From an optimization exercise on the open Yosys and OpenROAD flow, aimed at a short achievable clock period and few clock cycles; shortcuts taken in it are not production practice. In this exercise RTL edits were held to simulation tests only and were not proved equivalent to the original. Some runs may be left out. An edit can pass the tests and still lose a function that they never use.

==> flow/design.v, too long to show whole: its modules and the start of the top module <==
// module alu: 47 lines
// module shifter: 13 lines
// module reg_file: 18 lines
// module mul_pipe: 1007 lines
// module custom_cpu: 329 lines
module custom_cpu(
	input         clk,
	input         rst,
	output reg [31:0] PC,
	output        Inst_Req_Valid,
	input         Inst_Req_Ready,
	input  [31:0] Instruction,
	input         Inst_Valid,
	output        Inst_Ready,
	output [31:0] Address,
	output        MemWrite,
	output [31:0] Write_data,
	output [ 3:0] Write_strb,
	output        MemRead,
	input         Mem_Req_Ready,
	input  [31:0] Read_data,
	input         Read_data_Valid,
	output        Read_data_Ready
);
  // ...
==> flow/flow/run.sh <==
#!/bin/bash
set -euo pipefail
MARGIN=6.5
bash standard.sh SETUP_SLACK_MARGIN=$MARGIN finish > standard_make.log 2>&1
==> flow/standard.sh <==
#!/bin/bash
# synth_recipe.tcl (not shown) runs the flow's synth.tcl, then flattens the netlist and writes it again
# the make line also repeats each setting of config.mk as NAME=value (left out here)
make -C /OpenROAD-flow-scripts/flow DESIGN_CONFIG=/design/flow/config.mk WORK_HOME=/design/flow/orfs CLKGATE_MAP_FILE= SYNTH_SCRIPT=/design/flow/synth_recipe.tcl "${@:-finish}"
==> flow/config.mk <==
export PLATFORM = sky130hd
export DESIGN_NAME = custom_cpu
export DESIGN_NICKNAME = custom_cpu
export VERILOG_FILES = /design/flow/design.v
export SDC_FILE = /design/flow/constraint.sdc
export NUM_CORES = 4
export LEC_CHECK = 0
export CAP_MARGIN = 20
export CORE_MARGIN = 2
export CORE_UTILIZATION = 30
export PLACE_DENSITY = 0.5
export SLEW_MARGIN = 20
==> flow/constraint.sdc <==
create_clock -name core_clock -period 10.0 [get_ports {clk}]
set_input_delay 2.0000 -clock core_clock [delete_from_list [all_inputs] [get_ports {clk}]]
set_output_delay 2.0000 -clock core_clock [all_outputs]
set_load 0.01 [all_outputs]
### Metal layers overlaid, run 1

Only two layers are drawn.
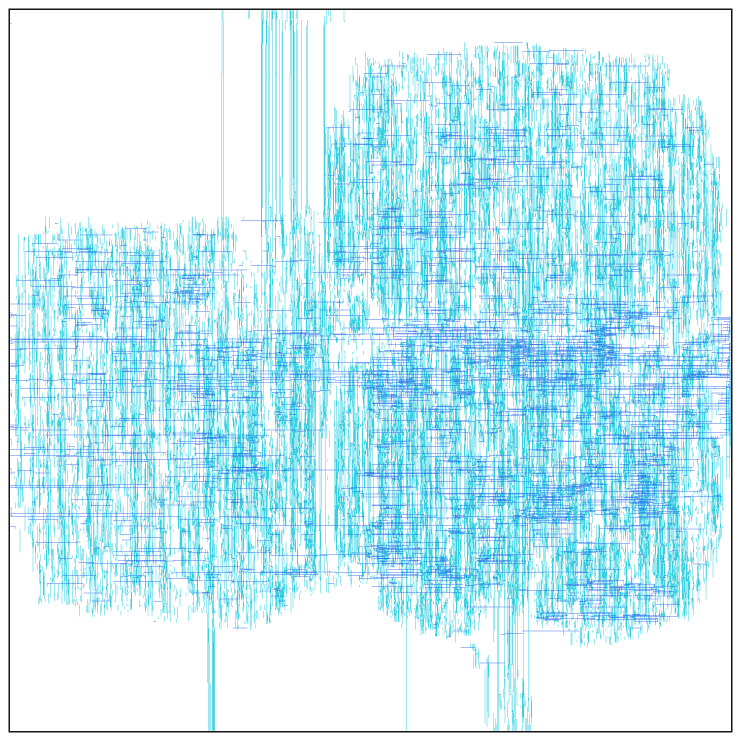
- blue: metal 3 (wire length 42.9 mm)
- cyan: metal 2 (wire length 243 mm)
GRT Util Overall: 0.223
Wirelength per Cell: 32.0 um
WL final: 524,000 um

### Placement by cell class, run 1

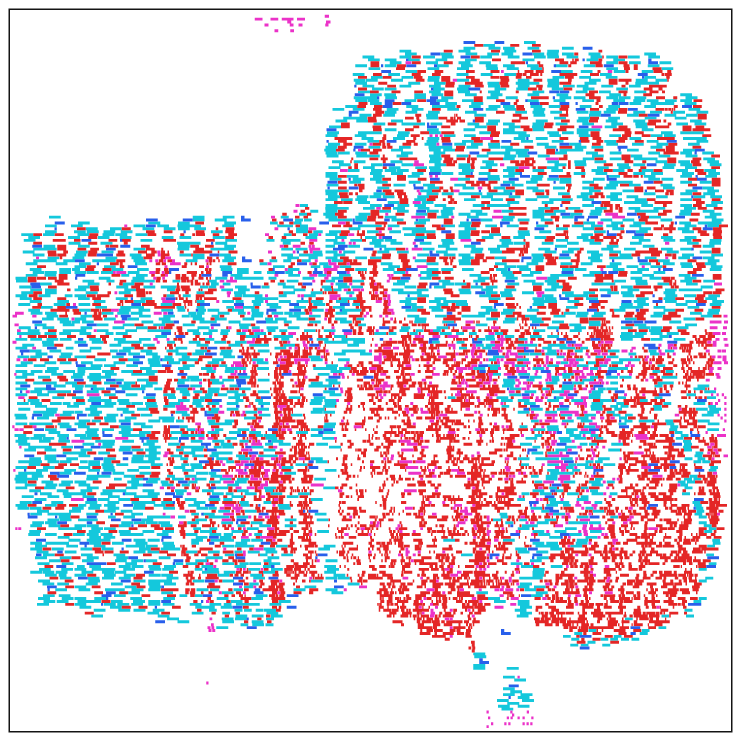
- blue: clock drivers and dummy loads (cells 546; share of their area 6.1%)
- magenta: other buffers and delay cells (cells 1,072; share of their area 7.2%)
- cyan: flops (cells 2,621; share of their area 47%)
- red: combinational and other logic (cells 6,201; share of their area 40%)
row cnt: 245
final core utilization: 0.376
sequential cell area share: 0.447
core outline area: 0.446 mm2

### Congestion heat map, run 1

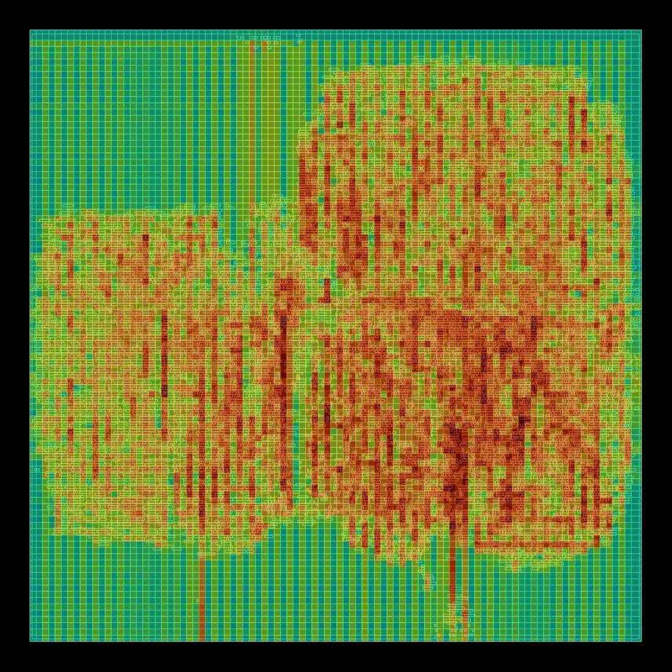
met1 Resource Use GR: 0.299
GRT Max-Usage Layer: met2
routing usage on met2: 0.359
met3 GRT Util: 0.0403

### Routed clock nets over the placement, run 1

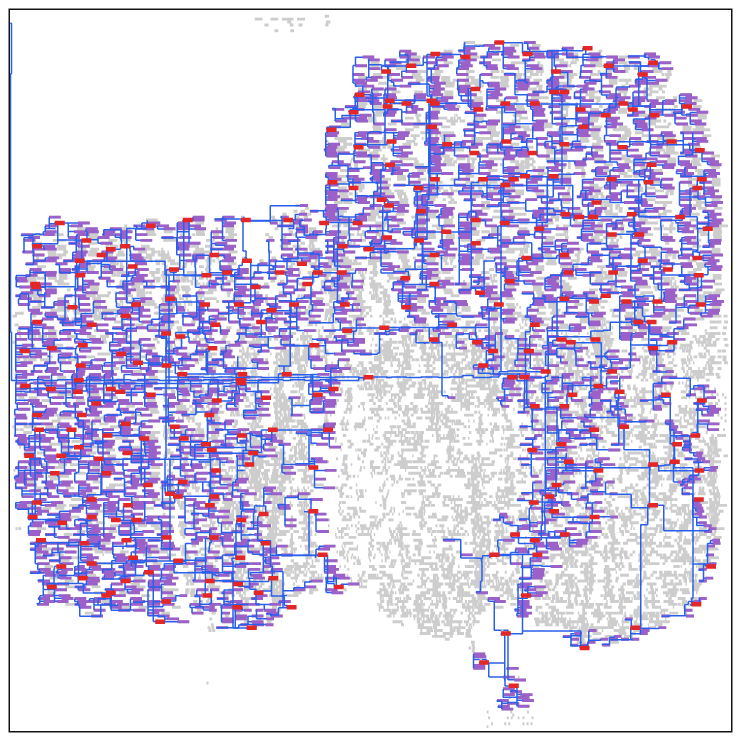
- purple: flip-flops (count 2,621)
- red: clock drivers (count 300)
- blue: clock wires (length 35.0 mm)
- routed clock nets: 301
clock skew: 0.0961 ns
worst-skew pair later-pin latency: 0.95 ns

==> metrics.md, run 1 <==
| Metric | Value |
|---|---|
| Synth Area in XOR/XNOR | 0.0381 |
| Multi-In Gates | 5,834 |
| First drt pass iteration count | 6 |
| Initial Util | 0.302 |
| HPWL after DPL | 325,000 um |
| CTS tree | yes |
| Asr flop ratio synth | 0 |
| Die area | 0.454 mm2 |
| Sequential Area | 0.0748 mm2 |
| Bufs and invs on worst path | 6 |
| Area contributors post-synth | edfxtp_1 49%, mux4_2 13%, dfxtp_1 6.2% |
| Synth Area in Compound Gates | 0.0940 |
| Synth Flop Type | edfxtp_1 |
| Leading cell type in the layout, fill and taps excluded | edfxtp_1 |
| Crit path kind | reg2reg |
| Post-synth top area cell | edfxtp_1 |
| Final Non-Filler Cells | 16,400 |
| Gpl congestion | 0.917 |
| Critical Path Stages | 20 |
| Pins over their slew limit | 0 |
| Clk cell area share | 0.0584 |
| Most frequent cells in the layout | 2,204 x edfxtp_1, 806 x mux4_2, 599 x buf_4, 516 x nor2_1, 438 x nand2_1 |
| Mapped Cells | 9,503 |
| Metal-1 WL | around 210,000 um |
| Synthesized area | 0.134 mm2 |
| TAP cells | 5,928 |
| Status | complete, no violations |
| Tightest Pin Transition | 1.20 ns |
| Leading cell kind | flip-flops and latches |
| PortBufs | 172 |
| Sequential cells | 2,621 |
| Mapped Avg Cell Area | 14.2 um2 |
| Post-synth EDFFs | between 2,000 and 2,500 |
Testbench counts for the RTL of run 1, summed over its fixed seeds: cycles 82,065.
==> run 1 -> run 2 <==
--- a/flow/design.v
+++ b/flow/design.v
@@ -1119,3 +1119,3 @@
 	reg  [31:0] e_pc4, e_tgt, e_rv1, e_rv2, e_imm, e_pre;
-	reg  [3:0]  e_s1, e_s2;      
+	reg         e_s1, e_s2;      
 	reg         e_useimm;
@@ -1178,2 +1178,8 @@
 	wire d_sttaken = d_jal | (d_br & (d_inst[31] | (d_f3 == 3'b001)));
+	wire [31:0] ld_sh = Read_data >> {w_res[1:0], 3'b000};
+	wire [31:0] ld_al = w_f3[1] ? Read_data :
+		(w_f3[0] ? {{16{ld_sh[15] & ~w_f3[2]}}, ld_sh[15:0]} :
+		           {{24{ld_sh[7] & ~w_f3[2]}}, ld_sh[7:0]});
+	wire [31:0] mul_p;
+	wire [31:0] x_next = w_ld ? ld_al : (w_mul ? mul_p : w_res);
 	wire [31:0] rf_r1, rf_r2;
@@ -1191,4 +1197,4 @@
 	wire d2X = w_v & w_wen & (w_rd == d_rs2);
-	wire [3:0] d_s1 = d1M ? 4'b0001 : d1W ? 4'b0010 : d1X ? 4'b0100 : 4'b1000;
-	wire [3:0] d_s2 = d2M ? 4'b0001 : d2W ? 4'b0010 : d2X ? 4'b0100 : 4'b1000;
+	wire [31:0] d_op1 = d1W ? m_res : (d1X ? x_next : d_rv1);
+	wire [31:0] d_op2 = d2W ? m_res : (d2X ? x_next : d_rv2);
 	wire hz = d_v & (
@@ -1196,6 +1202,4 @@
 		((m_ld | m_mul) & ((d_use1 & d1W) | (d_use2 & d2W))));
-	wire [31:0] fa = ({32{e_s1[0]}} & m_res) | ({32{e_s1[1]}} & w_res) |
-		({32{e_s1[2]}} & x_res) | ({32{e_s1[3]}} & e_rv1);
-	wire [31:0] fb = ({32{e_s2[0]}} & m_res) | ({32{e_s2[1]}} & w_res) |
-		({32{e_s2[2]}} & x_res) | ({32{e_s2[3]}} & e_rv2);
+	wire [31:0] fa = e_s1 ? m_res : e_rv1;
+	wire [31:0] fb = e_s2 ? m_res : e_rv2;
 	wire [31:0] e_sum, e_res;
@@ -1215,3 +1219,2 @@
 	wire [31:0] e_npc = e_jalr ? {e_sum[31:1], 1'b0} : (e_taken ? e_tgt : e_pc4);
-	wire [31:0] mul_p;
 	mul_pipe MULT (.clk(clk), .en(~frz_M), .a(fa), .b(fb), .p(mul_p));
@@ -1294,9 +1297,9 @@
 			e_rv2 <= fb;
-			e_s1 <= 4'b1000;
-			e_s2 <= 4'b1000;
+			e_s1 <= 1'b0;
+			e_s2 <= 1'b0;
 		end else begin
-			e_rv1 <= d_rv1;
-			e_rv2 <= d_rv2;
-			e_s1 <= d_s1;
-			e_s2 <= d_s2;
+			e_rv1 <= d_op1;
+			e_rv2 <= d_op2;
+			e_s1 <= d1M;
+			e_s2 <= d2M;
 			e_pc <= d_pc;
@@ -1401,6 +1404,2 @@
 	end
-	wire [31:0] ld_sh = Read_data >> {w_res[1:0], 3'b000};
-	wire [31:0] ld_al = w_f3[1] ? Read_data :
-		(w_f3[0] ? {{16{ld_sh[15] & ~w_f3[2]}}, ld_sh[15:0]} :
-		           {{24{ld_sh[7] & ~w_f3[2]}}, ld_sh[7:0]});
 	always @ (posedge clk) begin
@@ -1410,3 +1409,3 @@
 			x_v <= w_v & ~frz_W;
-		x_res <= w_ld ? ld_al : (w_mul ? mul_p : w_res);
+		x_res <= x_next;
 		x_wen <= w_wen;
### Placement by cell class, run 2

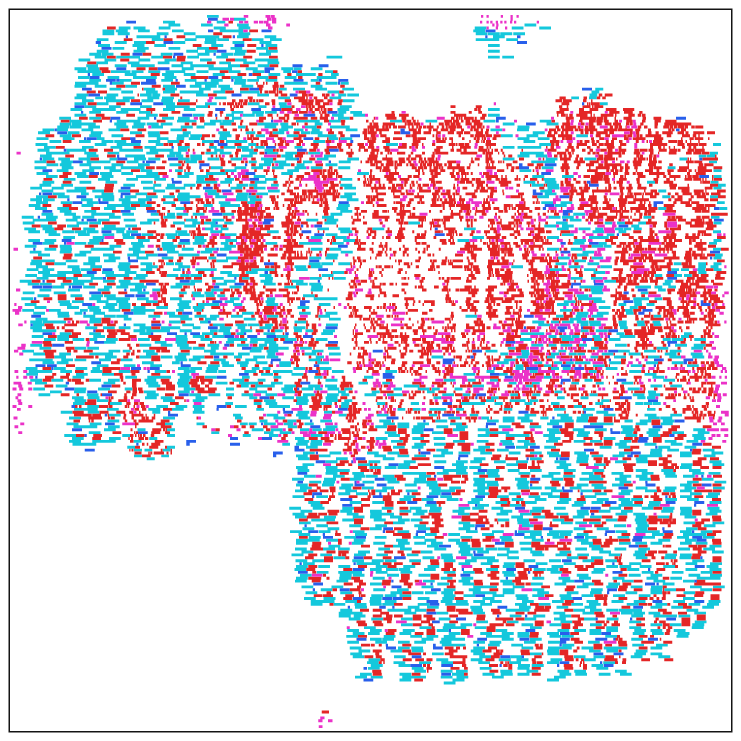
- blue: clock drivers and dummy loads (cells 552; share of their area 6.0%)
- cyan: flops (cells 2,615; share of their area 46%)
- red: combinational and other logic (cells 6,243; share of their area 40%)
- magenta: other buffers and delay cells (cells 1,164; share of their area 8.0%)
final core utilization: 0.378
core outline area: 0.446 mm2

### Congestion heat map, run 2

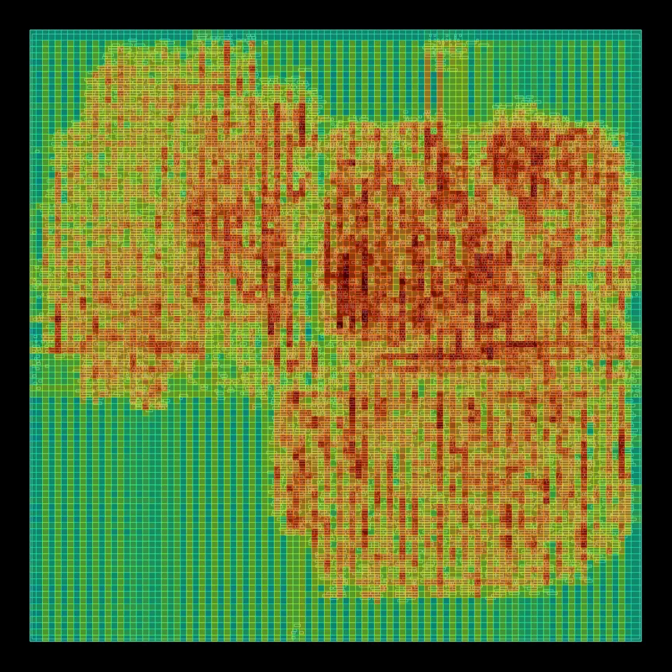
Wirelength per Cell: 32.1 um
routing usage on met2: 0.349
met1 Resource Use GR: 0.313

### Metal layers overlaid, run 2

Only two layers are drawn.
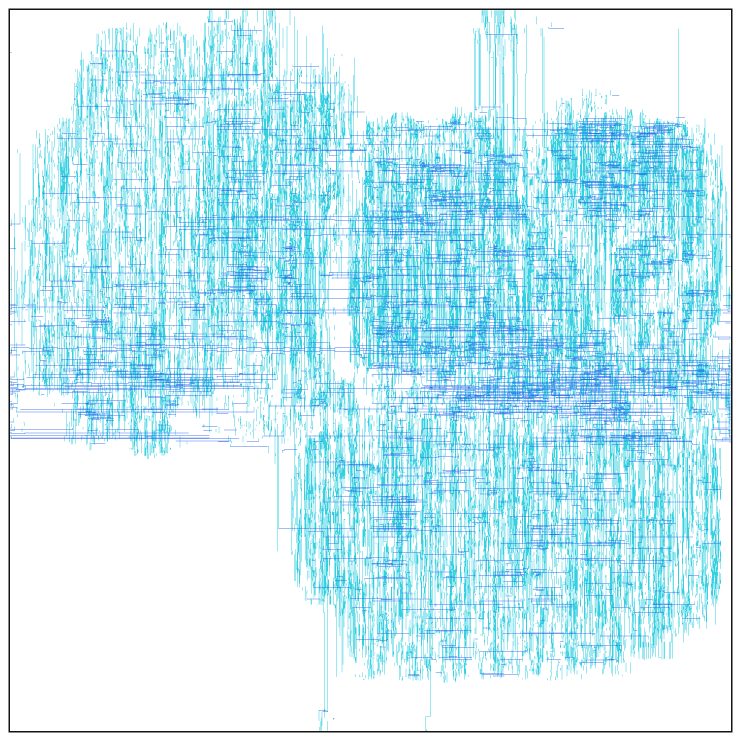
- cyan: metal 2 (wire length 239 mm)
- blue: metal 3 (wire length 45.0 mm)
GRT Util Overall: 0.225
total number of vias: 93,400

==> run 2 against run 1 <==
Against the previous run:
- synthesized cell count grew 0.16%
- clock skew is 0.014 ns higher
- wire length grew 1.3%
- critical path depth is 7 higher
- non-clock buffer count is 92 higher
- synthesized area is essentially flat
- final cell count rose by 0.89%
- maximum frequency rose by 6.7%
- final area increased by 0.62%
- setup slack improved by 0.30 ns
- largest cell class unchanged
- highest routed layer unchanged
==> metrics.md, run 2 <==
| Metric | Value |
|---|---|
| Sequential cell area share | 0.443 |
| First drt pass iteration count | 6 |
| Bufs and invs on worst path | 16 |
| Initial DRC count | around 11,000 |
| Met3 GRT Util | 0.0410 |
| Sequential cells | 2,615 |
| WL final | between 500,000 and 600,000 um |
| Sequential Area | 0.0746 mm2 |
| Vias/cell | 5.66 |
| Post-synth EDFFs | 2,204 |
| Slowest stage delay, CP | 0.40 ns |
| HPWL after DPL | 322,000 um |
| Tightest Pin Transition | 1.23 ns |
| Metal-1 WL | around 220,000 um |
| Synth Area in Compound Gates | 0.0906 |
| Synth Area in XOR/XNOR | 0.0381 |
| Pins over their slew limit | 0 |
| Initial Util | 0.302 |
| Flop2flop setup slack | 5.46 ns |
| Share of layout cells above drive strength 1 | 0.338 |
| Row cnt | 245 |
| Asr flop ratio synth | 0 |
| First-pass GRT wire length | roughly 730,000 um |
| Leading cell kind | flip-flops and latches |
| Largest net degree at the start of global routing | approximately 160 |
| Highest metal used | met5 |
| Critical Path Stages | 27 |
| Post-synth top area cell | edfxtp_1 |
| Die area | 0.454 mm2 |
| PortBufs | 172 |
| CTS tree | yes |
| Final Non-Filler Cells | ~17,000 |
| Synth Flop Type | edfxtp_1 |
| Synthesized area | 0.135 mm2 |
| Clock skew | 0.110 ns |
| Area contributors post-synth | edfxtp_1 49%, mux4_2 13%, dfxtp_1 6.1% |
| Mapped Cells | 9,518 |
| Mapped Avg Cell Area | 14.1 um2 |
| Clk cell area share | 0.0572 |
| Worst-skew pair later-pin latency | around 0.97 ns |
| Leading cell type in the layout, fill and taps excluded | edfxtp_1 |
| GRT Max-Usage Layer | met2 |
| TAP cells | ~5,900 |
| Multi-In Gates | 5,858 |
| Status | complete, no violations |
| RSZ-0062 raised after global routing | true |
| Gpl congestion | 0.962 |
Testbench counts for the RTL of run 2, summed over its fixed seeds: cycles 82,065.
==> run 2 -> run 3 <==
--- a/flow/design.v
+++ b/flow/design.v
@@ -1110,11 +1110,8 @@
 	reg         pend, pend_kill;
-	reg  [31:0] pend_pc, pend_ptgt;
+	reg  [31:0] pend_pc;
 	reg         pend_pt;
-	reg         sk_v, sk_pt;
-	reg  [31:0] sk_inst, sk_pc, sk_ptgt;
-	reg         d_v, d_pt;
-	reg  [31:0] d_inst, d_pc, d_ptgt;
-	reg         e_v, e_pt, e_tokf;
-	reg  [31:0] e_ptgt;
-	reg  [31:0] e_pc4, e_tgt, e_rv1, e_rv2, e_imm, e_pre;
+	reg         dq_v, dq_pt;
+	reg  [31:0] dq_inst, dq_pc;
+	reg         e_v, e_pt, e_auipc;
+	reg  [31:0] e_pc4, e_timm, e_rv1, e_rv2, e_imm, e_pre;
 	reg         e_s1, e_s2;      
@@ -1143,3 +1140,3 @@
 	reg  [15:0] btb_v;
-	reg  [7:0]  btb_tag [0:15];
+	reg  [25:0] btb_tag [0:15];
 	reg  [31:0] btb_tgt [0:15];
@@ -1147,5 +1144,10 @@
 	wire [3:0]  f_idx = PC[5:2];
-	wire        f_hit = btb_v[f_idx] && (btb_tag[f_idx] == PC[13:6]);
+	wire        f_hit = btb_v[f_idx] && (btb_tag[f_idx] == PC[31:6]);
 	wire        f_pt = f_hit && btb_cnt[f_idx][1];
 	wire [31:0] f_pnext = f_pt ? btb_tgt[f_idx] : PC + 32'd4;
+	wire        resp_fire = pend & Inst_Valid & ird_r;
+	wire        d_v = dq_v | (resp_fire & ~pend_kill);
+	wire [31:0] d_inst = dq_v ? dq_inst : Instruction;
+	wire [31:0] d_pc = dq_v ? dq_pc : pend_pc;
+	wire        d_pt = dq_v ? dq_pt : pend_pt;
 	wire [6:0] d_op = d_inst[6:0];
@@ -1169,7 +1171,5 @@
 	wire [31:0] immJ = {{11{d_inst[31]}}, d_inst[31], d_inst[19:12], d_inst[20], d_inst[30:21], 1'b0};
-	wire [31:0] d_tgtB = d_pc + immB;
-	wire [31:0] d_tgtJ = d_pc + immJ;
-	wire [31:0] d_padd = d_jal ? d_tgtJ : d_tgtB;      
 	wire [31:0] d_pc4 = d_pc + 32'd4;
-	wire [31:0] d_pre = d_lui ? immU : (d_auipc ? (d_pc + immU) : d_pc4);
+	wire [31:0] d_pre = d_lui ? immU : d_pc4;
+	wire [31:0] d_timm = d_jal ? immJ : (d_auipc ? immU : immB);
 	wire        d_use1 = ~(d_lui | d_auipc | d_jal);
@@ -1177,3 +1177,2 @@
 	wire        d_wen = (d_lui | d_auipc | d_jal | d_jalr | d_ld | d_opi | d_opr) & (d_rdn != 5'd0);
-	wire d_sttaken = d_jal | (d_br & (d_inst[31] | (d_f3 == 3'b001)));
 	wire [31:0] ld_sh = Read_data >> {w_res[1:0], 3'b000};
@@ -1204,2 +1203,3 @@
 	wire [31:0] fb = e_s2 ? m_res : e_rv2;
+	wire [31:0] e_tgt = e_pc + e_timm;
 	wire [31:0] e_sum, e_res;
@@ -1211,24 +1211,18 @@
 		.op_sll(e_sll), .op_srl(e_srl), .op_sra(e_sra),
-		.op_pre(e_pres), .Pre(e_pre), .br_f3(e_f3),
+		.op_pre(e_pres), .Pre(e_auipc ? e_tgt : e_pre), .br_f3(e_f3),
 		.Sum(e_sum), .Cond(e_cond), .Result(e_res)
 	);
-	wire        e_tok = e_tokf | (e_ptgt == e_tgt);
 	wire        e_taken = e_jal | (e_br & e_cond);
-	wire        e_mis = e_v & (e_jalr |
-		((e_br | e_jal) ? ((e_taken ^ e_pt) | (e_taken & ~e_tok)) : e_pt));
+	wire        e_mis = e_v & (e_jalr | ((e_br | e_jal) ? (e_taken ^ e_pt) : e_pt));
 	wire [31:0] e_npc = e_jalr ? {e_sum[31:1], 1'b0} : (e_taken ? e_tgt : e_pc4);
 	mul_pipe MULT (.clk(clk), .en(~frz_M), .a(fa), .b(fb), .p(mul_p));
-	wire d_redir_raw = d_v & ~d_pt & d_sttaken;
-	wire d_redir = d_redir_raw & ~e_mis;
-	wire redir = e_mis | d_redir;
-	wire [31:0] redir_pc = e_mis ? e_npc : d_padd;
+	wire redir = e_mis;
+	wire [31:0] redir_pc = e_npc;
 	wire req_fire  = run_r & Inst_Req_Ready;
-	wire resp_fire = pend & Inst_Valid & ird_r;
 	wire resp_ok   = resp_fire & ~pend_kill & ~redir;
 	wire d_adv  = ~frz_M & ~hz;           
-	wire d_take = ~d_v | d_adv;           
-	wire sk_v_n = rst ? 1'b0 :
+	wire dq_v_n = rst ? 1'b0 :
 		redir ? 1'b0 :
-		sk_v ? ~d_take :
-		(resp_ok & ~d_take);
+		dq_v ? ~d_adv :
+		(resp_ok & ~d_adv);
 	always @ (posedge clk) begin
@@ -1244,3 +1238,3 @@
 			rdr_r <= 1'b1;
-			ird_r <= ~sk_v_n;
+			ird_r <= ~dq_v_n;
 			if (redir)
@@ -1260,3 +1254,2 @@
 			pend_pt <= f_pt;
-			pend_ptgt <= f_pnext;
 		end
@@ -1264,25 +1257,7 @@
 	always @ (posedge clk) begin
-		sk_v <= sk_v_n;
-		if (~sk_v) begin
-			sk_inst <= Instruction;
-			sk_pc <= pend_pc;
-			sk_pt <= pend_pt;
-			sk_ptgt <= pend_ptgt;
-		end
-	end
-	always @ (posedge clk) begin
-		if (rst)
-			d_v <= 1'b0;
-		else if (e_mis)
-			d_v <= 1'b0;
-		else if (d_take)
-			d_v <= ~d_redir & (sk_v | resp_ok);
-		if (d_take) begin
-			d_inst <= sk_v ? sk_inst : Instruction;
-			d_pc <= sk_v ? sk_pc : pend_pc;
-			d_pt <= sk_v ? sk_pt : pend_pt;
-			d_ptgt <= sk_v ? sk_ptgt : pend_ptgt;
-		end else if (d_redir_raw) begin
-			d_pt <= 1'b1;
-			d_ptgt <= d_padd;
+		dq_v <= dq_v_n;
+		if (~dq_v) begin
+			dq_inst <= Instruction;
+			dq_pc <= pend_pc;
+			dq_pt <= pend_pt;
 		end
@@ -1306,6 +1281,5 @@
 			e_pc4 <= d_pc4;
-			e_tgt <= d_padd;
-			e_pt <= d_pt | d_redir_raw;
-			e_tokf <= d_redir_raw;
-			e_ptgt <= d_ptgt;
+			e_timm <= d_timm;
+			e_auipc <= d_auipc;
+			e_pt <= d_pt;
 			e_imm <= d_st ? immS : immI;
@@ -1347,3 +1321,3 @@
 	wire [3:0] u_idx = u_pc[5:2];
-	wire       u_hit = btb_v[u_idx] && (btb_tag[u_idx] == u_pc[13:6]);
+	wire       u_hit = btb_v[u_idx] && (btb_tag[u_idx] == u_pc[31:6]);
 	wire [1:0] u_cnt = btb_cnt[u_idx];
@@ -1356,3 +1330,3 @@
 			if (u_taken) begin
-				btb_tag[u_idx] <= u_pc[13:6];
+				btb_tag[u_idx] <= u_pc[31:6];
 				btb_tgt[u_idx] <= u_tgt;
### Congestion heat map, run 3

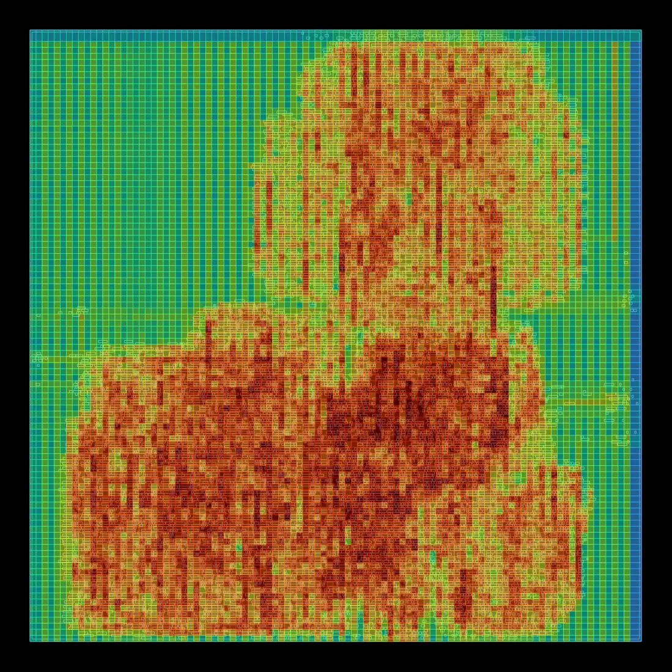
met3 GRT Util: 0.0654
routing usage on met2: 0.407
GRT Util Overall: 0.271
final core utilization: 0.404
met1 Resource Use GR: 0.348

### Metal layers overlaid, run 3

Only two layers are drawn.
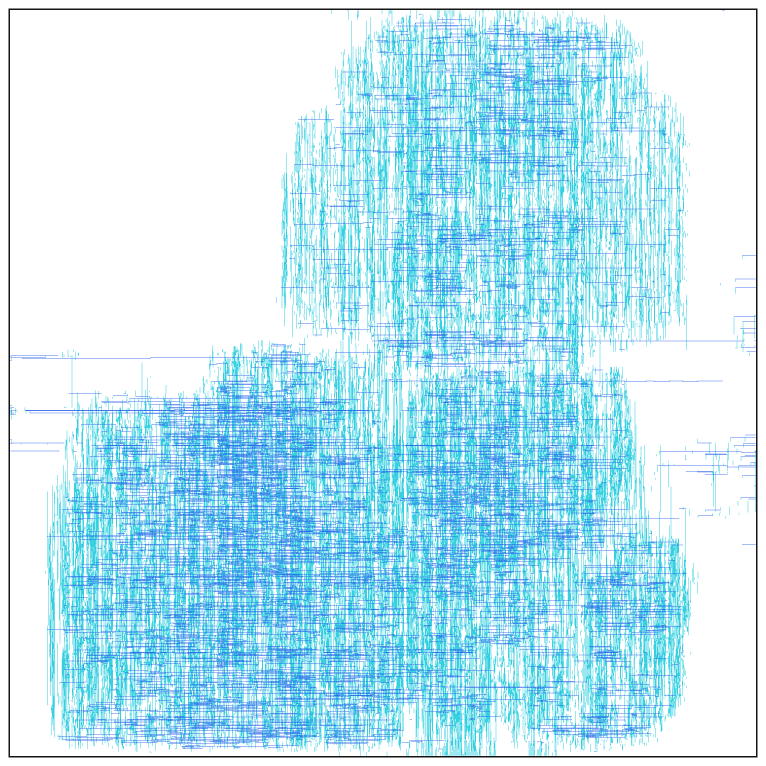
- cyan: metal 2 (wire length 297 mm)
- blue: metal 3 (wire length 80.2 mm)
total number of vias: 120,000
Wirelength per Cell: 33.7 um
WL final: 690,000 um

### Placement by cell class, run 3

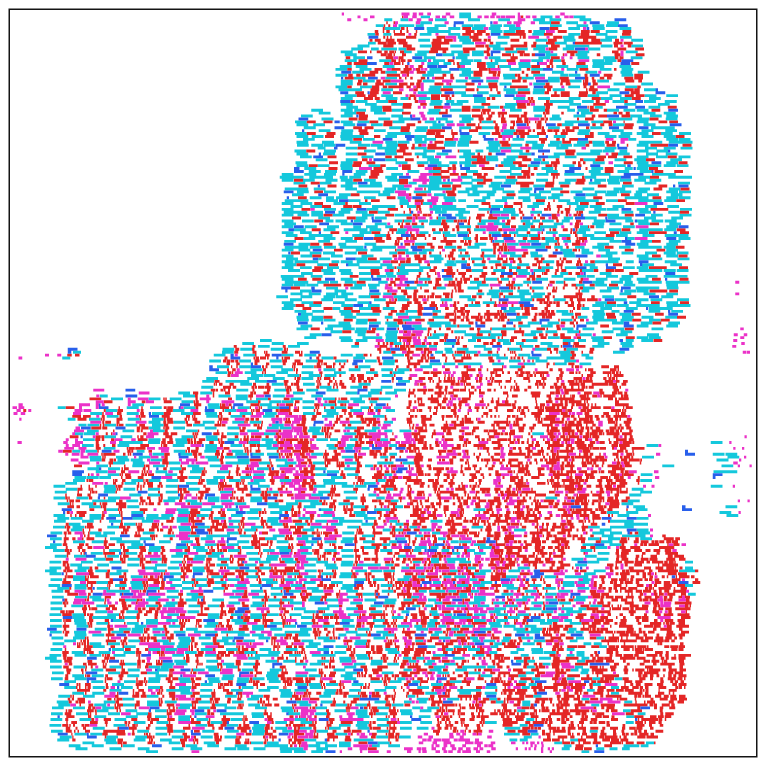
- red: combinational and other logic (cells 8,905; share of their area 39%)
- blue: clock drivers and dummy loads (cells 585; share of their area 5.6%)
- cyan: flops (cells 2,736; share of their area 42%)
- magenta: other buffers and delay cells (cells 1,836; share of their area 13%)
row cnt: 254
sequential cell area share: 0.406

==> run 3 against run 2 <==
Against the previous run:
- final cell count up 24%
- die area up 6.7%
- final area up 15%
- via count up 29%
- highest routed layer unchanged
==> metrics.md, run 3 <==
| Metric | Value |
|---|---|
| Status | complete, no violations |
| RSZ-0062 raised after global routing | true |
| TAP cells | 6,400 |
| Die area | 0.484 mm2 |
| Core outline area | around 0.48 mm2 |
| Synthesized area | roughly 0.14 mm2 |
| Crit path kind | reg2reg |
| Bufs and invs on worst path | 7 |
| Initial DRC count | 17,600 |
| Initial Util | 0.301 |
| Leading cell kind | flip-flops and latches |
| Worst-skew pair later-pin latency | 1.02 ns |
| Vias/cell | 5.87 |
| Clk cell area share | 0.0533 |
| Metal-1 WL | 256,000 um |
| Mapped Avg Cell Area | approximately 11 um2 |
| Post-synth EDFFs | 2,350 |
| Highest metal used | met5 |
| Mapped Cells | 12,600 |
| Flop2flop setup slack | 5.57 ns |
| CTS tree | yes |
| Most frequent cells in the layout | 2,350 x edfxtp_1, 2,307 x nand2_1, 890 x nand3_1, 857 x buf_4, 404 x nor2_1 |
| Clock skew | 0.128 ns |
| Critical Path Stages | 20 |
| Leading cell type in the layout, fill and taps excluded | edfxtp_1 |
| Final Non-Filler Cells | 20,500 |
| GRT Max-Usage Layer | met2 |
| Tightest Pin Transition | 1.20 ns |
| HPWL after DPL | 362,000 um |
| Sequential Area | 0.0785 mm2 |
| Gpl congestion | 0.977 |
| Area contributors post-synth | edfxtp_1 49%, mux4_2 6.3%, nand2_1 6.2% |
Testbench counts for the RTL of run 3, summed over its fixed seeds: cycles 79,314.
==> run 3 -> run 4 <==
--- a/flow/design.v
+++ b/flow/design.v
@@ -1117,2 +1117,3 @@
 	reg         e_s1, e_s2;      
+	reg         e_s1n, e_s2n;    
 	reg         e_useimm;
@@ -1201,4 +1202,4 @@
 		((m_ld | m_mul) & ((d_use1 & d1W) | (d_use2 & d2W))));
-	wire [31:0] fa = e_s1 ? m_res : e_rv1;
-	wire [31:0] fb = e_s2 ? m_res : e_rv2;
+	wire [31:0] fa = {e_s1n ? e_rv1[31:16] : m_res[31:16], e_s1 ? m_res[15:0] : e_rv1[15:0]};
+	wire [31:0] fb = {e_s2n ? e_rv2[31:16] : m_res[31:16], e_s2 ? m_res[15:0] : e_rv2[15:0]};
 	wire [31:0] e_tgt = e_pc + e_timm;
@@ -1216,3 +1217,3 @@
 	wire        e_mis = e_v & (e_jalr | ((e_br | e_jal) ? (e_taken ^ e_pt) : e_pt));
-	wire [31:0] e_npc = e_jalr ? {e_sum[31:1], 1'b0} : (e_taken ? e_tgt : e_pc4);
+	wire [31:0] e_npc = e_jalr ? {e_sum[31:1], 1'b0} : (e_pt ? e_pc4 : e_tgt);
 	mul_pipe MULT (.clk(clk), .en(~frz_M), .a(fa), .b(fb), .p(mul_p));
@@ -1274,2 +1275,4 @@
 			e_s2 <= 1'b0;
+			e_s1n <= 1'b1;
+			e_s2n <= 1'b1;
 		end else begin
@@ -1279,2 +1282,4 @@
 			e_s2 <= d2M;
+			e_s1n <= ~d1M;
+			e_s2n <= ~d2M;
 			e_pc <= d_pc;
### Routed clock nets over the placement, run 4

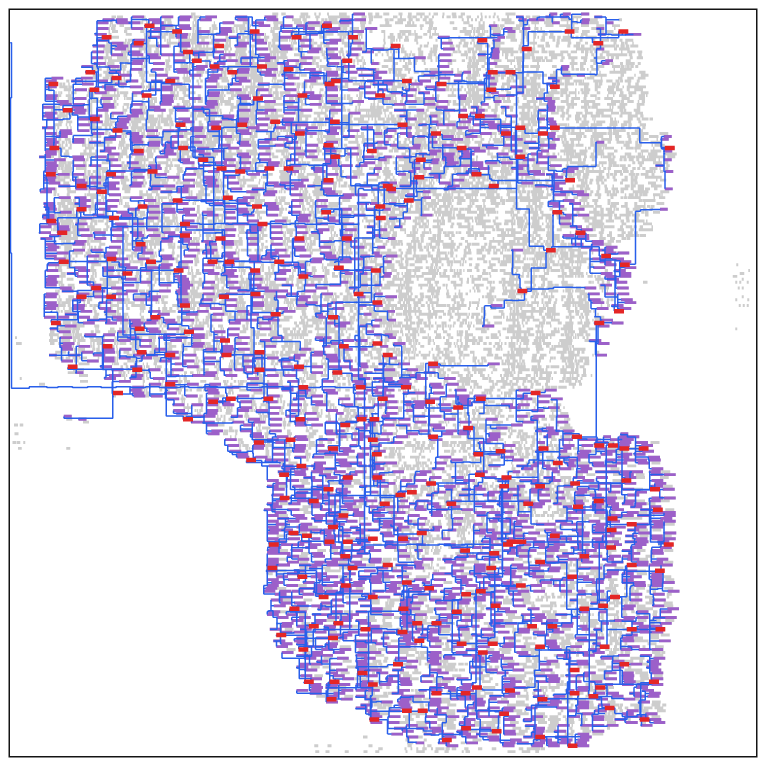
- purple: flip-flops (count 2,738)
- blue: clock wires (length 37.6 mm)
- red: clock drivers (count 303)
- routed clock nets: 304

### Metal layers overlaid, run 4

Only two layers are drawn.
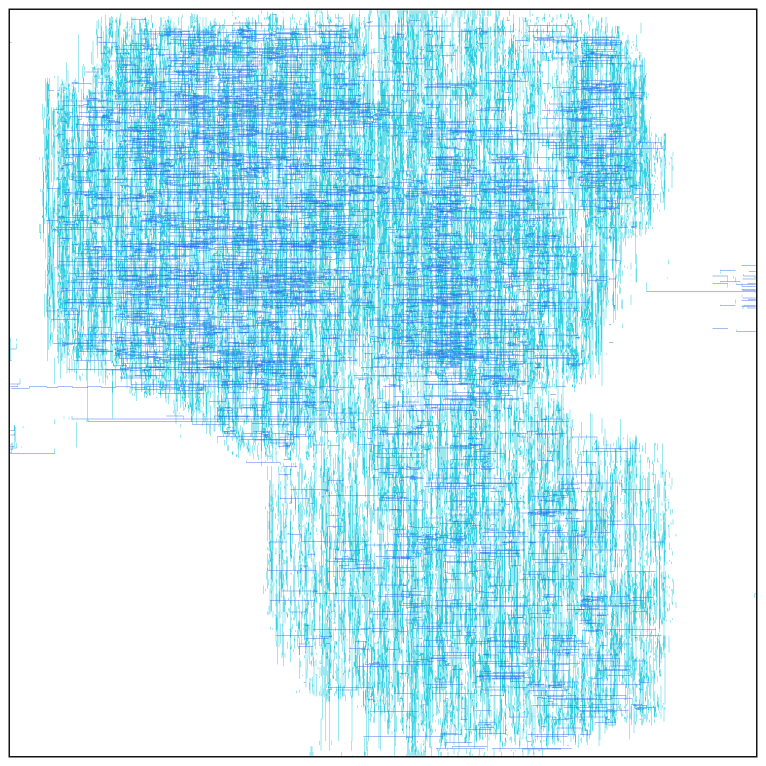
- cyan: metal 2 (wire length 296 mm)
- blue: metal 3 (wire length 70.1 mm)
GRT Util Overall: 0.263
total number of vias: 118,000
Wirelength per Cell: 32.9 um
WL final: 670,000 um

### Placement by cell class, run 4

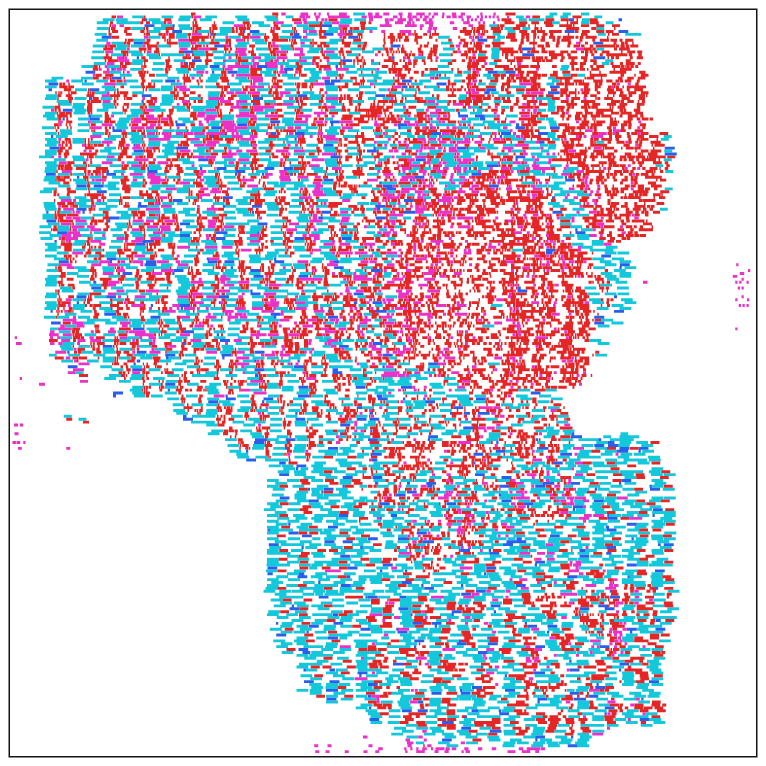
- blue: clock drivers and dummy loads (cells 553; share of their area 5.3%)
- red: combinational and other logic (cells 8,883; share of their area 39%)
- magenta: other buffers and delay cells (cells 1,780; share of their area 13%)
- cyan: flops (cells 2,738; share of their area 43%)
final instance area: 0.191 mm2
final core utilization: 0.400

==> run 4 against run 3 <==
Against the previous run:
- largest cell class unchanged
- maximum frequency up 5.1%
- still clean
- sequential share of layout area grew 0.48 points
==> metrics.md, run 4 <==
| Metric | Value |
|---|---|
| Status | complete, no violations |
| Die area | 0.484 mm2 |
| Vias/cell | 5.81 |
| Met1 Resource Use GR | 0.333 |
| TAP cells | ~6,400 |
| Synth Area in XOR/XNOR | 0.0343 |
| Synth Area in Compound Gates | 0.108 |
| Mapped Nets | 13,100 |
| Bufs and invs on worst path | 6 |
| Synthesized area | 0.144 mm2 |
| RSZ-0062 raised after global routing | true |
| First-pass GRT wire length | 902,000 um |
| Tightest Pin Transition | 1.22 ns |
| Worst-skew pair later-pin latency | 0.99 ns |
| Leading cell kind | flip-flops and latches |
| Critical Path Stages | 19 |
| Mapped Cells | 12,500 |
| Clk cell area share | 0.0510 |
| Flop2flop setup slack | between 5 and 6 ns |
| Core outline area | around 0.48 mm2 |
| Highest metal used | met5 |
| PortBufs | approximately 170 |
| Synth Flop Type | edfxtp_1 |
| Post-synth top area cell | edfxtp_1 |
| Final Non-Filler Cells | 20,400 |
| Post-synth EDFFs | around 2,400 |
| First drt pass iteration count | 8 |
| CTS tree | yes |
| Mapped Avg Cell Area | 11.5 um2 |
| Asr flop ratio synth | 0 |
| Row cnt | 254 |
| Routing usage on met2 | 0.409 |
| Met3 GRT Util | 0.0584 |
| Largest net degree at the start of global routing | 81 |
| Gpl congestion | around 0.96 |
| Area contributors post-synth | edfxtp_1 49%, mux4_2 6.5%, nand2_1 6.2% |
| GRT Max-Usage Layer | met2 |
| Metal-1 WL | 250,000 um |
| Sequential Area | 0.0785 mm2 |
| Clock skew | 0.116 ns |
| HPWL after DPL | 353,000 um |
| Most frequent cells in the layout | 2,350 x edfxtp_1, 2,307 x nand2_1, 902 x nand3_1, 879 x buf_4, 413 x mux4_2 |
| Pins over their slew limit | 0 |
| Post-route setup slack | 5.78 ns |
| Share of layout cells above drive strength 1 | 0.297 |
| Initial DRC count | 16,200 |
Testbench counts for the RTL of run 4, summed over its fixed seeds: cycles 79,314.
==> run 4 -> run 5 <==
--- a/flow/design.v
+++ b/flow/design.v
@@ -1141,9 +1141,9 @@
 	reg  [15:0] btb_v;
-	reg  [25:0] btb_tag [0:15];
-	reg  [31:0] btb_tgt [0:15];
-	reg  [1:0]  btb_cnt [0:15];
+	reg  [16*26-1:0] btb_tag;
+	reg  [16*32-1:0] btb_tgt;
+	reg  [16*2-1:0]  btb_cnt;
 	wire [3:0]  f_idx = PC[5:2];
-	wire        f_hit = btb_v[f_idx] && (btb_tag[f_idx] == PC[31:6]);
-	wire        f_pt = f_hit && btb_cnt[f_idx][1];
-	wire [31:0] f_pnext = f_pt ? btb_tgt[f_idx] : PC + 32'd4;
+	wire        f_hit = btb_v[f_idx] && (btb_tag[f_idx*26 +: 26] == PC[31:6]);
+	wire        f_pt = f_hit && btb_cnt[f_idx*2 + 1];
+	wire [31:0] f_pnext = f_pt ? btb_tgt[f_idx*32 +: 32] : PC + 32'd4;
 	wire        resp_fire = pend & Inst_Valid & ird_r;
@@ -1173,2 +1173,10 @@
 	wire [31:0] d_pc4 = d_pc + 32'd4;
+	wire [13:0] tb_lo = {1'b0, d_pc[12:0]} + {1'b0, immB[12:0]};
+	wire [18:0] tb_hi = tb_lo[13] ? (d_inst[31] ? d_pc[31:13] : d_pc[31:13] + 19'd1)
+	                              : (d_inst[31] ? d_pc[31:13] - 19'd1 : d_pc[31:13]);
+	wire [21:0] tj_lo = {1'b0, d_pc[20:0]} + {1'b0, immJ[20:0]};
+	wire [10:0] tj_hi = tj_lo[21] ? (d_inst[31] ? d_pc[31:21] : d_pc[31:21] + 11'd1)
+	                              : (d_inst[31] ? d_pc[31:21] - 11'd1 : d_pc[31:21]);
+	wire [31:0] d_stgt = d_jal ? {tj_hi, tj_lo[20:0]} : {tb_hi, tb_lo[12:0]};
+	wire d_redir = d_v & ~d_pt & (d_jal | (d_br & (d_inst[31] | (d_f3 == 3'b001))));
 	wire [31:0] d_pre = d_lui ? immU : d_pc4;
@@ -1219,9 +1227,8 @@
 	mul_pipe MULT (.clk(clk), .en(~frz_M), .a(fa), .b(fb), .p(mul_p));
-	wire redir = e_mis;
-	wire [31:0] redir_pc = e_npc;
+	wire redir = e_mis | d_redir;
 	wire req_fire  = run_r & Inst_Req_Ready;
-	wire resp_ok   = resp_fire & ~pend_kill & ~redir;
+	wire resp_ok   = resp_fire & ~pend_kill & ~e_mis;
 	wire d_adv  = ~frz_M & ~hz;           
 	wire dq_v_n = rst ? 1'b0 :
-		redir ? 1'b0 :
+		e_mis ? 1'b0 :
 		dq_v ? ~d_adv :
@@ -1240,4 +1247,6 @@
 			ird_r <= ~dq_v_n;
-			if (redir)
-				PC <= redir_pc;
+			if (e_mis)
+				PC <= e_npc;
+			else if (d_redir)
+				PC <= d_stgt;
 			else if (req_fire)
@@ -1259,2 +1268,4 @@
 		dq_v <= dq_v_n;
+		if (dq_v & d_redir)
+			dq_pt <= 1'b1;
 		if (~dq_v) begin
@@ -1262,3 +1273,3 @@
 			dq_pc <= pend_pc;
-			dq_pt <= pend_pt;
+			dq_pt <= pend_pt | d_redir;
 		end
@@ -1288,3 +1299,3 @@
 			e_auipc <= d_auipc;
-			e_pt <= d_pt;
+			e_pt <= d_pt | d_redir;
 			e_imm <= d_st ? immS : immI;
@@ -1326,4 +1337,5 @@
 	wire [3:0] u_idx = u_pc[5:2];
-	wire       u_hit = btb_v[u_idx] && (btb_tag[u_idx] == u_pc[31:6]);
-	wire [1:0] u_cnt = btb_cnt[u_idx];
+	wire       u_hit = btb_v[u_idx] && (btb_tag[u_idx*26 +: 26] == u_pc[31:6]);
+	wire [1:0] u_cnt = btb_cnt[u_idx*2 +: 2];
+	integer bi;
 	always @ (posedge clk) begin
@@ -1335,7 +1347,12 @@
 			if (u_taken) begin
-				btb_tag[u_idx] <= u_pc[31:6];
-				btb_tgt[u_idx] <= u_tgt;
-				btb_cnt[u_idx] <= ~u_hit ? 2'b10 : (u_cnt == 2'b11 ? 2'b11 : u_cnt + 2'b01);
+				for (bi = 0; bi < 16; bi = bi + 1)
+					if (u_idx == bi) begin
+						btb_tag[bi*26 +: 26] <= u_pc[31:6];
+						btb_tgt[bi*32 +: 32] <= u_tgt;
+						btb_cnt[bi*2 +: 2] <= ~u_hit ? 2'b10 : (u_cnt == 2'b11 ? 2'b11 : u_cnt + 2'b01);
+					end
 			end else if (u_hit)
-				btb_cnt[u_idx] <= (u_cnt == 2'b00) ? 2'b00 : u_cnt - 2'b01;
+				for (bi = 0; bi < 16; bi = bi + 1)
+					if (u_idx == bi)
+						btb_cnt[bi*2 +: 2] <= (u_cnt == 2'b00) ? 2'b00 : u_cnt - 2'b01;
 		end
### Congestion heat map, run 5

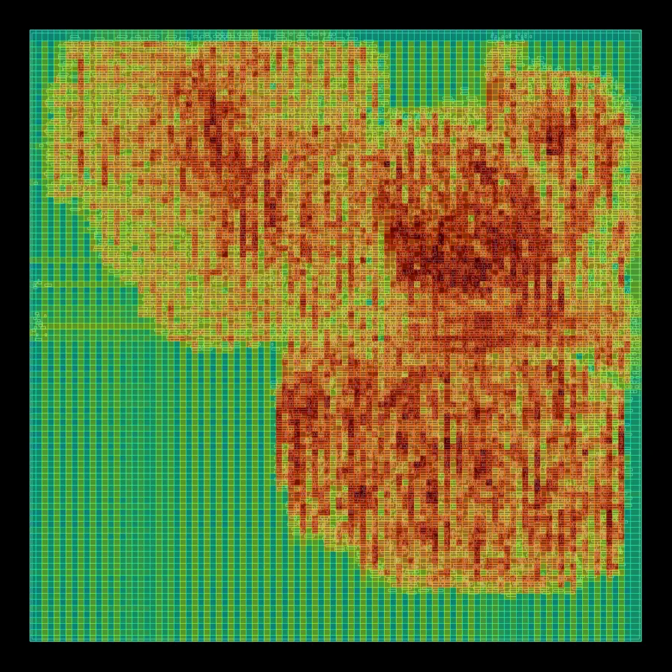
met3 GRT Util: 0.0654
met1 Resource Use GR: 0.357
routing usage on met2: 0.388
Wirelength per Cell: 33.0 um

### Metal layers overlaid, run 5

Only two layers are drawn.
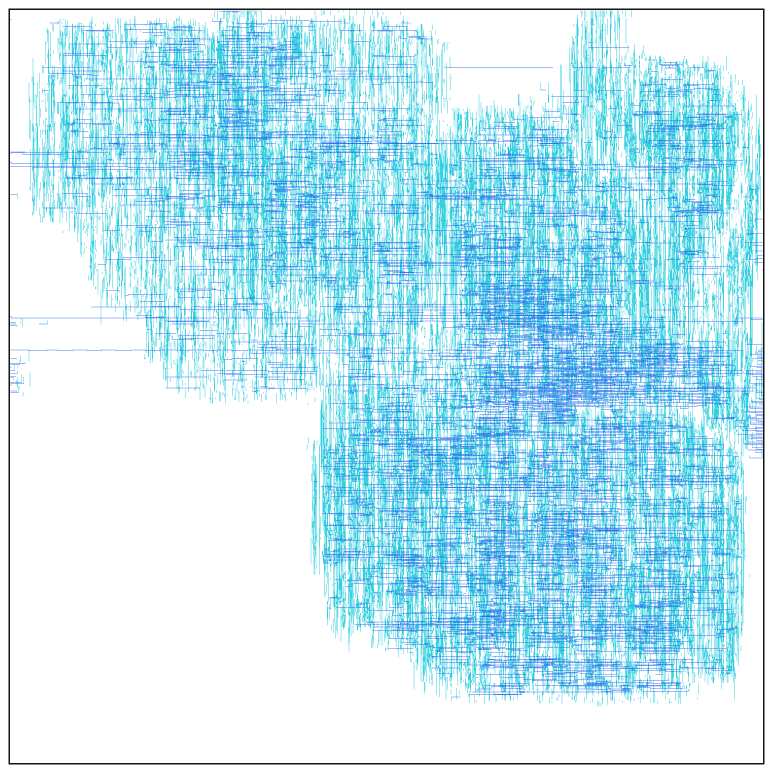
- blue: metal 3 (wire length 82.4 mm)
- cyan: metal 2 (wire length 289 mm)
GRT Util Overall: 0.265
total number of vias: 122,000

### Routed clock nets over the placement, run 5

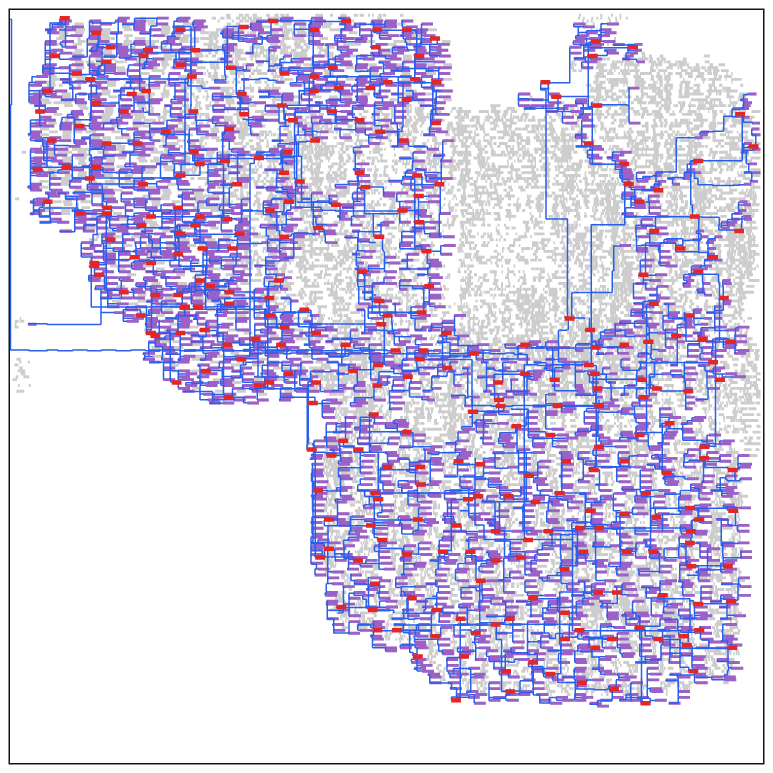
- blue: clock wires (length 38.2 mm)
- red: clock drivers (count 310)
- purple: flip-flops (count 2,734)
- routed clock nets: 311
worst-skew pair later-pin latency: 1.07 ns
clock skew: 0.127 ns

==> run 5 against run 4 <==
Against the previous run:
- register-to-register slack worse by 0.37 ns
- still clean
- via count increased by 3.2%
==> metrics.md, run 5 <==
| Metric | Value |
|---|---|
| Row cnt | 256 |
| Synthesized area | 0.146 mm2 |
| Sequential Area | approximately 0.078 mm2 |
| PortBufs | 172 |
| CTS tree | yes |
| Flop2flop setup slack | between 5 and 6 ns |
| Pins over their slew limit | 0 |
| Bufs and invs on worst path | 4 |
| Mapped Nets | 13,600 |
| Area contributors post-synth | edfxtp_1 48%, mux4_2 6.2%, nand2_1 6.2% |
| GRT Max-Usage Layer | met2 |
| Post-route setup slack | 5.42 ns |
| Gpl congestion | approximately 1 |
| Leading cell kind | flip-flops and latches |
| Crit path kind | reg2reg |
| Sequential cell area share | 0.405 |
| Tightest Pin Transition | ~1.2 ns |
| Mapped Avg Cell Area | 11.3 um2 |
| Die area | 0.494 mm2 |
| Metal-1 WL | 265,000 um |
| RSZ-0062 raised after global routing | true |
| WL final | 686,000 um |
| Asr flop ratio synth | 0 |
| Post-synth EDFFs | approximately 2,400 |
| Post-synth top area cell | edfxtp_1 |
| HPWL after DPL | 376,000 um |
| Slowest stage delay, CP | 0.43 ns |
| Synth Flop Type | edfxtp_1 |
| Clk cell area share | 0.0513 |
| Initial Util | 0.301 |
| Core outline area | roughly 0.49 mm2 |
| Highest metal used | met5 |
| TAP cells | around 6,500 |
| Leading cell type in the layout, fill and taps excluded | nand2_1 |
| Status | complete, no violations |
| Multi-In Gates | 8,849 |
| Synth Area in Compound Gates | 0.114 |
Testbench counts for the RTL of run 5, summed over its fixed seeds: cycles 77,672.
==> run 5 -> run 6 <==
--- a/flow/design.v
+++ b/flow/design.v
@@ -1118,2 +1118,3 @@
 	reg         e_s1n, e_s2n;    
+	reg         e_s1m, e_s2m;    
 	reg         e_useimm;
@@ -1226,3 +1227,5 @@
 	wire [31:0] e_npc = e_jalr ? {e_sum[31:1], 1'b0} : (e_pt ? e_pc4 : e_tgt);
-	mul_pipe MULT (.clk(clk), .en(~frz_M), .a(fa), .b(fb), .p(mul_p));
+	wire [31:0] ma = e_s1m ? m_res : e_rv1;
+	wire [31:0] mb = e_s2m ? m_res : e_rv2;
+	mul_pipe MULT (.clk(clk), .en(~frz_M), .a(ma), .b(mb), .p(mul_p));
 	wire redir = e_mis | d_redir;
@@ -1288,2 +1291,4 @@
 			e_s2n <= 1'b1;
+			e_s1m <= 1'b0;
+			e_s2m <= 1'b0;
 		end else begin
@@ -1295,2 +1300,4 @@
 			e_s2n <= ~d2M;
+			e_s1m <= d1M & d_mul;
+			e_s2m <= d2M & d_mul;
 			e_pc <= d_pc;
### Metal layers overlaid, run 6

Only two layers are drawn.
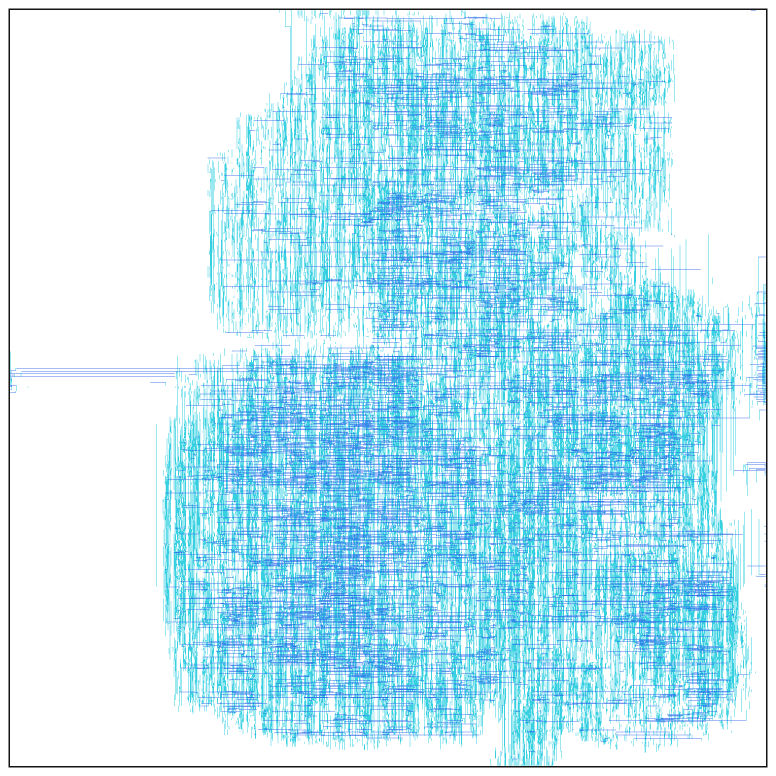
- cyan: metal 2 (wire length 302 mm)
- blue: metal 3 (wire length 84.4 mm)
WL final: 707,000 um
Wirelength per Cell: 33.4 um
total number of vias: 125,000
GRT Util Overall: 0.270

### Congestion heat map, run 6

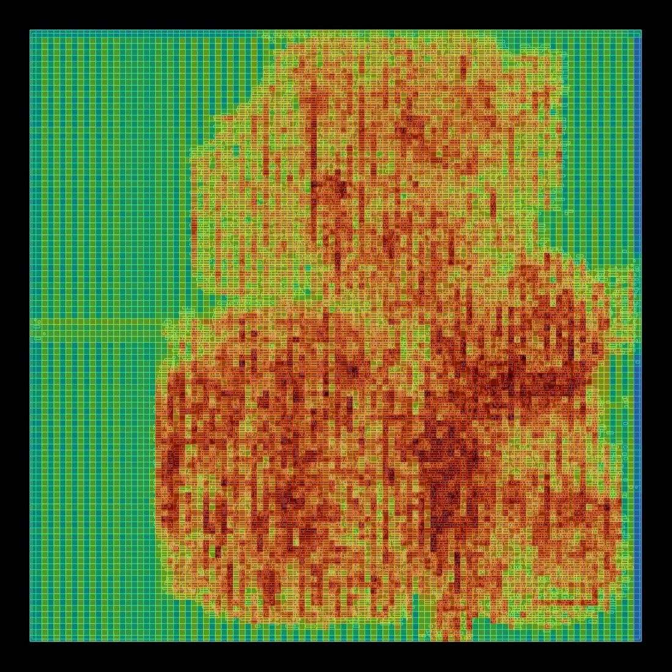
met1 Resource Use GR: 0.356
final core utilization: 0.403

### Placement by cell class, run 6

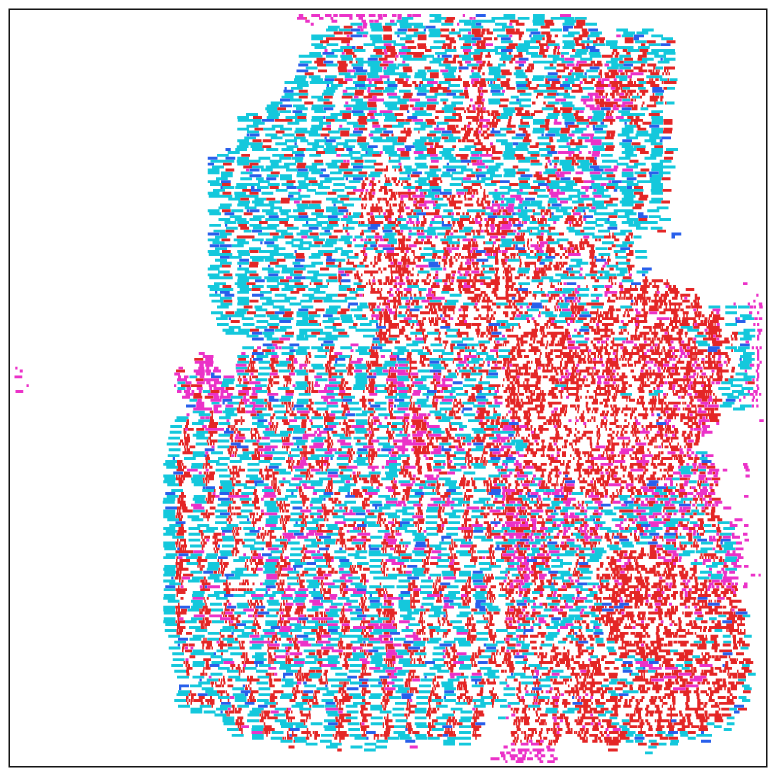
- magenta: other buffers and delay cells (cells 1,844; share of their area 13%)
- red: combinational and other logic (cells 9,534; share of their area 40%)
- cyan: flops (cells 2,738; share of their area 41%)
- blue: clock drivers and dummy loads (cells 562; share of their area 5.5%)
final instance area: 0.197 mm2
core outline area: 0.490 mm2
sequential cell area share: 0.398
row cnt: 257

==> run 6 against run 5 <==
Against the previous run:
- still clean on timing, DRC and antenna
- critical endpoint unchanged
- final area rose by 2.0%
- core utilization rose by 0.46 points
- synthesized area rose by 0.85%
- die area rose by 0.84%
==> metrics.md, run 6 <==
| Metric | Value |
|---|---|
| Leading cell kind | flip-flops and latches |
| First drt pass iteration count | 8 |
| Vias/cell | 5.90 |
| Mapped Avg Cell Area | 11.2 um2 |
| Highest metal used | met5 |
| Initial Util | 0.301 |
| GRT Max-Usage Layer | met2 |
| Clock skew | ~0.087 ns |
| Critical Path Stages | 17 |
| Synth Area in Compound Gates | 0.117 |
| Asr flop ratio synth | 0 |
| Synthesized area | 0.148 mm2 |
| Post-route setup slack | about 5.4 ns |
| Area contributors post-synth | edfxtp_1 48%, nand2_1 6.3%, mux4_2 5.8% |
| Worst-skew pair later-pin latency | 1.00 ns |
| Tightest Pin Transition | roughly 1.3 ns |
| Sequential cells | about 2,700 |
| Mapped Cells | 13,200 |
| CTS tree | yes |
| Synth Flop Type | edfxtp_1 |
| Status | complete, no violations |
| Clk cell area share | 0.0529 |
| Metal-1 WL | about 270,000 um |
| Mapped Nets | between 10,000 and 15,000 |
| Leading cell type in the layout, fill and taps excluded | nand2_1 |
| Synth Area in XOR/XNOR | 0.0346 |
| Flop2flop setup slack | 5.45 ns |
| First-pass GRT wire length | 954,000 um |
| Initial DRC count | 18,400 |
| Die area | 0.498 mm2 |
| Gpl congestion | approximately 0.95 |
| Bufs and invs on worst path | 5 |
| Final Non-Filler Cells | about 21,000 |
| PortBufs | 172 |
| Share of layout cells above drive strength 1 | 0.297 |
| Slowest stage delay, CP | 0.38 ns |
| Sequential Area | 0.0785 mm2 |
| Crit path kind | reg2reg |
| Post-synth EDFFs | between 2,000 and 2,500 |
| Largest net degree at the start of global routing | 65 |
| Post-synth top area cell | edfxtp_1 |
| Most frequent cells in the layout | 2,398 x nand2_1, 2,353 x edfxtp_1, 917 x nand3_1, 900 x buf_4, 417 x nor2_1 |
Testbench counts for the RTL of run 6, summed over its fixed seeds: cycles 77,672.
==> run 6 -> run 7 <==
--- a/flow/design.v
+++ b/flow/design.v
@@ -1127,2 +1127,3 @@
 	reg  [31:0] m_res, m_sdata;
+	reg  [31:0] m_fwd;
 	reg  [3:0]  m_strb;
@@ -1211,4 +1212,4 @@
 		((m_ld | m_mul) & ((d_use1 & d1W) | (d_use2 & d2W))));
-	wire [31:0] fa = {e_s1n ? e_rv1[31:16] : m_res[31:16], e_s1 ? m_res[15:0] : e_rv1[15:0]};
-	wire [31:0] fb = {e_s2n ? e_rv2[31:16] : m_res[31:16], e_s2 ? m_res[15:0] : e_rv2[15:0]};
+	wire [31:0] fa = {e_s1n ? e_rv1[31:16] : m_fwd[31:16], e_s1 ? m_fwd[15:0] : e_rv1[15:0]};
+	wire [31:0] fb = {e_s2n ? e_rv2[31:16] : m_fwd[31:16], e_s2 ? m_fwd[15:0] : e_rv2[15:0]};
 	wire [31:0] e_tgt = e_pc + e_timm;
@@ -1227,4 +1228,4 @@
 	wire [31:0] e_npc = e_jalr ? {e_sum[31:1], 1'b0} : (e_pt ? e_pc4 : e_tgt);
-	wire [31:0] ma = e_s1m ? m_res : e_rv1;
-	wire [31:0] mb = e_s2m ? m_res : e_rv2;
+	wire [31:0] ma = e_s1m ? m_fwd : e_rv1;
+	wire [31:0] mb = e_s2m ? m_fwd : e_rv2;
 	mul_pipe MULT (.clk(clk), .en(~frz_M), .a(ma), .b(mb), .p(mul_p));
@@ -1376,2 +1377,3 @@
 		end
+		m_fwd <= e_res;
 		if (~frz_M) begin
### Routed clock nets over the placement, run 7

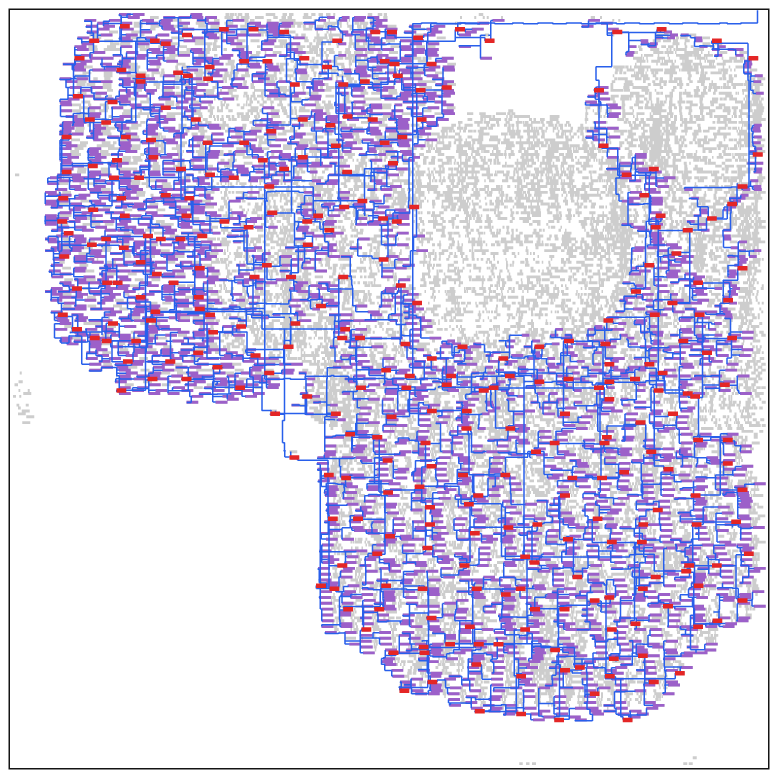
- purple: flip-flops (count 2,770)
- blue: clock wires (length 38.2 mm)
- red: clock drivers (count 317)
- routed clock nets: 318
clock skew: 0.0915 ns
worst-skew pair later-pin latency: 0.97 ns

### Congestion heat map, run 7

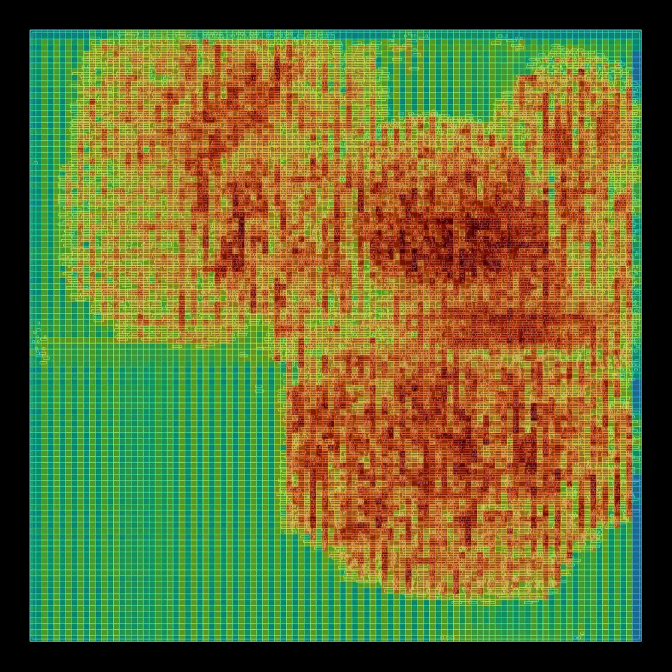
GRT Util Overall: 0.271
Wirelength per Cell: 33.6 um
final core utilization: 0.396

### Metal layers overlaid, run 7

Only two layers are drawn.
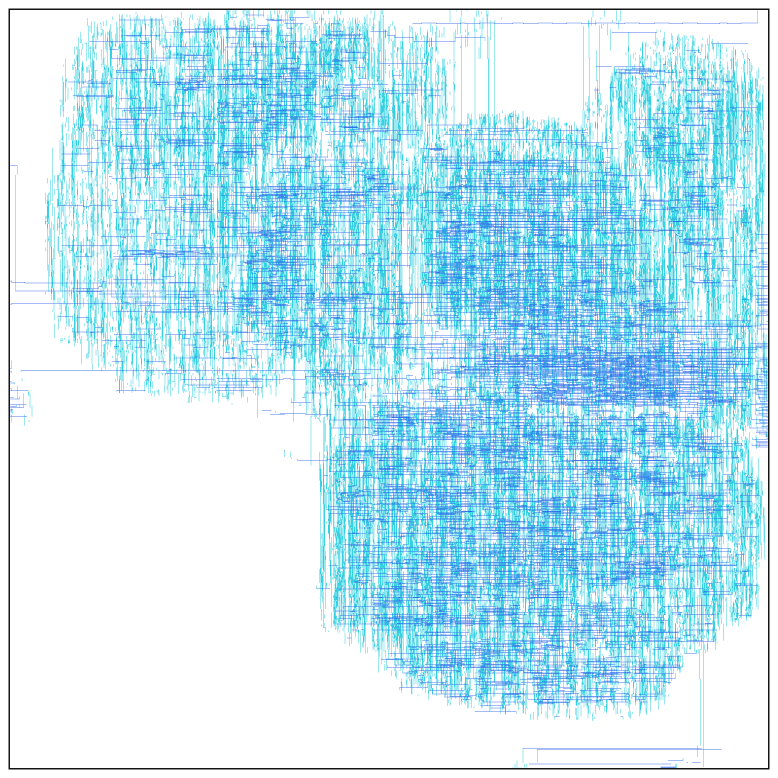
- cyan: metal 2 (wire length 295 mm)
- blue: metal 3 (wire length 86.8 mm)
total number of vias: 124,000
WL final: 708,000 um

==> run 7 against run 6 <==
Against the previous run:
- core utilization shrank 0.70 points
- synthesized area grew 0.53%
- maximum frequency shrank 1.2%
- via count shrank 0.70%
==> metrics.md, run 7 <==
| Metric | Value |
|---|---|
| HPWL after DPL | 405,000 um |
| Final instance area | ~0.2 mm2 |
| Met3 GRT Util | 0.0746 |
| Crit path kind | reg2reg |
| First drt pass iteration count | 6 |
| Initial Util | 0.301 |
| Clk cell area share | 0.0521 |
| Tightest Pin Transition | 1.26 ns |
| Slowest stage delay, CP | 0.43 ns |
| RSZ-0062 raised after global routing | true |
| Post-route setup slack | 5.39 ns |
| Met1 Resource Use GR | 0.361 |
| Largest net degree at the start of global routing | 77 |
| PortBufs | 172 |
| Sequential Area | 0.0792 mm2 |
| First-pass GRT wire length | 956,000 um |
| Mapped Nets | between 10,000 and 15,000 |
| Synth Area in Compound Gates | 0.113 |
| Pins over their slew limit | 0 |
| Routing usage on met2 | 0.394 |
| Highest metal used | met5 |
| Gpl congestion | 0.981 |
| Synthesized area | 0.148 mm2 |
| TAP cells | around 6,500 |
| Asr flop ratio synth | 0 |
| Metal-1 WL | 275,000 um |
| Leading cell kind | flip-flops and latches |
| Post-synth top area cell | edfxtp_1 |
| Multi-In Gates | around 9,100 |
| Post-synth EDFFs | about 2,400 |
| Mapped Cells | 13,300 |
| Leading cell type in the layout, fill and taps excluded | nand2_1 |
| Status | complete, no violations |
| Most frequent cells in the layout | 2,420 x nand2_1, 2,353 x edfxtp_1, 950 x nand3_1, 835 x buf_4, 445 x nor2_1 |
| Sequential cells | roughly 2,800 |
| Final Non-Filler Cells | roughly 21,000 |
| Die area | roughly 0.50 mm2 |
| Vias/cell | 5.88 |
| Initial DRC count | roughly 17,000 |
| Flop2flop setup slack | 5.39 ns |
| Core outline area | 0.493 mm2 |
| Mapped Avg Cell Area | 11.2 um2 |
Testbench counts for the RTL of run 7, summed over its fixed seeds: cycles 77,672.
==> run 7 -> run 8 <==
--- a/flow/design.v
+++ b/flow/design.v
@@ -1178,7 +1178,4 @@
 	                              : (d_inst[31] ? d_pc[31:13] - 19'd1 : d_pc[31:13]);
-	wire [21:0] tj_lo = {1'b0, d_pc[20:0]} + {1'b0, immJ[20:0]};
-	wire [10:0] tj_hi = tj_lo[21] ? (d_inst[31] ? d_pc[31:21] : d_pc[31:21] + 11'd1)
-	                              : (d_inst[31] ? d_pc[31:21] - 11'd1 : d_pc[31:21]);
-	wire [31:0] d_stgt = d_jal ? {tj_hi, tj_lo[20:0]} : {tb_hi, tb_lo[12:0]};
-	wire d_redir = d_v & ~d_pt & (d_jal | (d_br & (d_inst[31] | (d_f3 == 3'b001))));
+	wire [31:0] d_stgt = {tb_hi, tb_lo[12:0]};
+	wire d_redir = d_v & ~d_pt & d_br & (d_inst[31] | (d_f3 == 3'b001));
 	wire [31:0] d_pre = d_lui ? immU : d_pc4;
### Routed clock nets over the placement, run 8

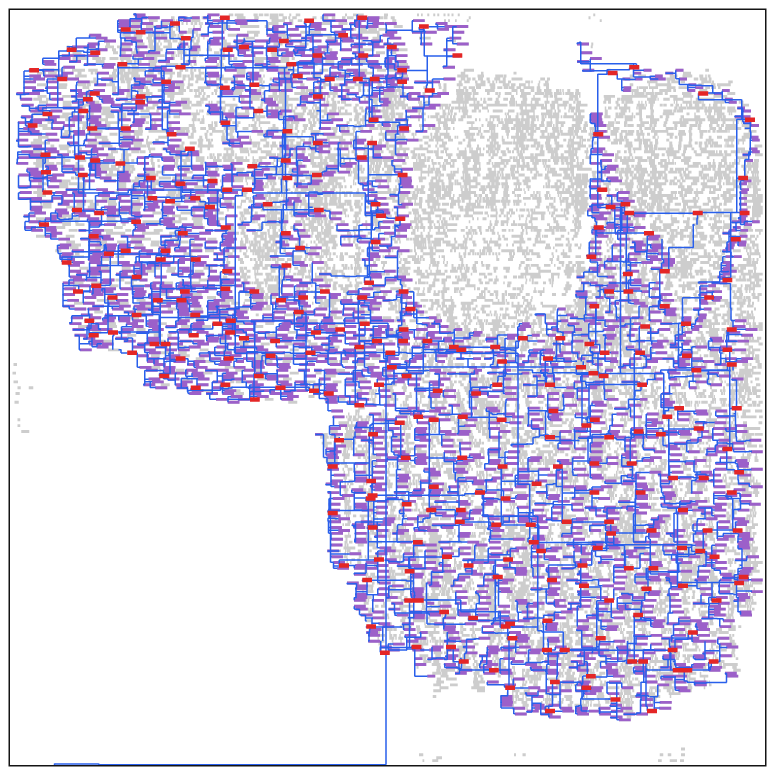
- blue: clock wires (length 38.1 mm)
- red: clock drivers (count 315)
- purple: flip-flops (count 2,770)
- flops lie: spread over the die
- routed clock nets: 316
clock skew: 0.138 ns
worst-skew pair later-pin latency: 1.03 ns

### Placement by cell class, run 8

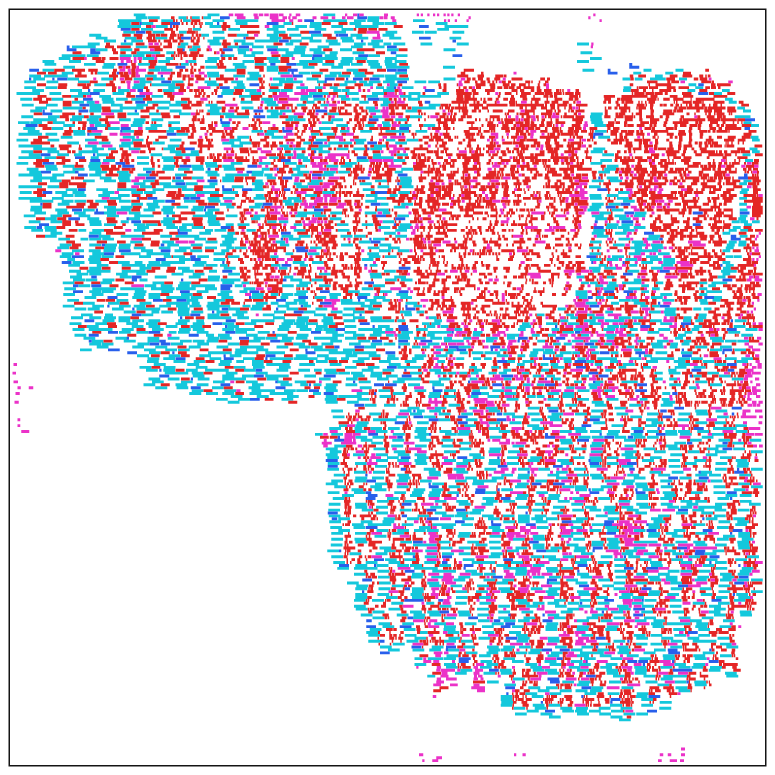
- red: combinational and other logic (cells 9,379; share of their area 40%)
- blue: clock drivers and dummy loads (cells 580; share of their area 5.7%)
- magenta: other buffers and delay cells (cells 1,631; share of their area 12%)
- cyan: flops (cells 2,770; share of their area 43%)
final core utilization: 0.396
core outline area: 0.490 mm2
final instance area: 0.194 mm2
sequential cell area share: 0.408

### Congestion heat map, run 8

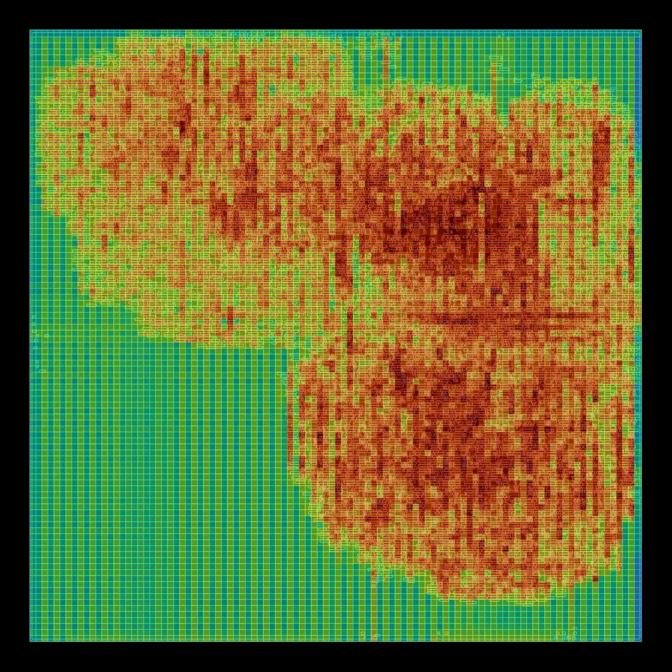
GRT Util Overall: 0.269
Wirelength per Cell: 33.6 um
met3 GRT Util: 0.0688
routing usage on met2: 0.401

==> run 8 against run 7 <==
Against the previous run:
- final cell count shrank 1.1%
- sequential share of layout area grew 0.26 points
- count of clock-buffer cells in the layout grew 1
- synthesized area shrank 0.70%
- maximum frequency grew 1.3%
- critical path depth grew 1
- sequential cell count is the same
- setup slack gained 0.060 ns
- core utilization is essentially flat
- highest routed layer unchanged
==> metrics.md, run 8 <==
| Metric | Value |
|---|---|
| Total number of vias | 123,000 |
| Tightest Pin Transition | 1.21 ns |
| Die area | 0.497 mm2 |
| Row cnt | 257 |
| First drt pass iteration count | 7 |
| WL final | 701,000 um |
| Share of layout cells above drive strength 1 | 0.280 |
| Leading cell kind | flip-flops and latches |
| CTS tree | yes |
| Flop2flop setup slack | 5.45 ns |
| Gpl congestion | 0.973 |
| Multi-In Gates | between 8,000 and 9,000 |
| HPWL after DPL | 391,000 um |
| Leading cell type in the layout, fill and taps excluded | nand2_1 |
| Vias/cell | 5.92 |
| Slowest stage delay, CP | about 0.55 ns |
| PortBufs | 172 |
| Bufs and invs on worst path | 8 |
| Met1 Resource Use GR | 0.354 |
| Critical Path Stages | 21 |
| Metal-1 WL | 269,000 um |
| Area contributors post-synth | edfxtp_1 48%, nand2_1 6.3%, mux4_2 5.7% |
| Synth Area in XOR/XNOR | 0.0349 |
| First-pass GRT wire length | 947,000 um |
| RSZ-0062 raised after global routing | true |
| GRT Max-Usage Layer | met2 |
| Final Non-Filler Cells | 20,900 |
| Post-synth top area cell | edfxtp_1 |
| Mapped Cells | 13,100 |
| Mapped Avg Cell Area | between 10 and 15 um2 |
| Initial DRC count | 18,500 |
| Crit path kind | reg2reg |
| Mapped Nets | 13,700 |
| Status | complete, no violations |
| Synth Flop Type | edfxtp_1 |
| Sequential cells | ~2,800 |
| Pins over their slew limit | 0 |
Testbench counts for the RTL of run 8, summed over its fixed seeds: cycles 78,073.
==> run 8 -> run 9 <==
--- a/flow/design.v
+++ b/flow/design.v
@@ -1175,7 +1175,2 @@
 	wire [31:0] d_pc4 = d_pc + 32'd4;
-	wire [13:0] tb_lo = {1'b0, d_pc[12:0]} + {1'b0, immB[12:0]};
-	wire [18:0] tb_hi = tb_lo[13] ? (d_inst[31] ? d_pc[31:13] : d_pc[31:13] + 19'd1)
-	                              : (d_inst[31] ? d_pc[31:13] - 19'd1 : d_pc[31:13]);
-	wire [31:0] d_stgt = {tb_hi, tb_lo[12:0]};
-	wire d_redir = d_v & ~d_pt & d_br & (d_inst[31] | (d_f3 == 3'b001));
 	wire [31:0] d_pre = d_lui ? immU : d_pc4;
@@ -1228,3 +1223,3 @@
 	mul_pipe MULT (.clk(clk), .en(~frz_M), .a(ma), .b(mb), .p(mul_p));
-	wire redir = e_mis | d_redir;
+	wire redir = e_mis;
 	wire req_fire  = run_r & Inst_Req_Ready;
@@ -1250,4 +1245,2 @@
 				PC <= e_npc;
-			else if (d_redir)
-				PC <= d_stgt;
 			else if (req_fire)
@@ -1269,4 +1262,2 @@
 		dq_v <= dq_v_n;
-		if (dq_v & d_redir)
-			dq_pt <= 1'b1;
 		if (~dq_v) begin
@@ -1274,3 +1265,3 @@
 			dq_pc <= pend_pc;
-			dq_pt <= pend_pt | d_redir;
+			dq_pt <= pend_pt;
 		end
@@ -1304,3 +1295,3 @@
 			e_auipc <= d_auipc;
-			e_pt <= d_pt | d_redir;
+			e_pt <= d_pt;
 			e_imm <= d_st ? immS : immI;
### Routed clock nets over the placement, run 9

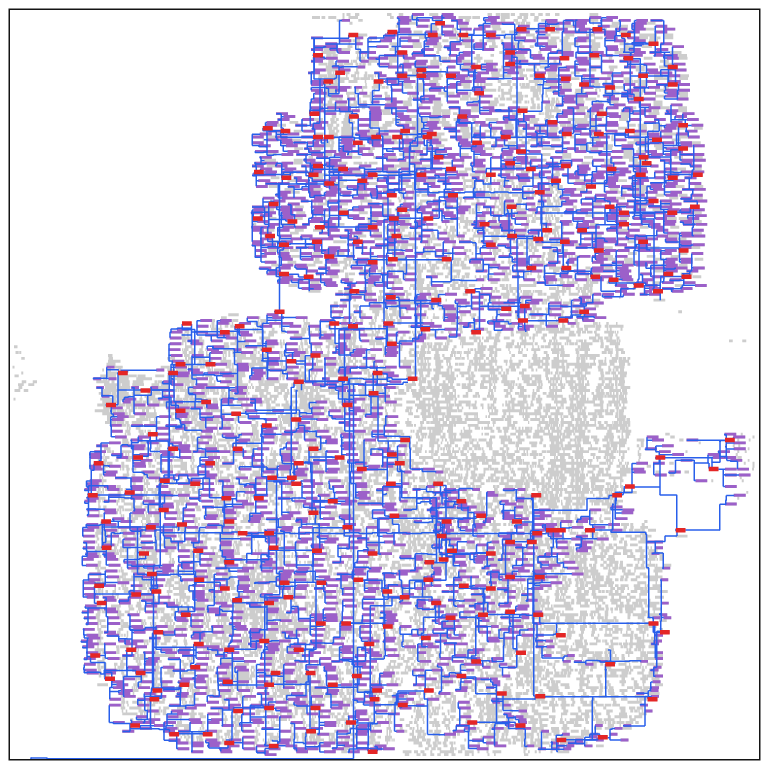
- purple: flip-flops (count 2,770)
- blue: clock wires (length 38.7 mm)
- red: clock drivers (count 313)
- routed clock nets: 314
clock skew: 0.134 ns

### Placement by cell class, run 9

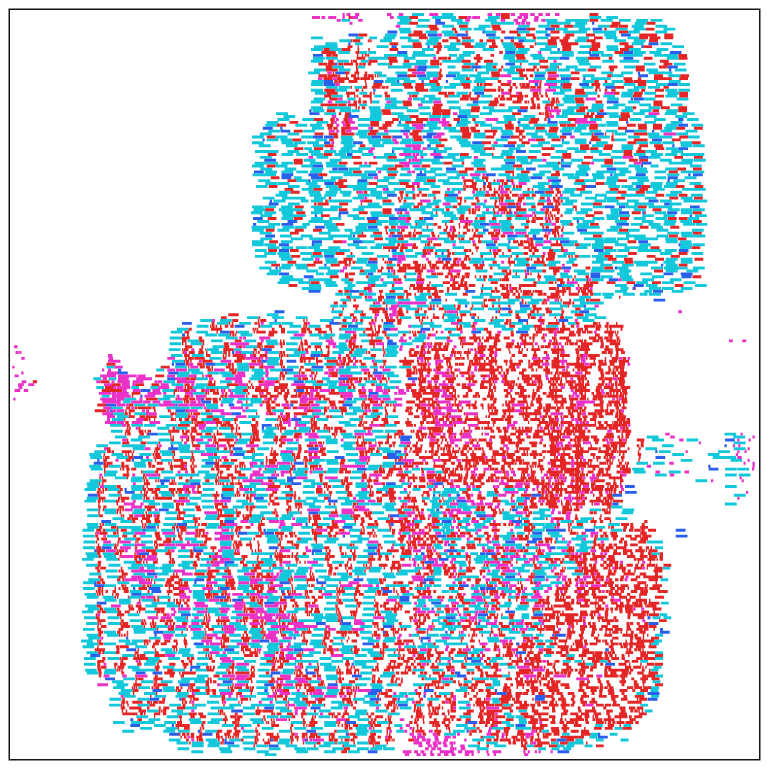
- red: combinational and other logic (cells 9,022; share of their area 39%)
- cyan: flops (cells 2,770; share of their area 43%)
- magenta: other buffers and delay cells (cells 1,694; share of their area 12%)
- blue: clock drivers and dummy loads (cells 560; share of their area 5.5%)
sequential cell area share: 0.410
final core utilization: 0.400
final instance area: 0.193 mm2

### Congestion heat map, run 9

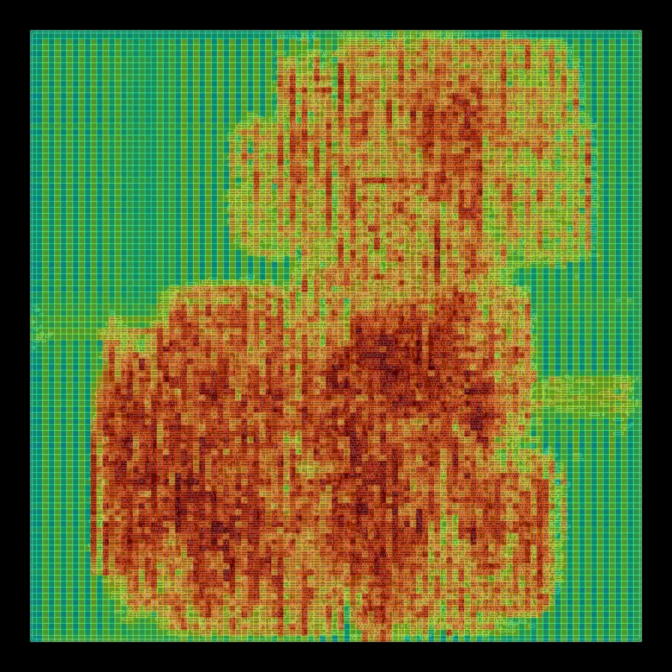
met1 Resource Use GR: 0.352
met3 GRT Util: 0.0613
GRT Util Overall: 0.270
routing usage on met2: 0.400

==> run 9 against run 8 <==
Against the previous run:
- setup slack improved by 0.24 ns
- critical path type unchanged
- first-iteration DRC count decreased by 3.7%
- still clean
- clock skew decreased by 0.0044 ns
- critical endpoint is now PC[22]$_SDFFE_PP0P_
- sequential cell count unchanged
==> metrics.md, run 9 <==
| Metric | Value |
|---|---|
| Leading cell type in the layout, fill and taps excluded | edfxtp_1 |
| Sequential cells | 2,770 |
| CTS tree | yes |
| Crit path kind | reg2reg |
| Die area | 0.489 mm2 |
| Flop2flop setup slack | 5.69 ns |
| Bufs and invs on worst path | 6 |
| Final Non-Filler Cells | 20,500 |
| Vias/cell | 5.88 |
| First-pass GRT wire length | 931,000 um |
| Synth Flop Type | edfxtp_1 |
| Sequential Area | 0.0791 mm2 |
| Wirelength per Cell | approximately 34 um |
| Post-route setup slack | 5.69 ns |
| Synth Area in Compound Gates | 0.107 |
| Most frequent cells in the layout | 2,352 x edfxtp_1, 2,313 x nand2_1, 902 x nand3_1, 781 x buf_4, 412 x nor2_1 |
| HPWL after DPL | ~360,000 um |
| Multi-In Gates | 8,537 |
| Status | complete, no violations |
| Post-synth EDFFs | between 2,000 and 2,500 |
| Total number of vias | 120,000 |
| Synth Area in XOR/XNOR | 0.0329 |
| Critical Path Stages | 18 |
| Worst-skew pair later-pin latency | approximately 1.0 ns |
Testbench counts for the RTL of run 9, summed over its fixed seeds: cycles 79,314.

==> screenshots <==
Routed clock nets over the placement.
panel A
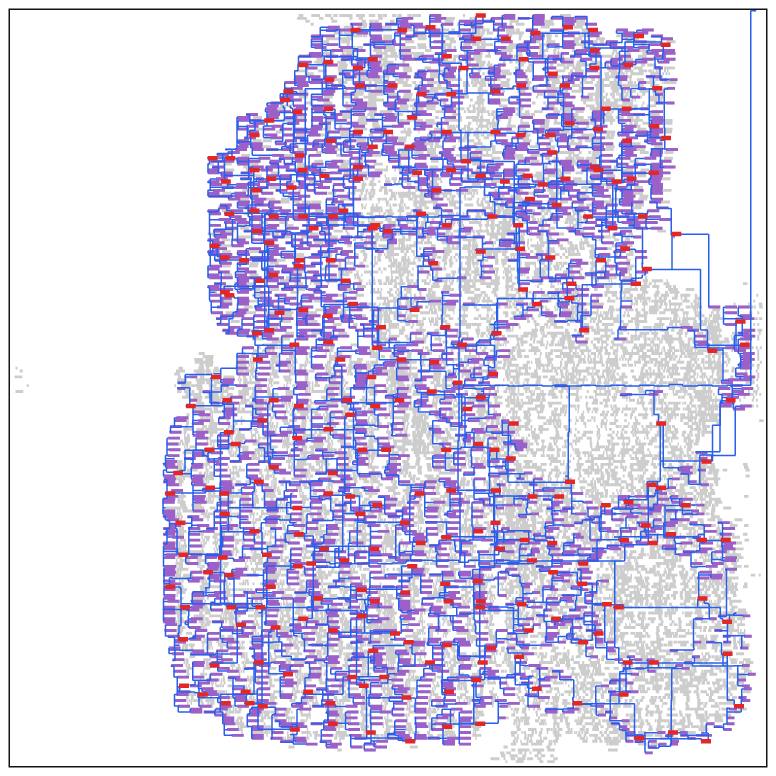
panel B
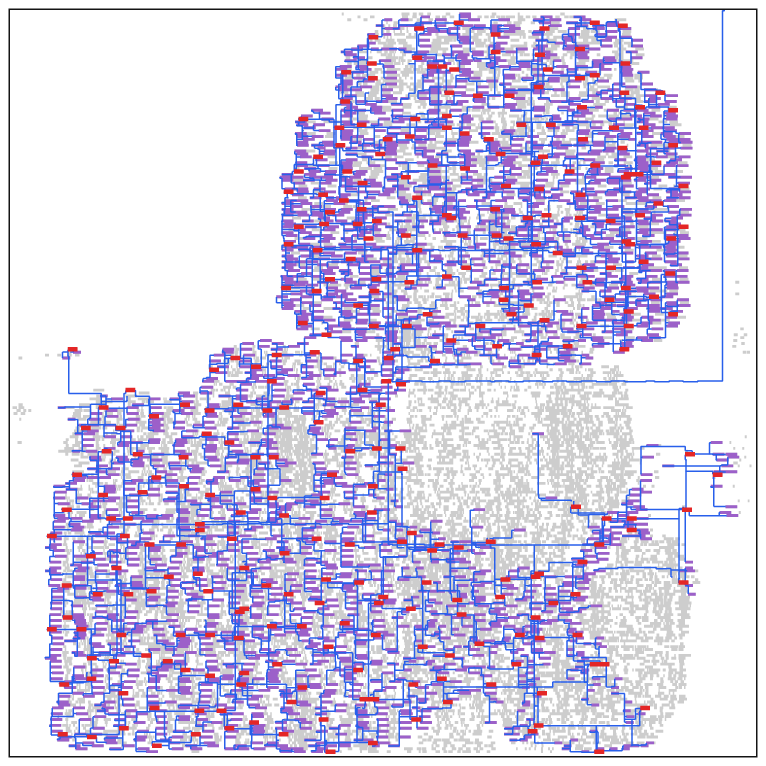
panel C
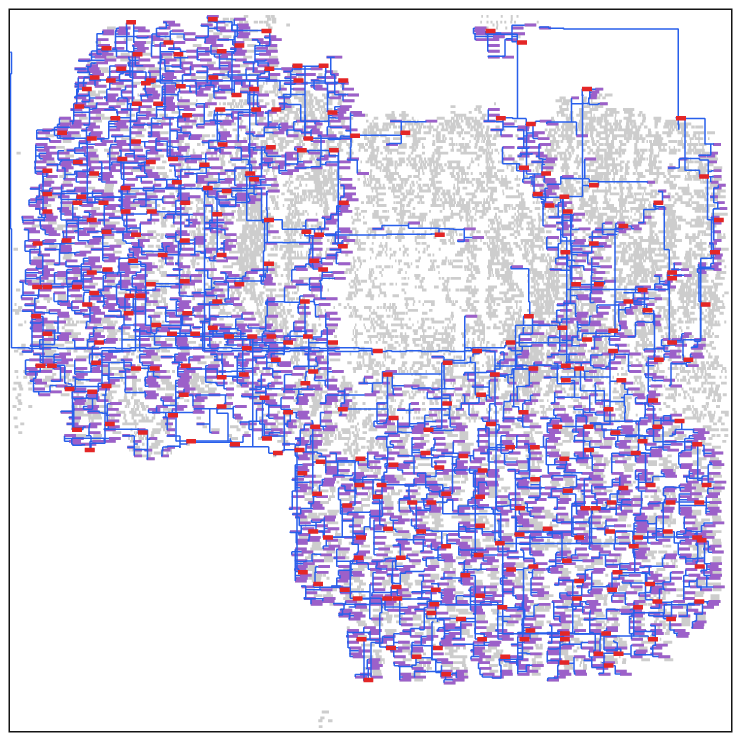
Panel C is run 2.
Panel A is run 6.
Panel B is run 3.

Key to panel A:
- red: clock drivers (count 305)
- purple: flip-flops (count 2,738)
- blue: clock wires (length 38.4 mm)
- routed clock nets: 306

[what the ideal ports hide]
The results above use ideal ports. As a check the final layouts listed here were re-extracted and re-timed, cells and wires unchanged.
Step 1 sets driving cells, clkbuf_16 on the clock port and buf_2 on the other inputs (assumed; they add their load-dependent delay and slew).
Step 2 times the ports against the registers' clock, not the clock port: input delays grow and output delays shrink by t, the midpoint of the rising clock arrivals with the driver on.
Three values: no drivers, after step 1, after step 2; two values: the first two.
run	t, ns	setup slack, ns	worst hold slack (ns)	cell pins on the clock port's net
run 1	1.011	5.155 / 5.155 / 5.155	0.337 / 0.337 / 0.337	1
run 2	1.024	5.458 / 5.458 / 5.411	0.349 / 0.349 / 0.349	1
run 3	1.089	5.569 / 5.569 / 5.043	0.461 / 0.461 / 0.461	1
run 4	1.038	5.783 / 5.783 / 5.049	0.412 / 0.412 / 0.412	1
run 5	1.081	5.416 / 5.416 / 4.652	0.383 / 0.383 / 0.383	1
run 6	1.078	5.446 / 5.446 / 4.477	0.421 / 0.421 / 0.421	1
run 7	1.066	5.393 / 5.393 / 4.443	0.410 / 0.410 / 0.410	1
run 8	1.060	5.453 / 5.453 / 4.672	0.396 / 0.396 / 0.396	1
run 9	1.084	5.692 / 5.692 / 5.036	0.416 / 0.416 / 0.416	1
After both steps setup and hold are still met in every run listed. The setup slack of run 6, which loses most, moves by 0.000 ns with the drivers and by -0.969 ns with both steps.
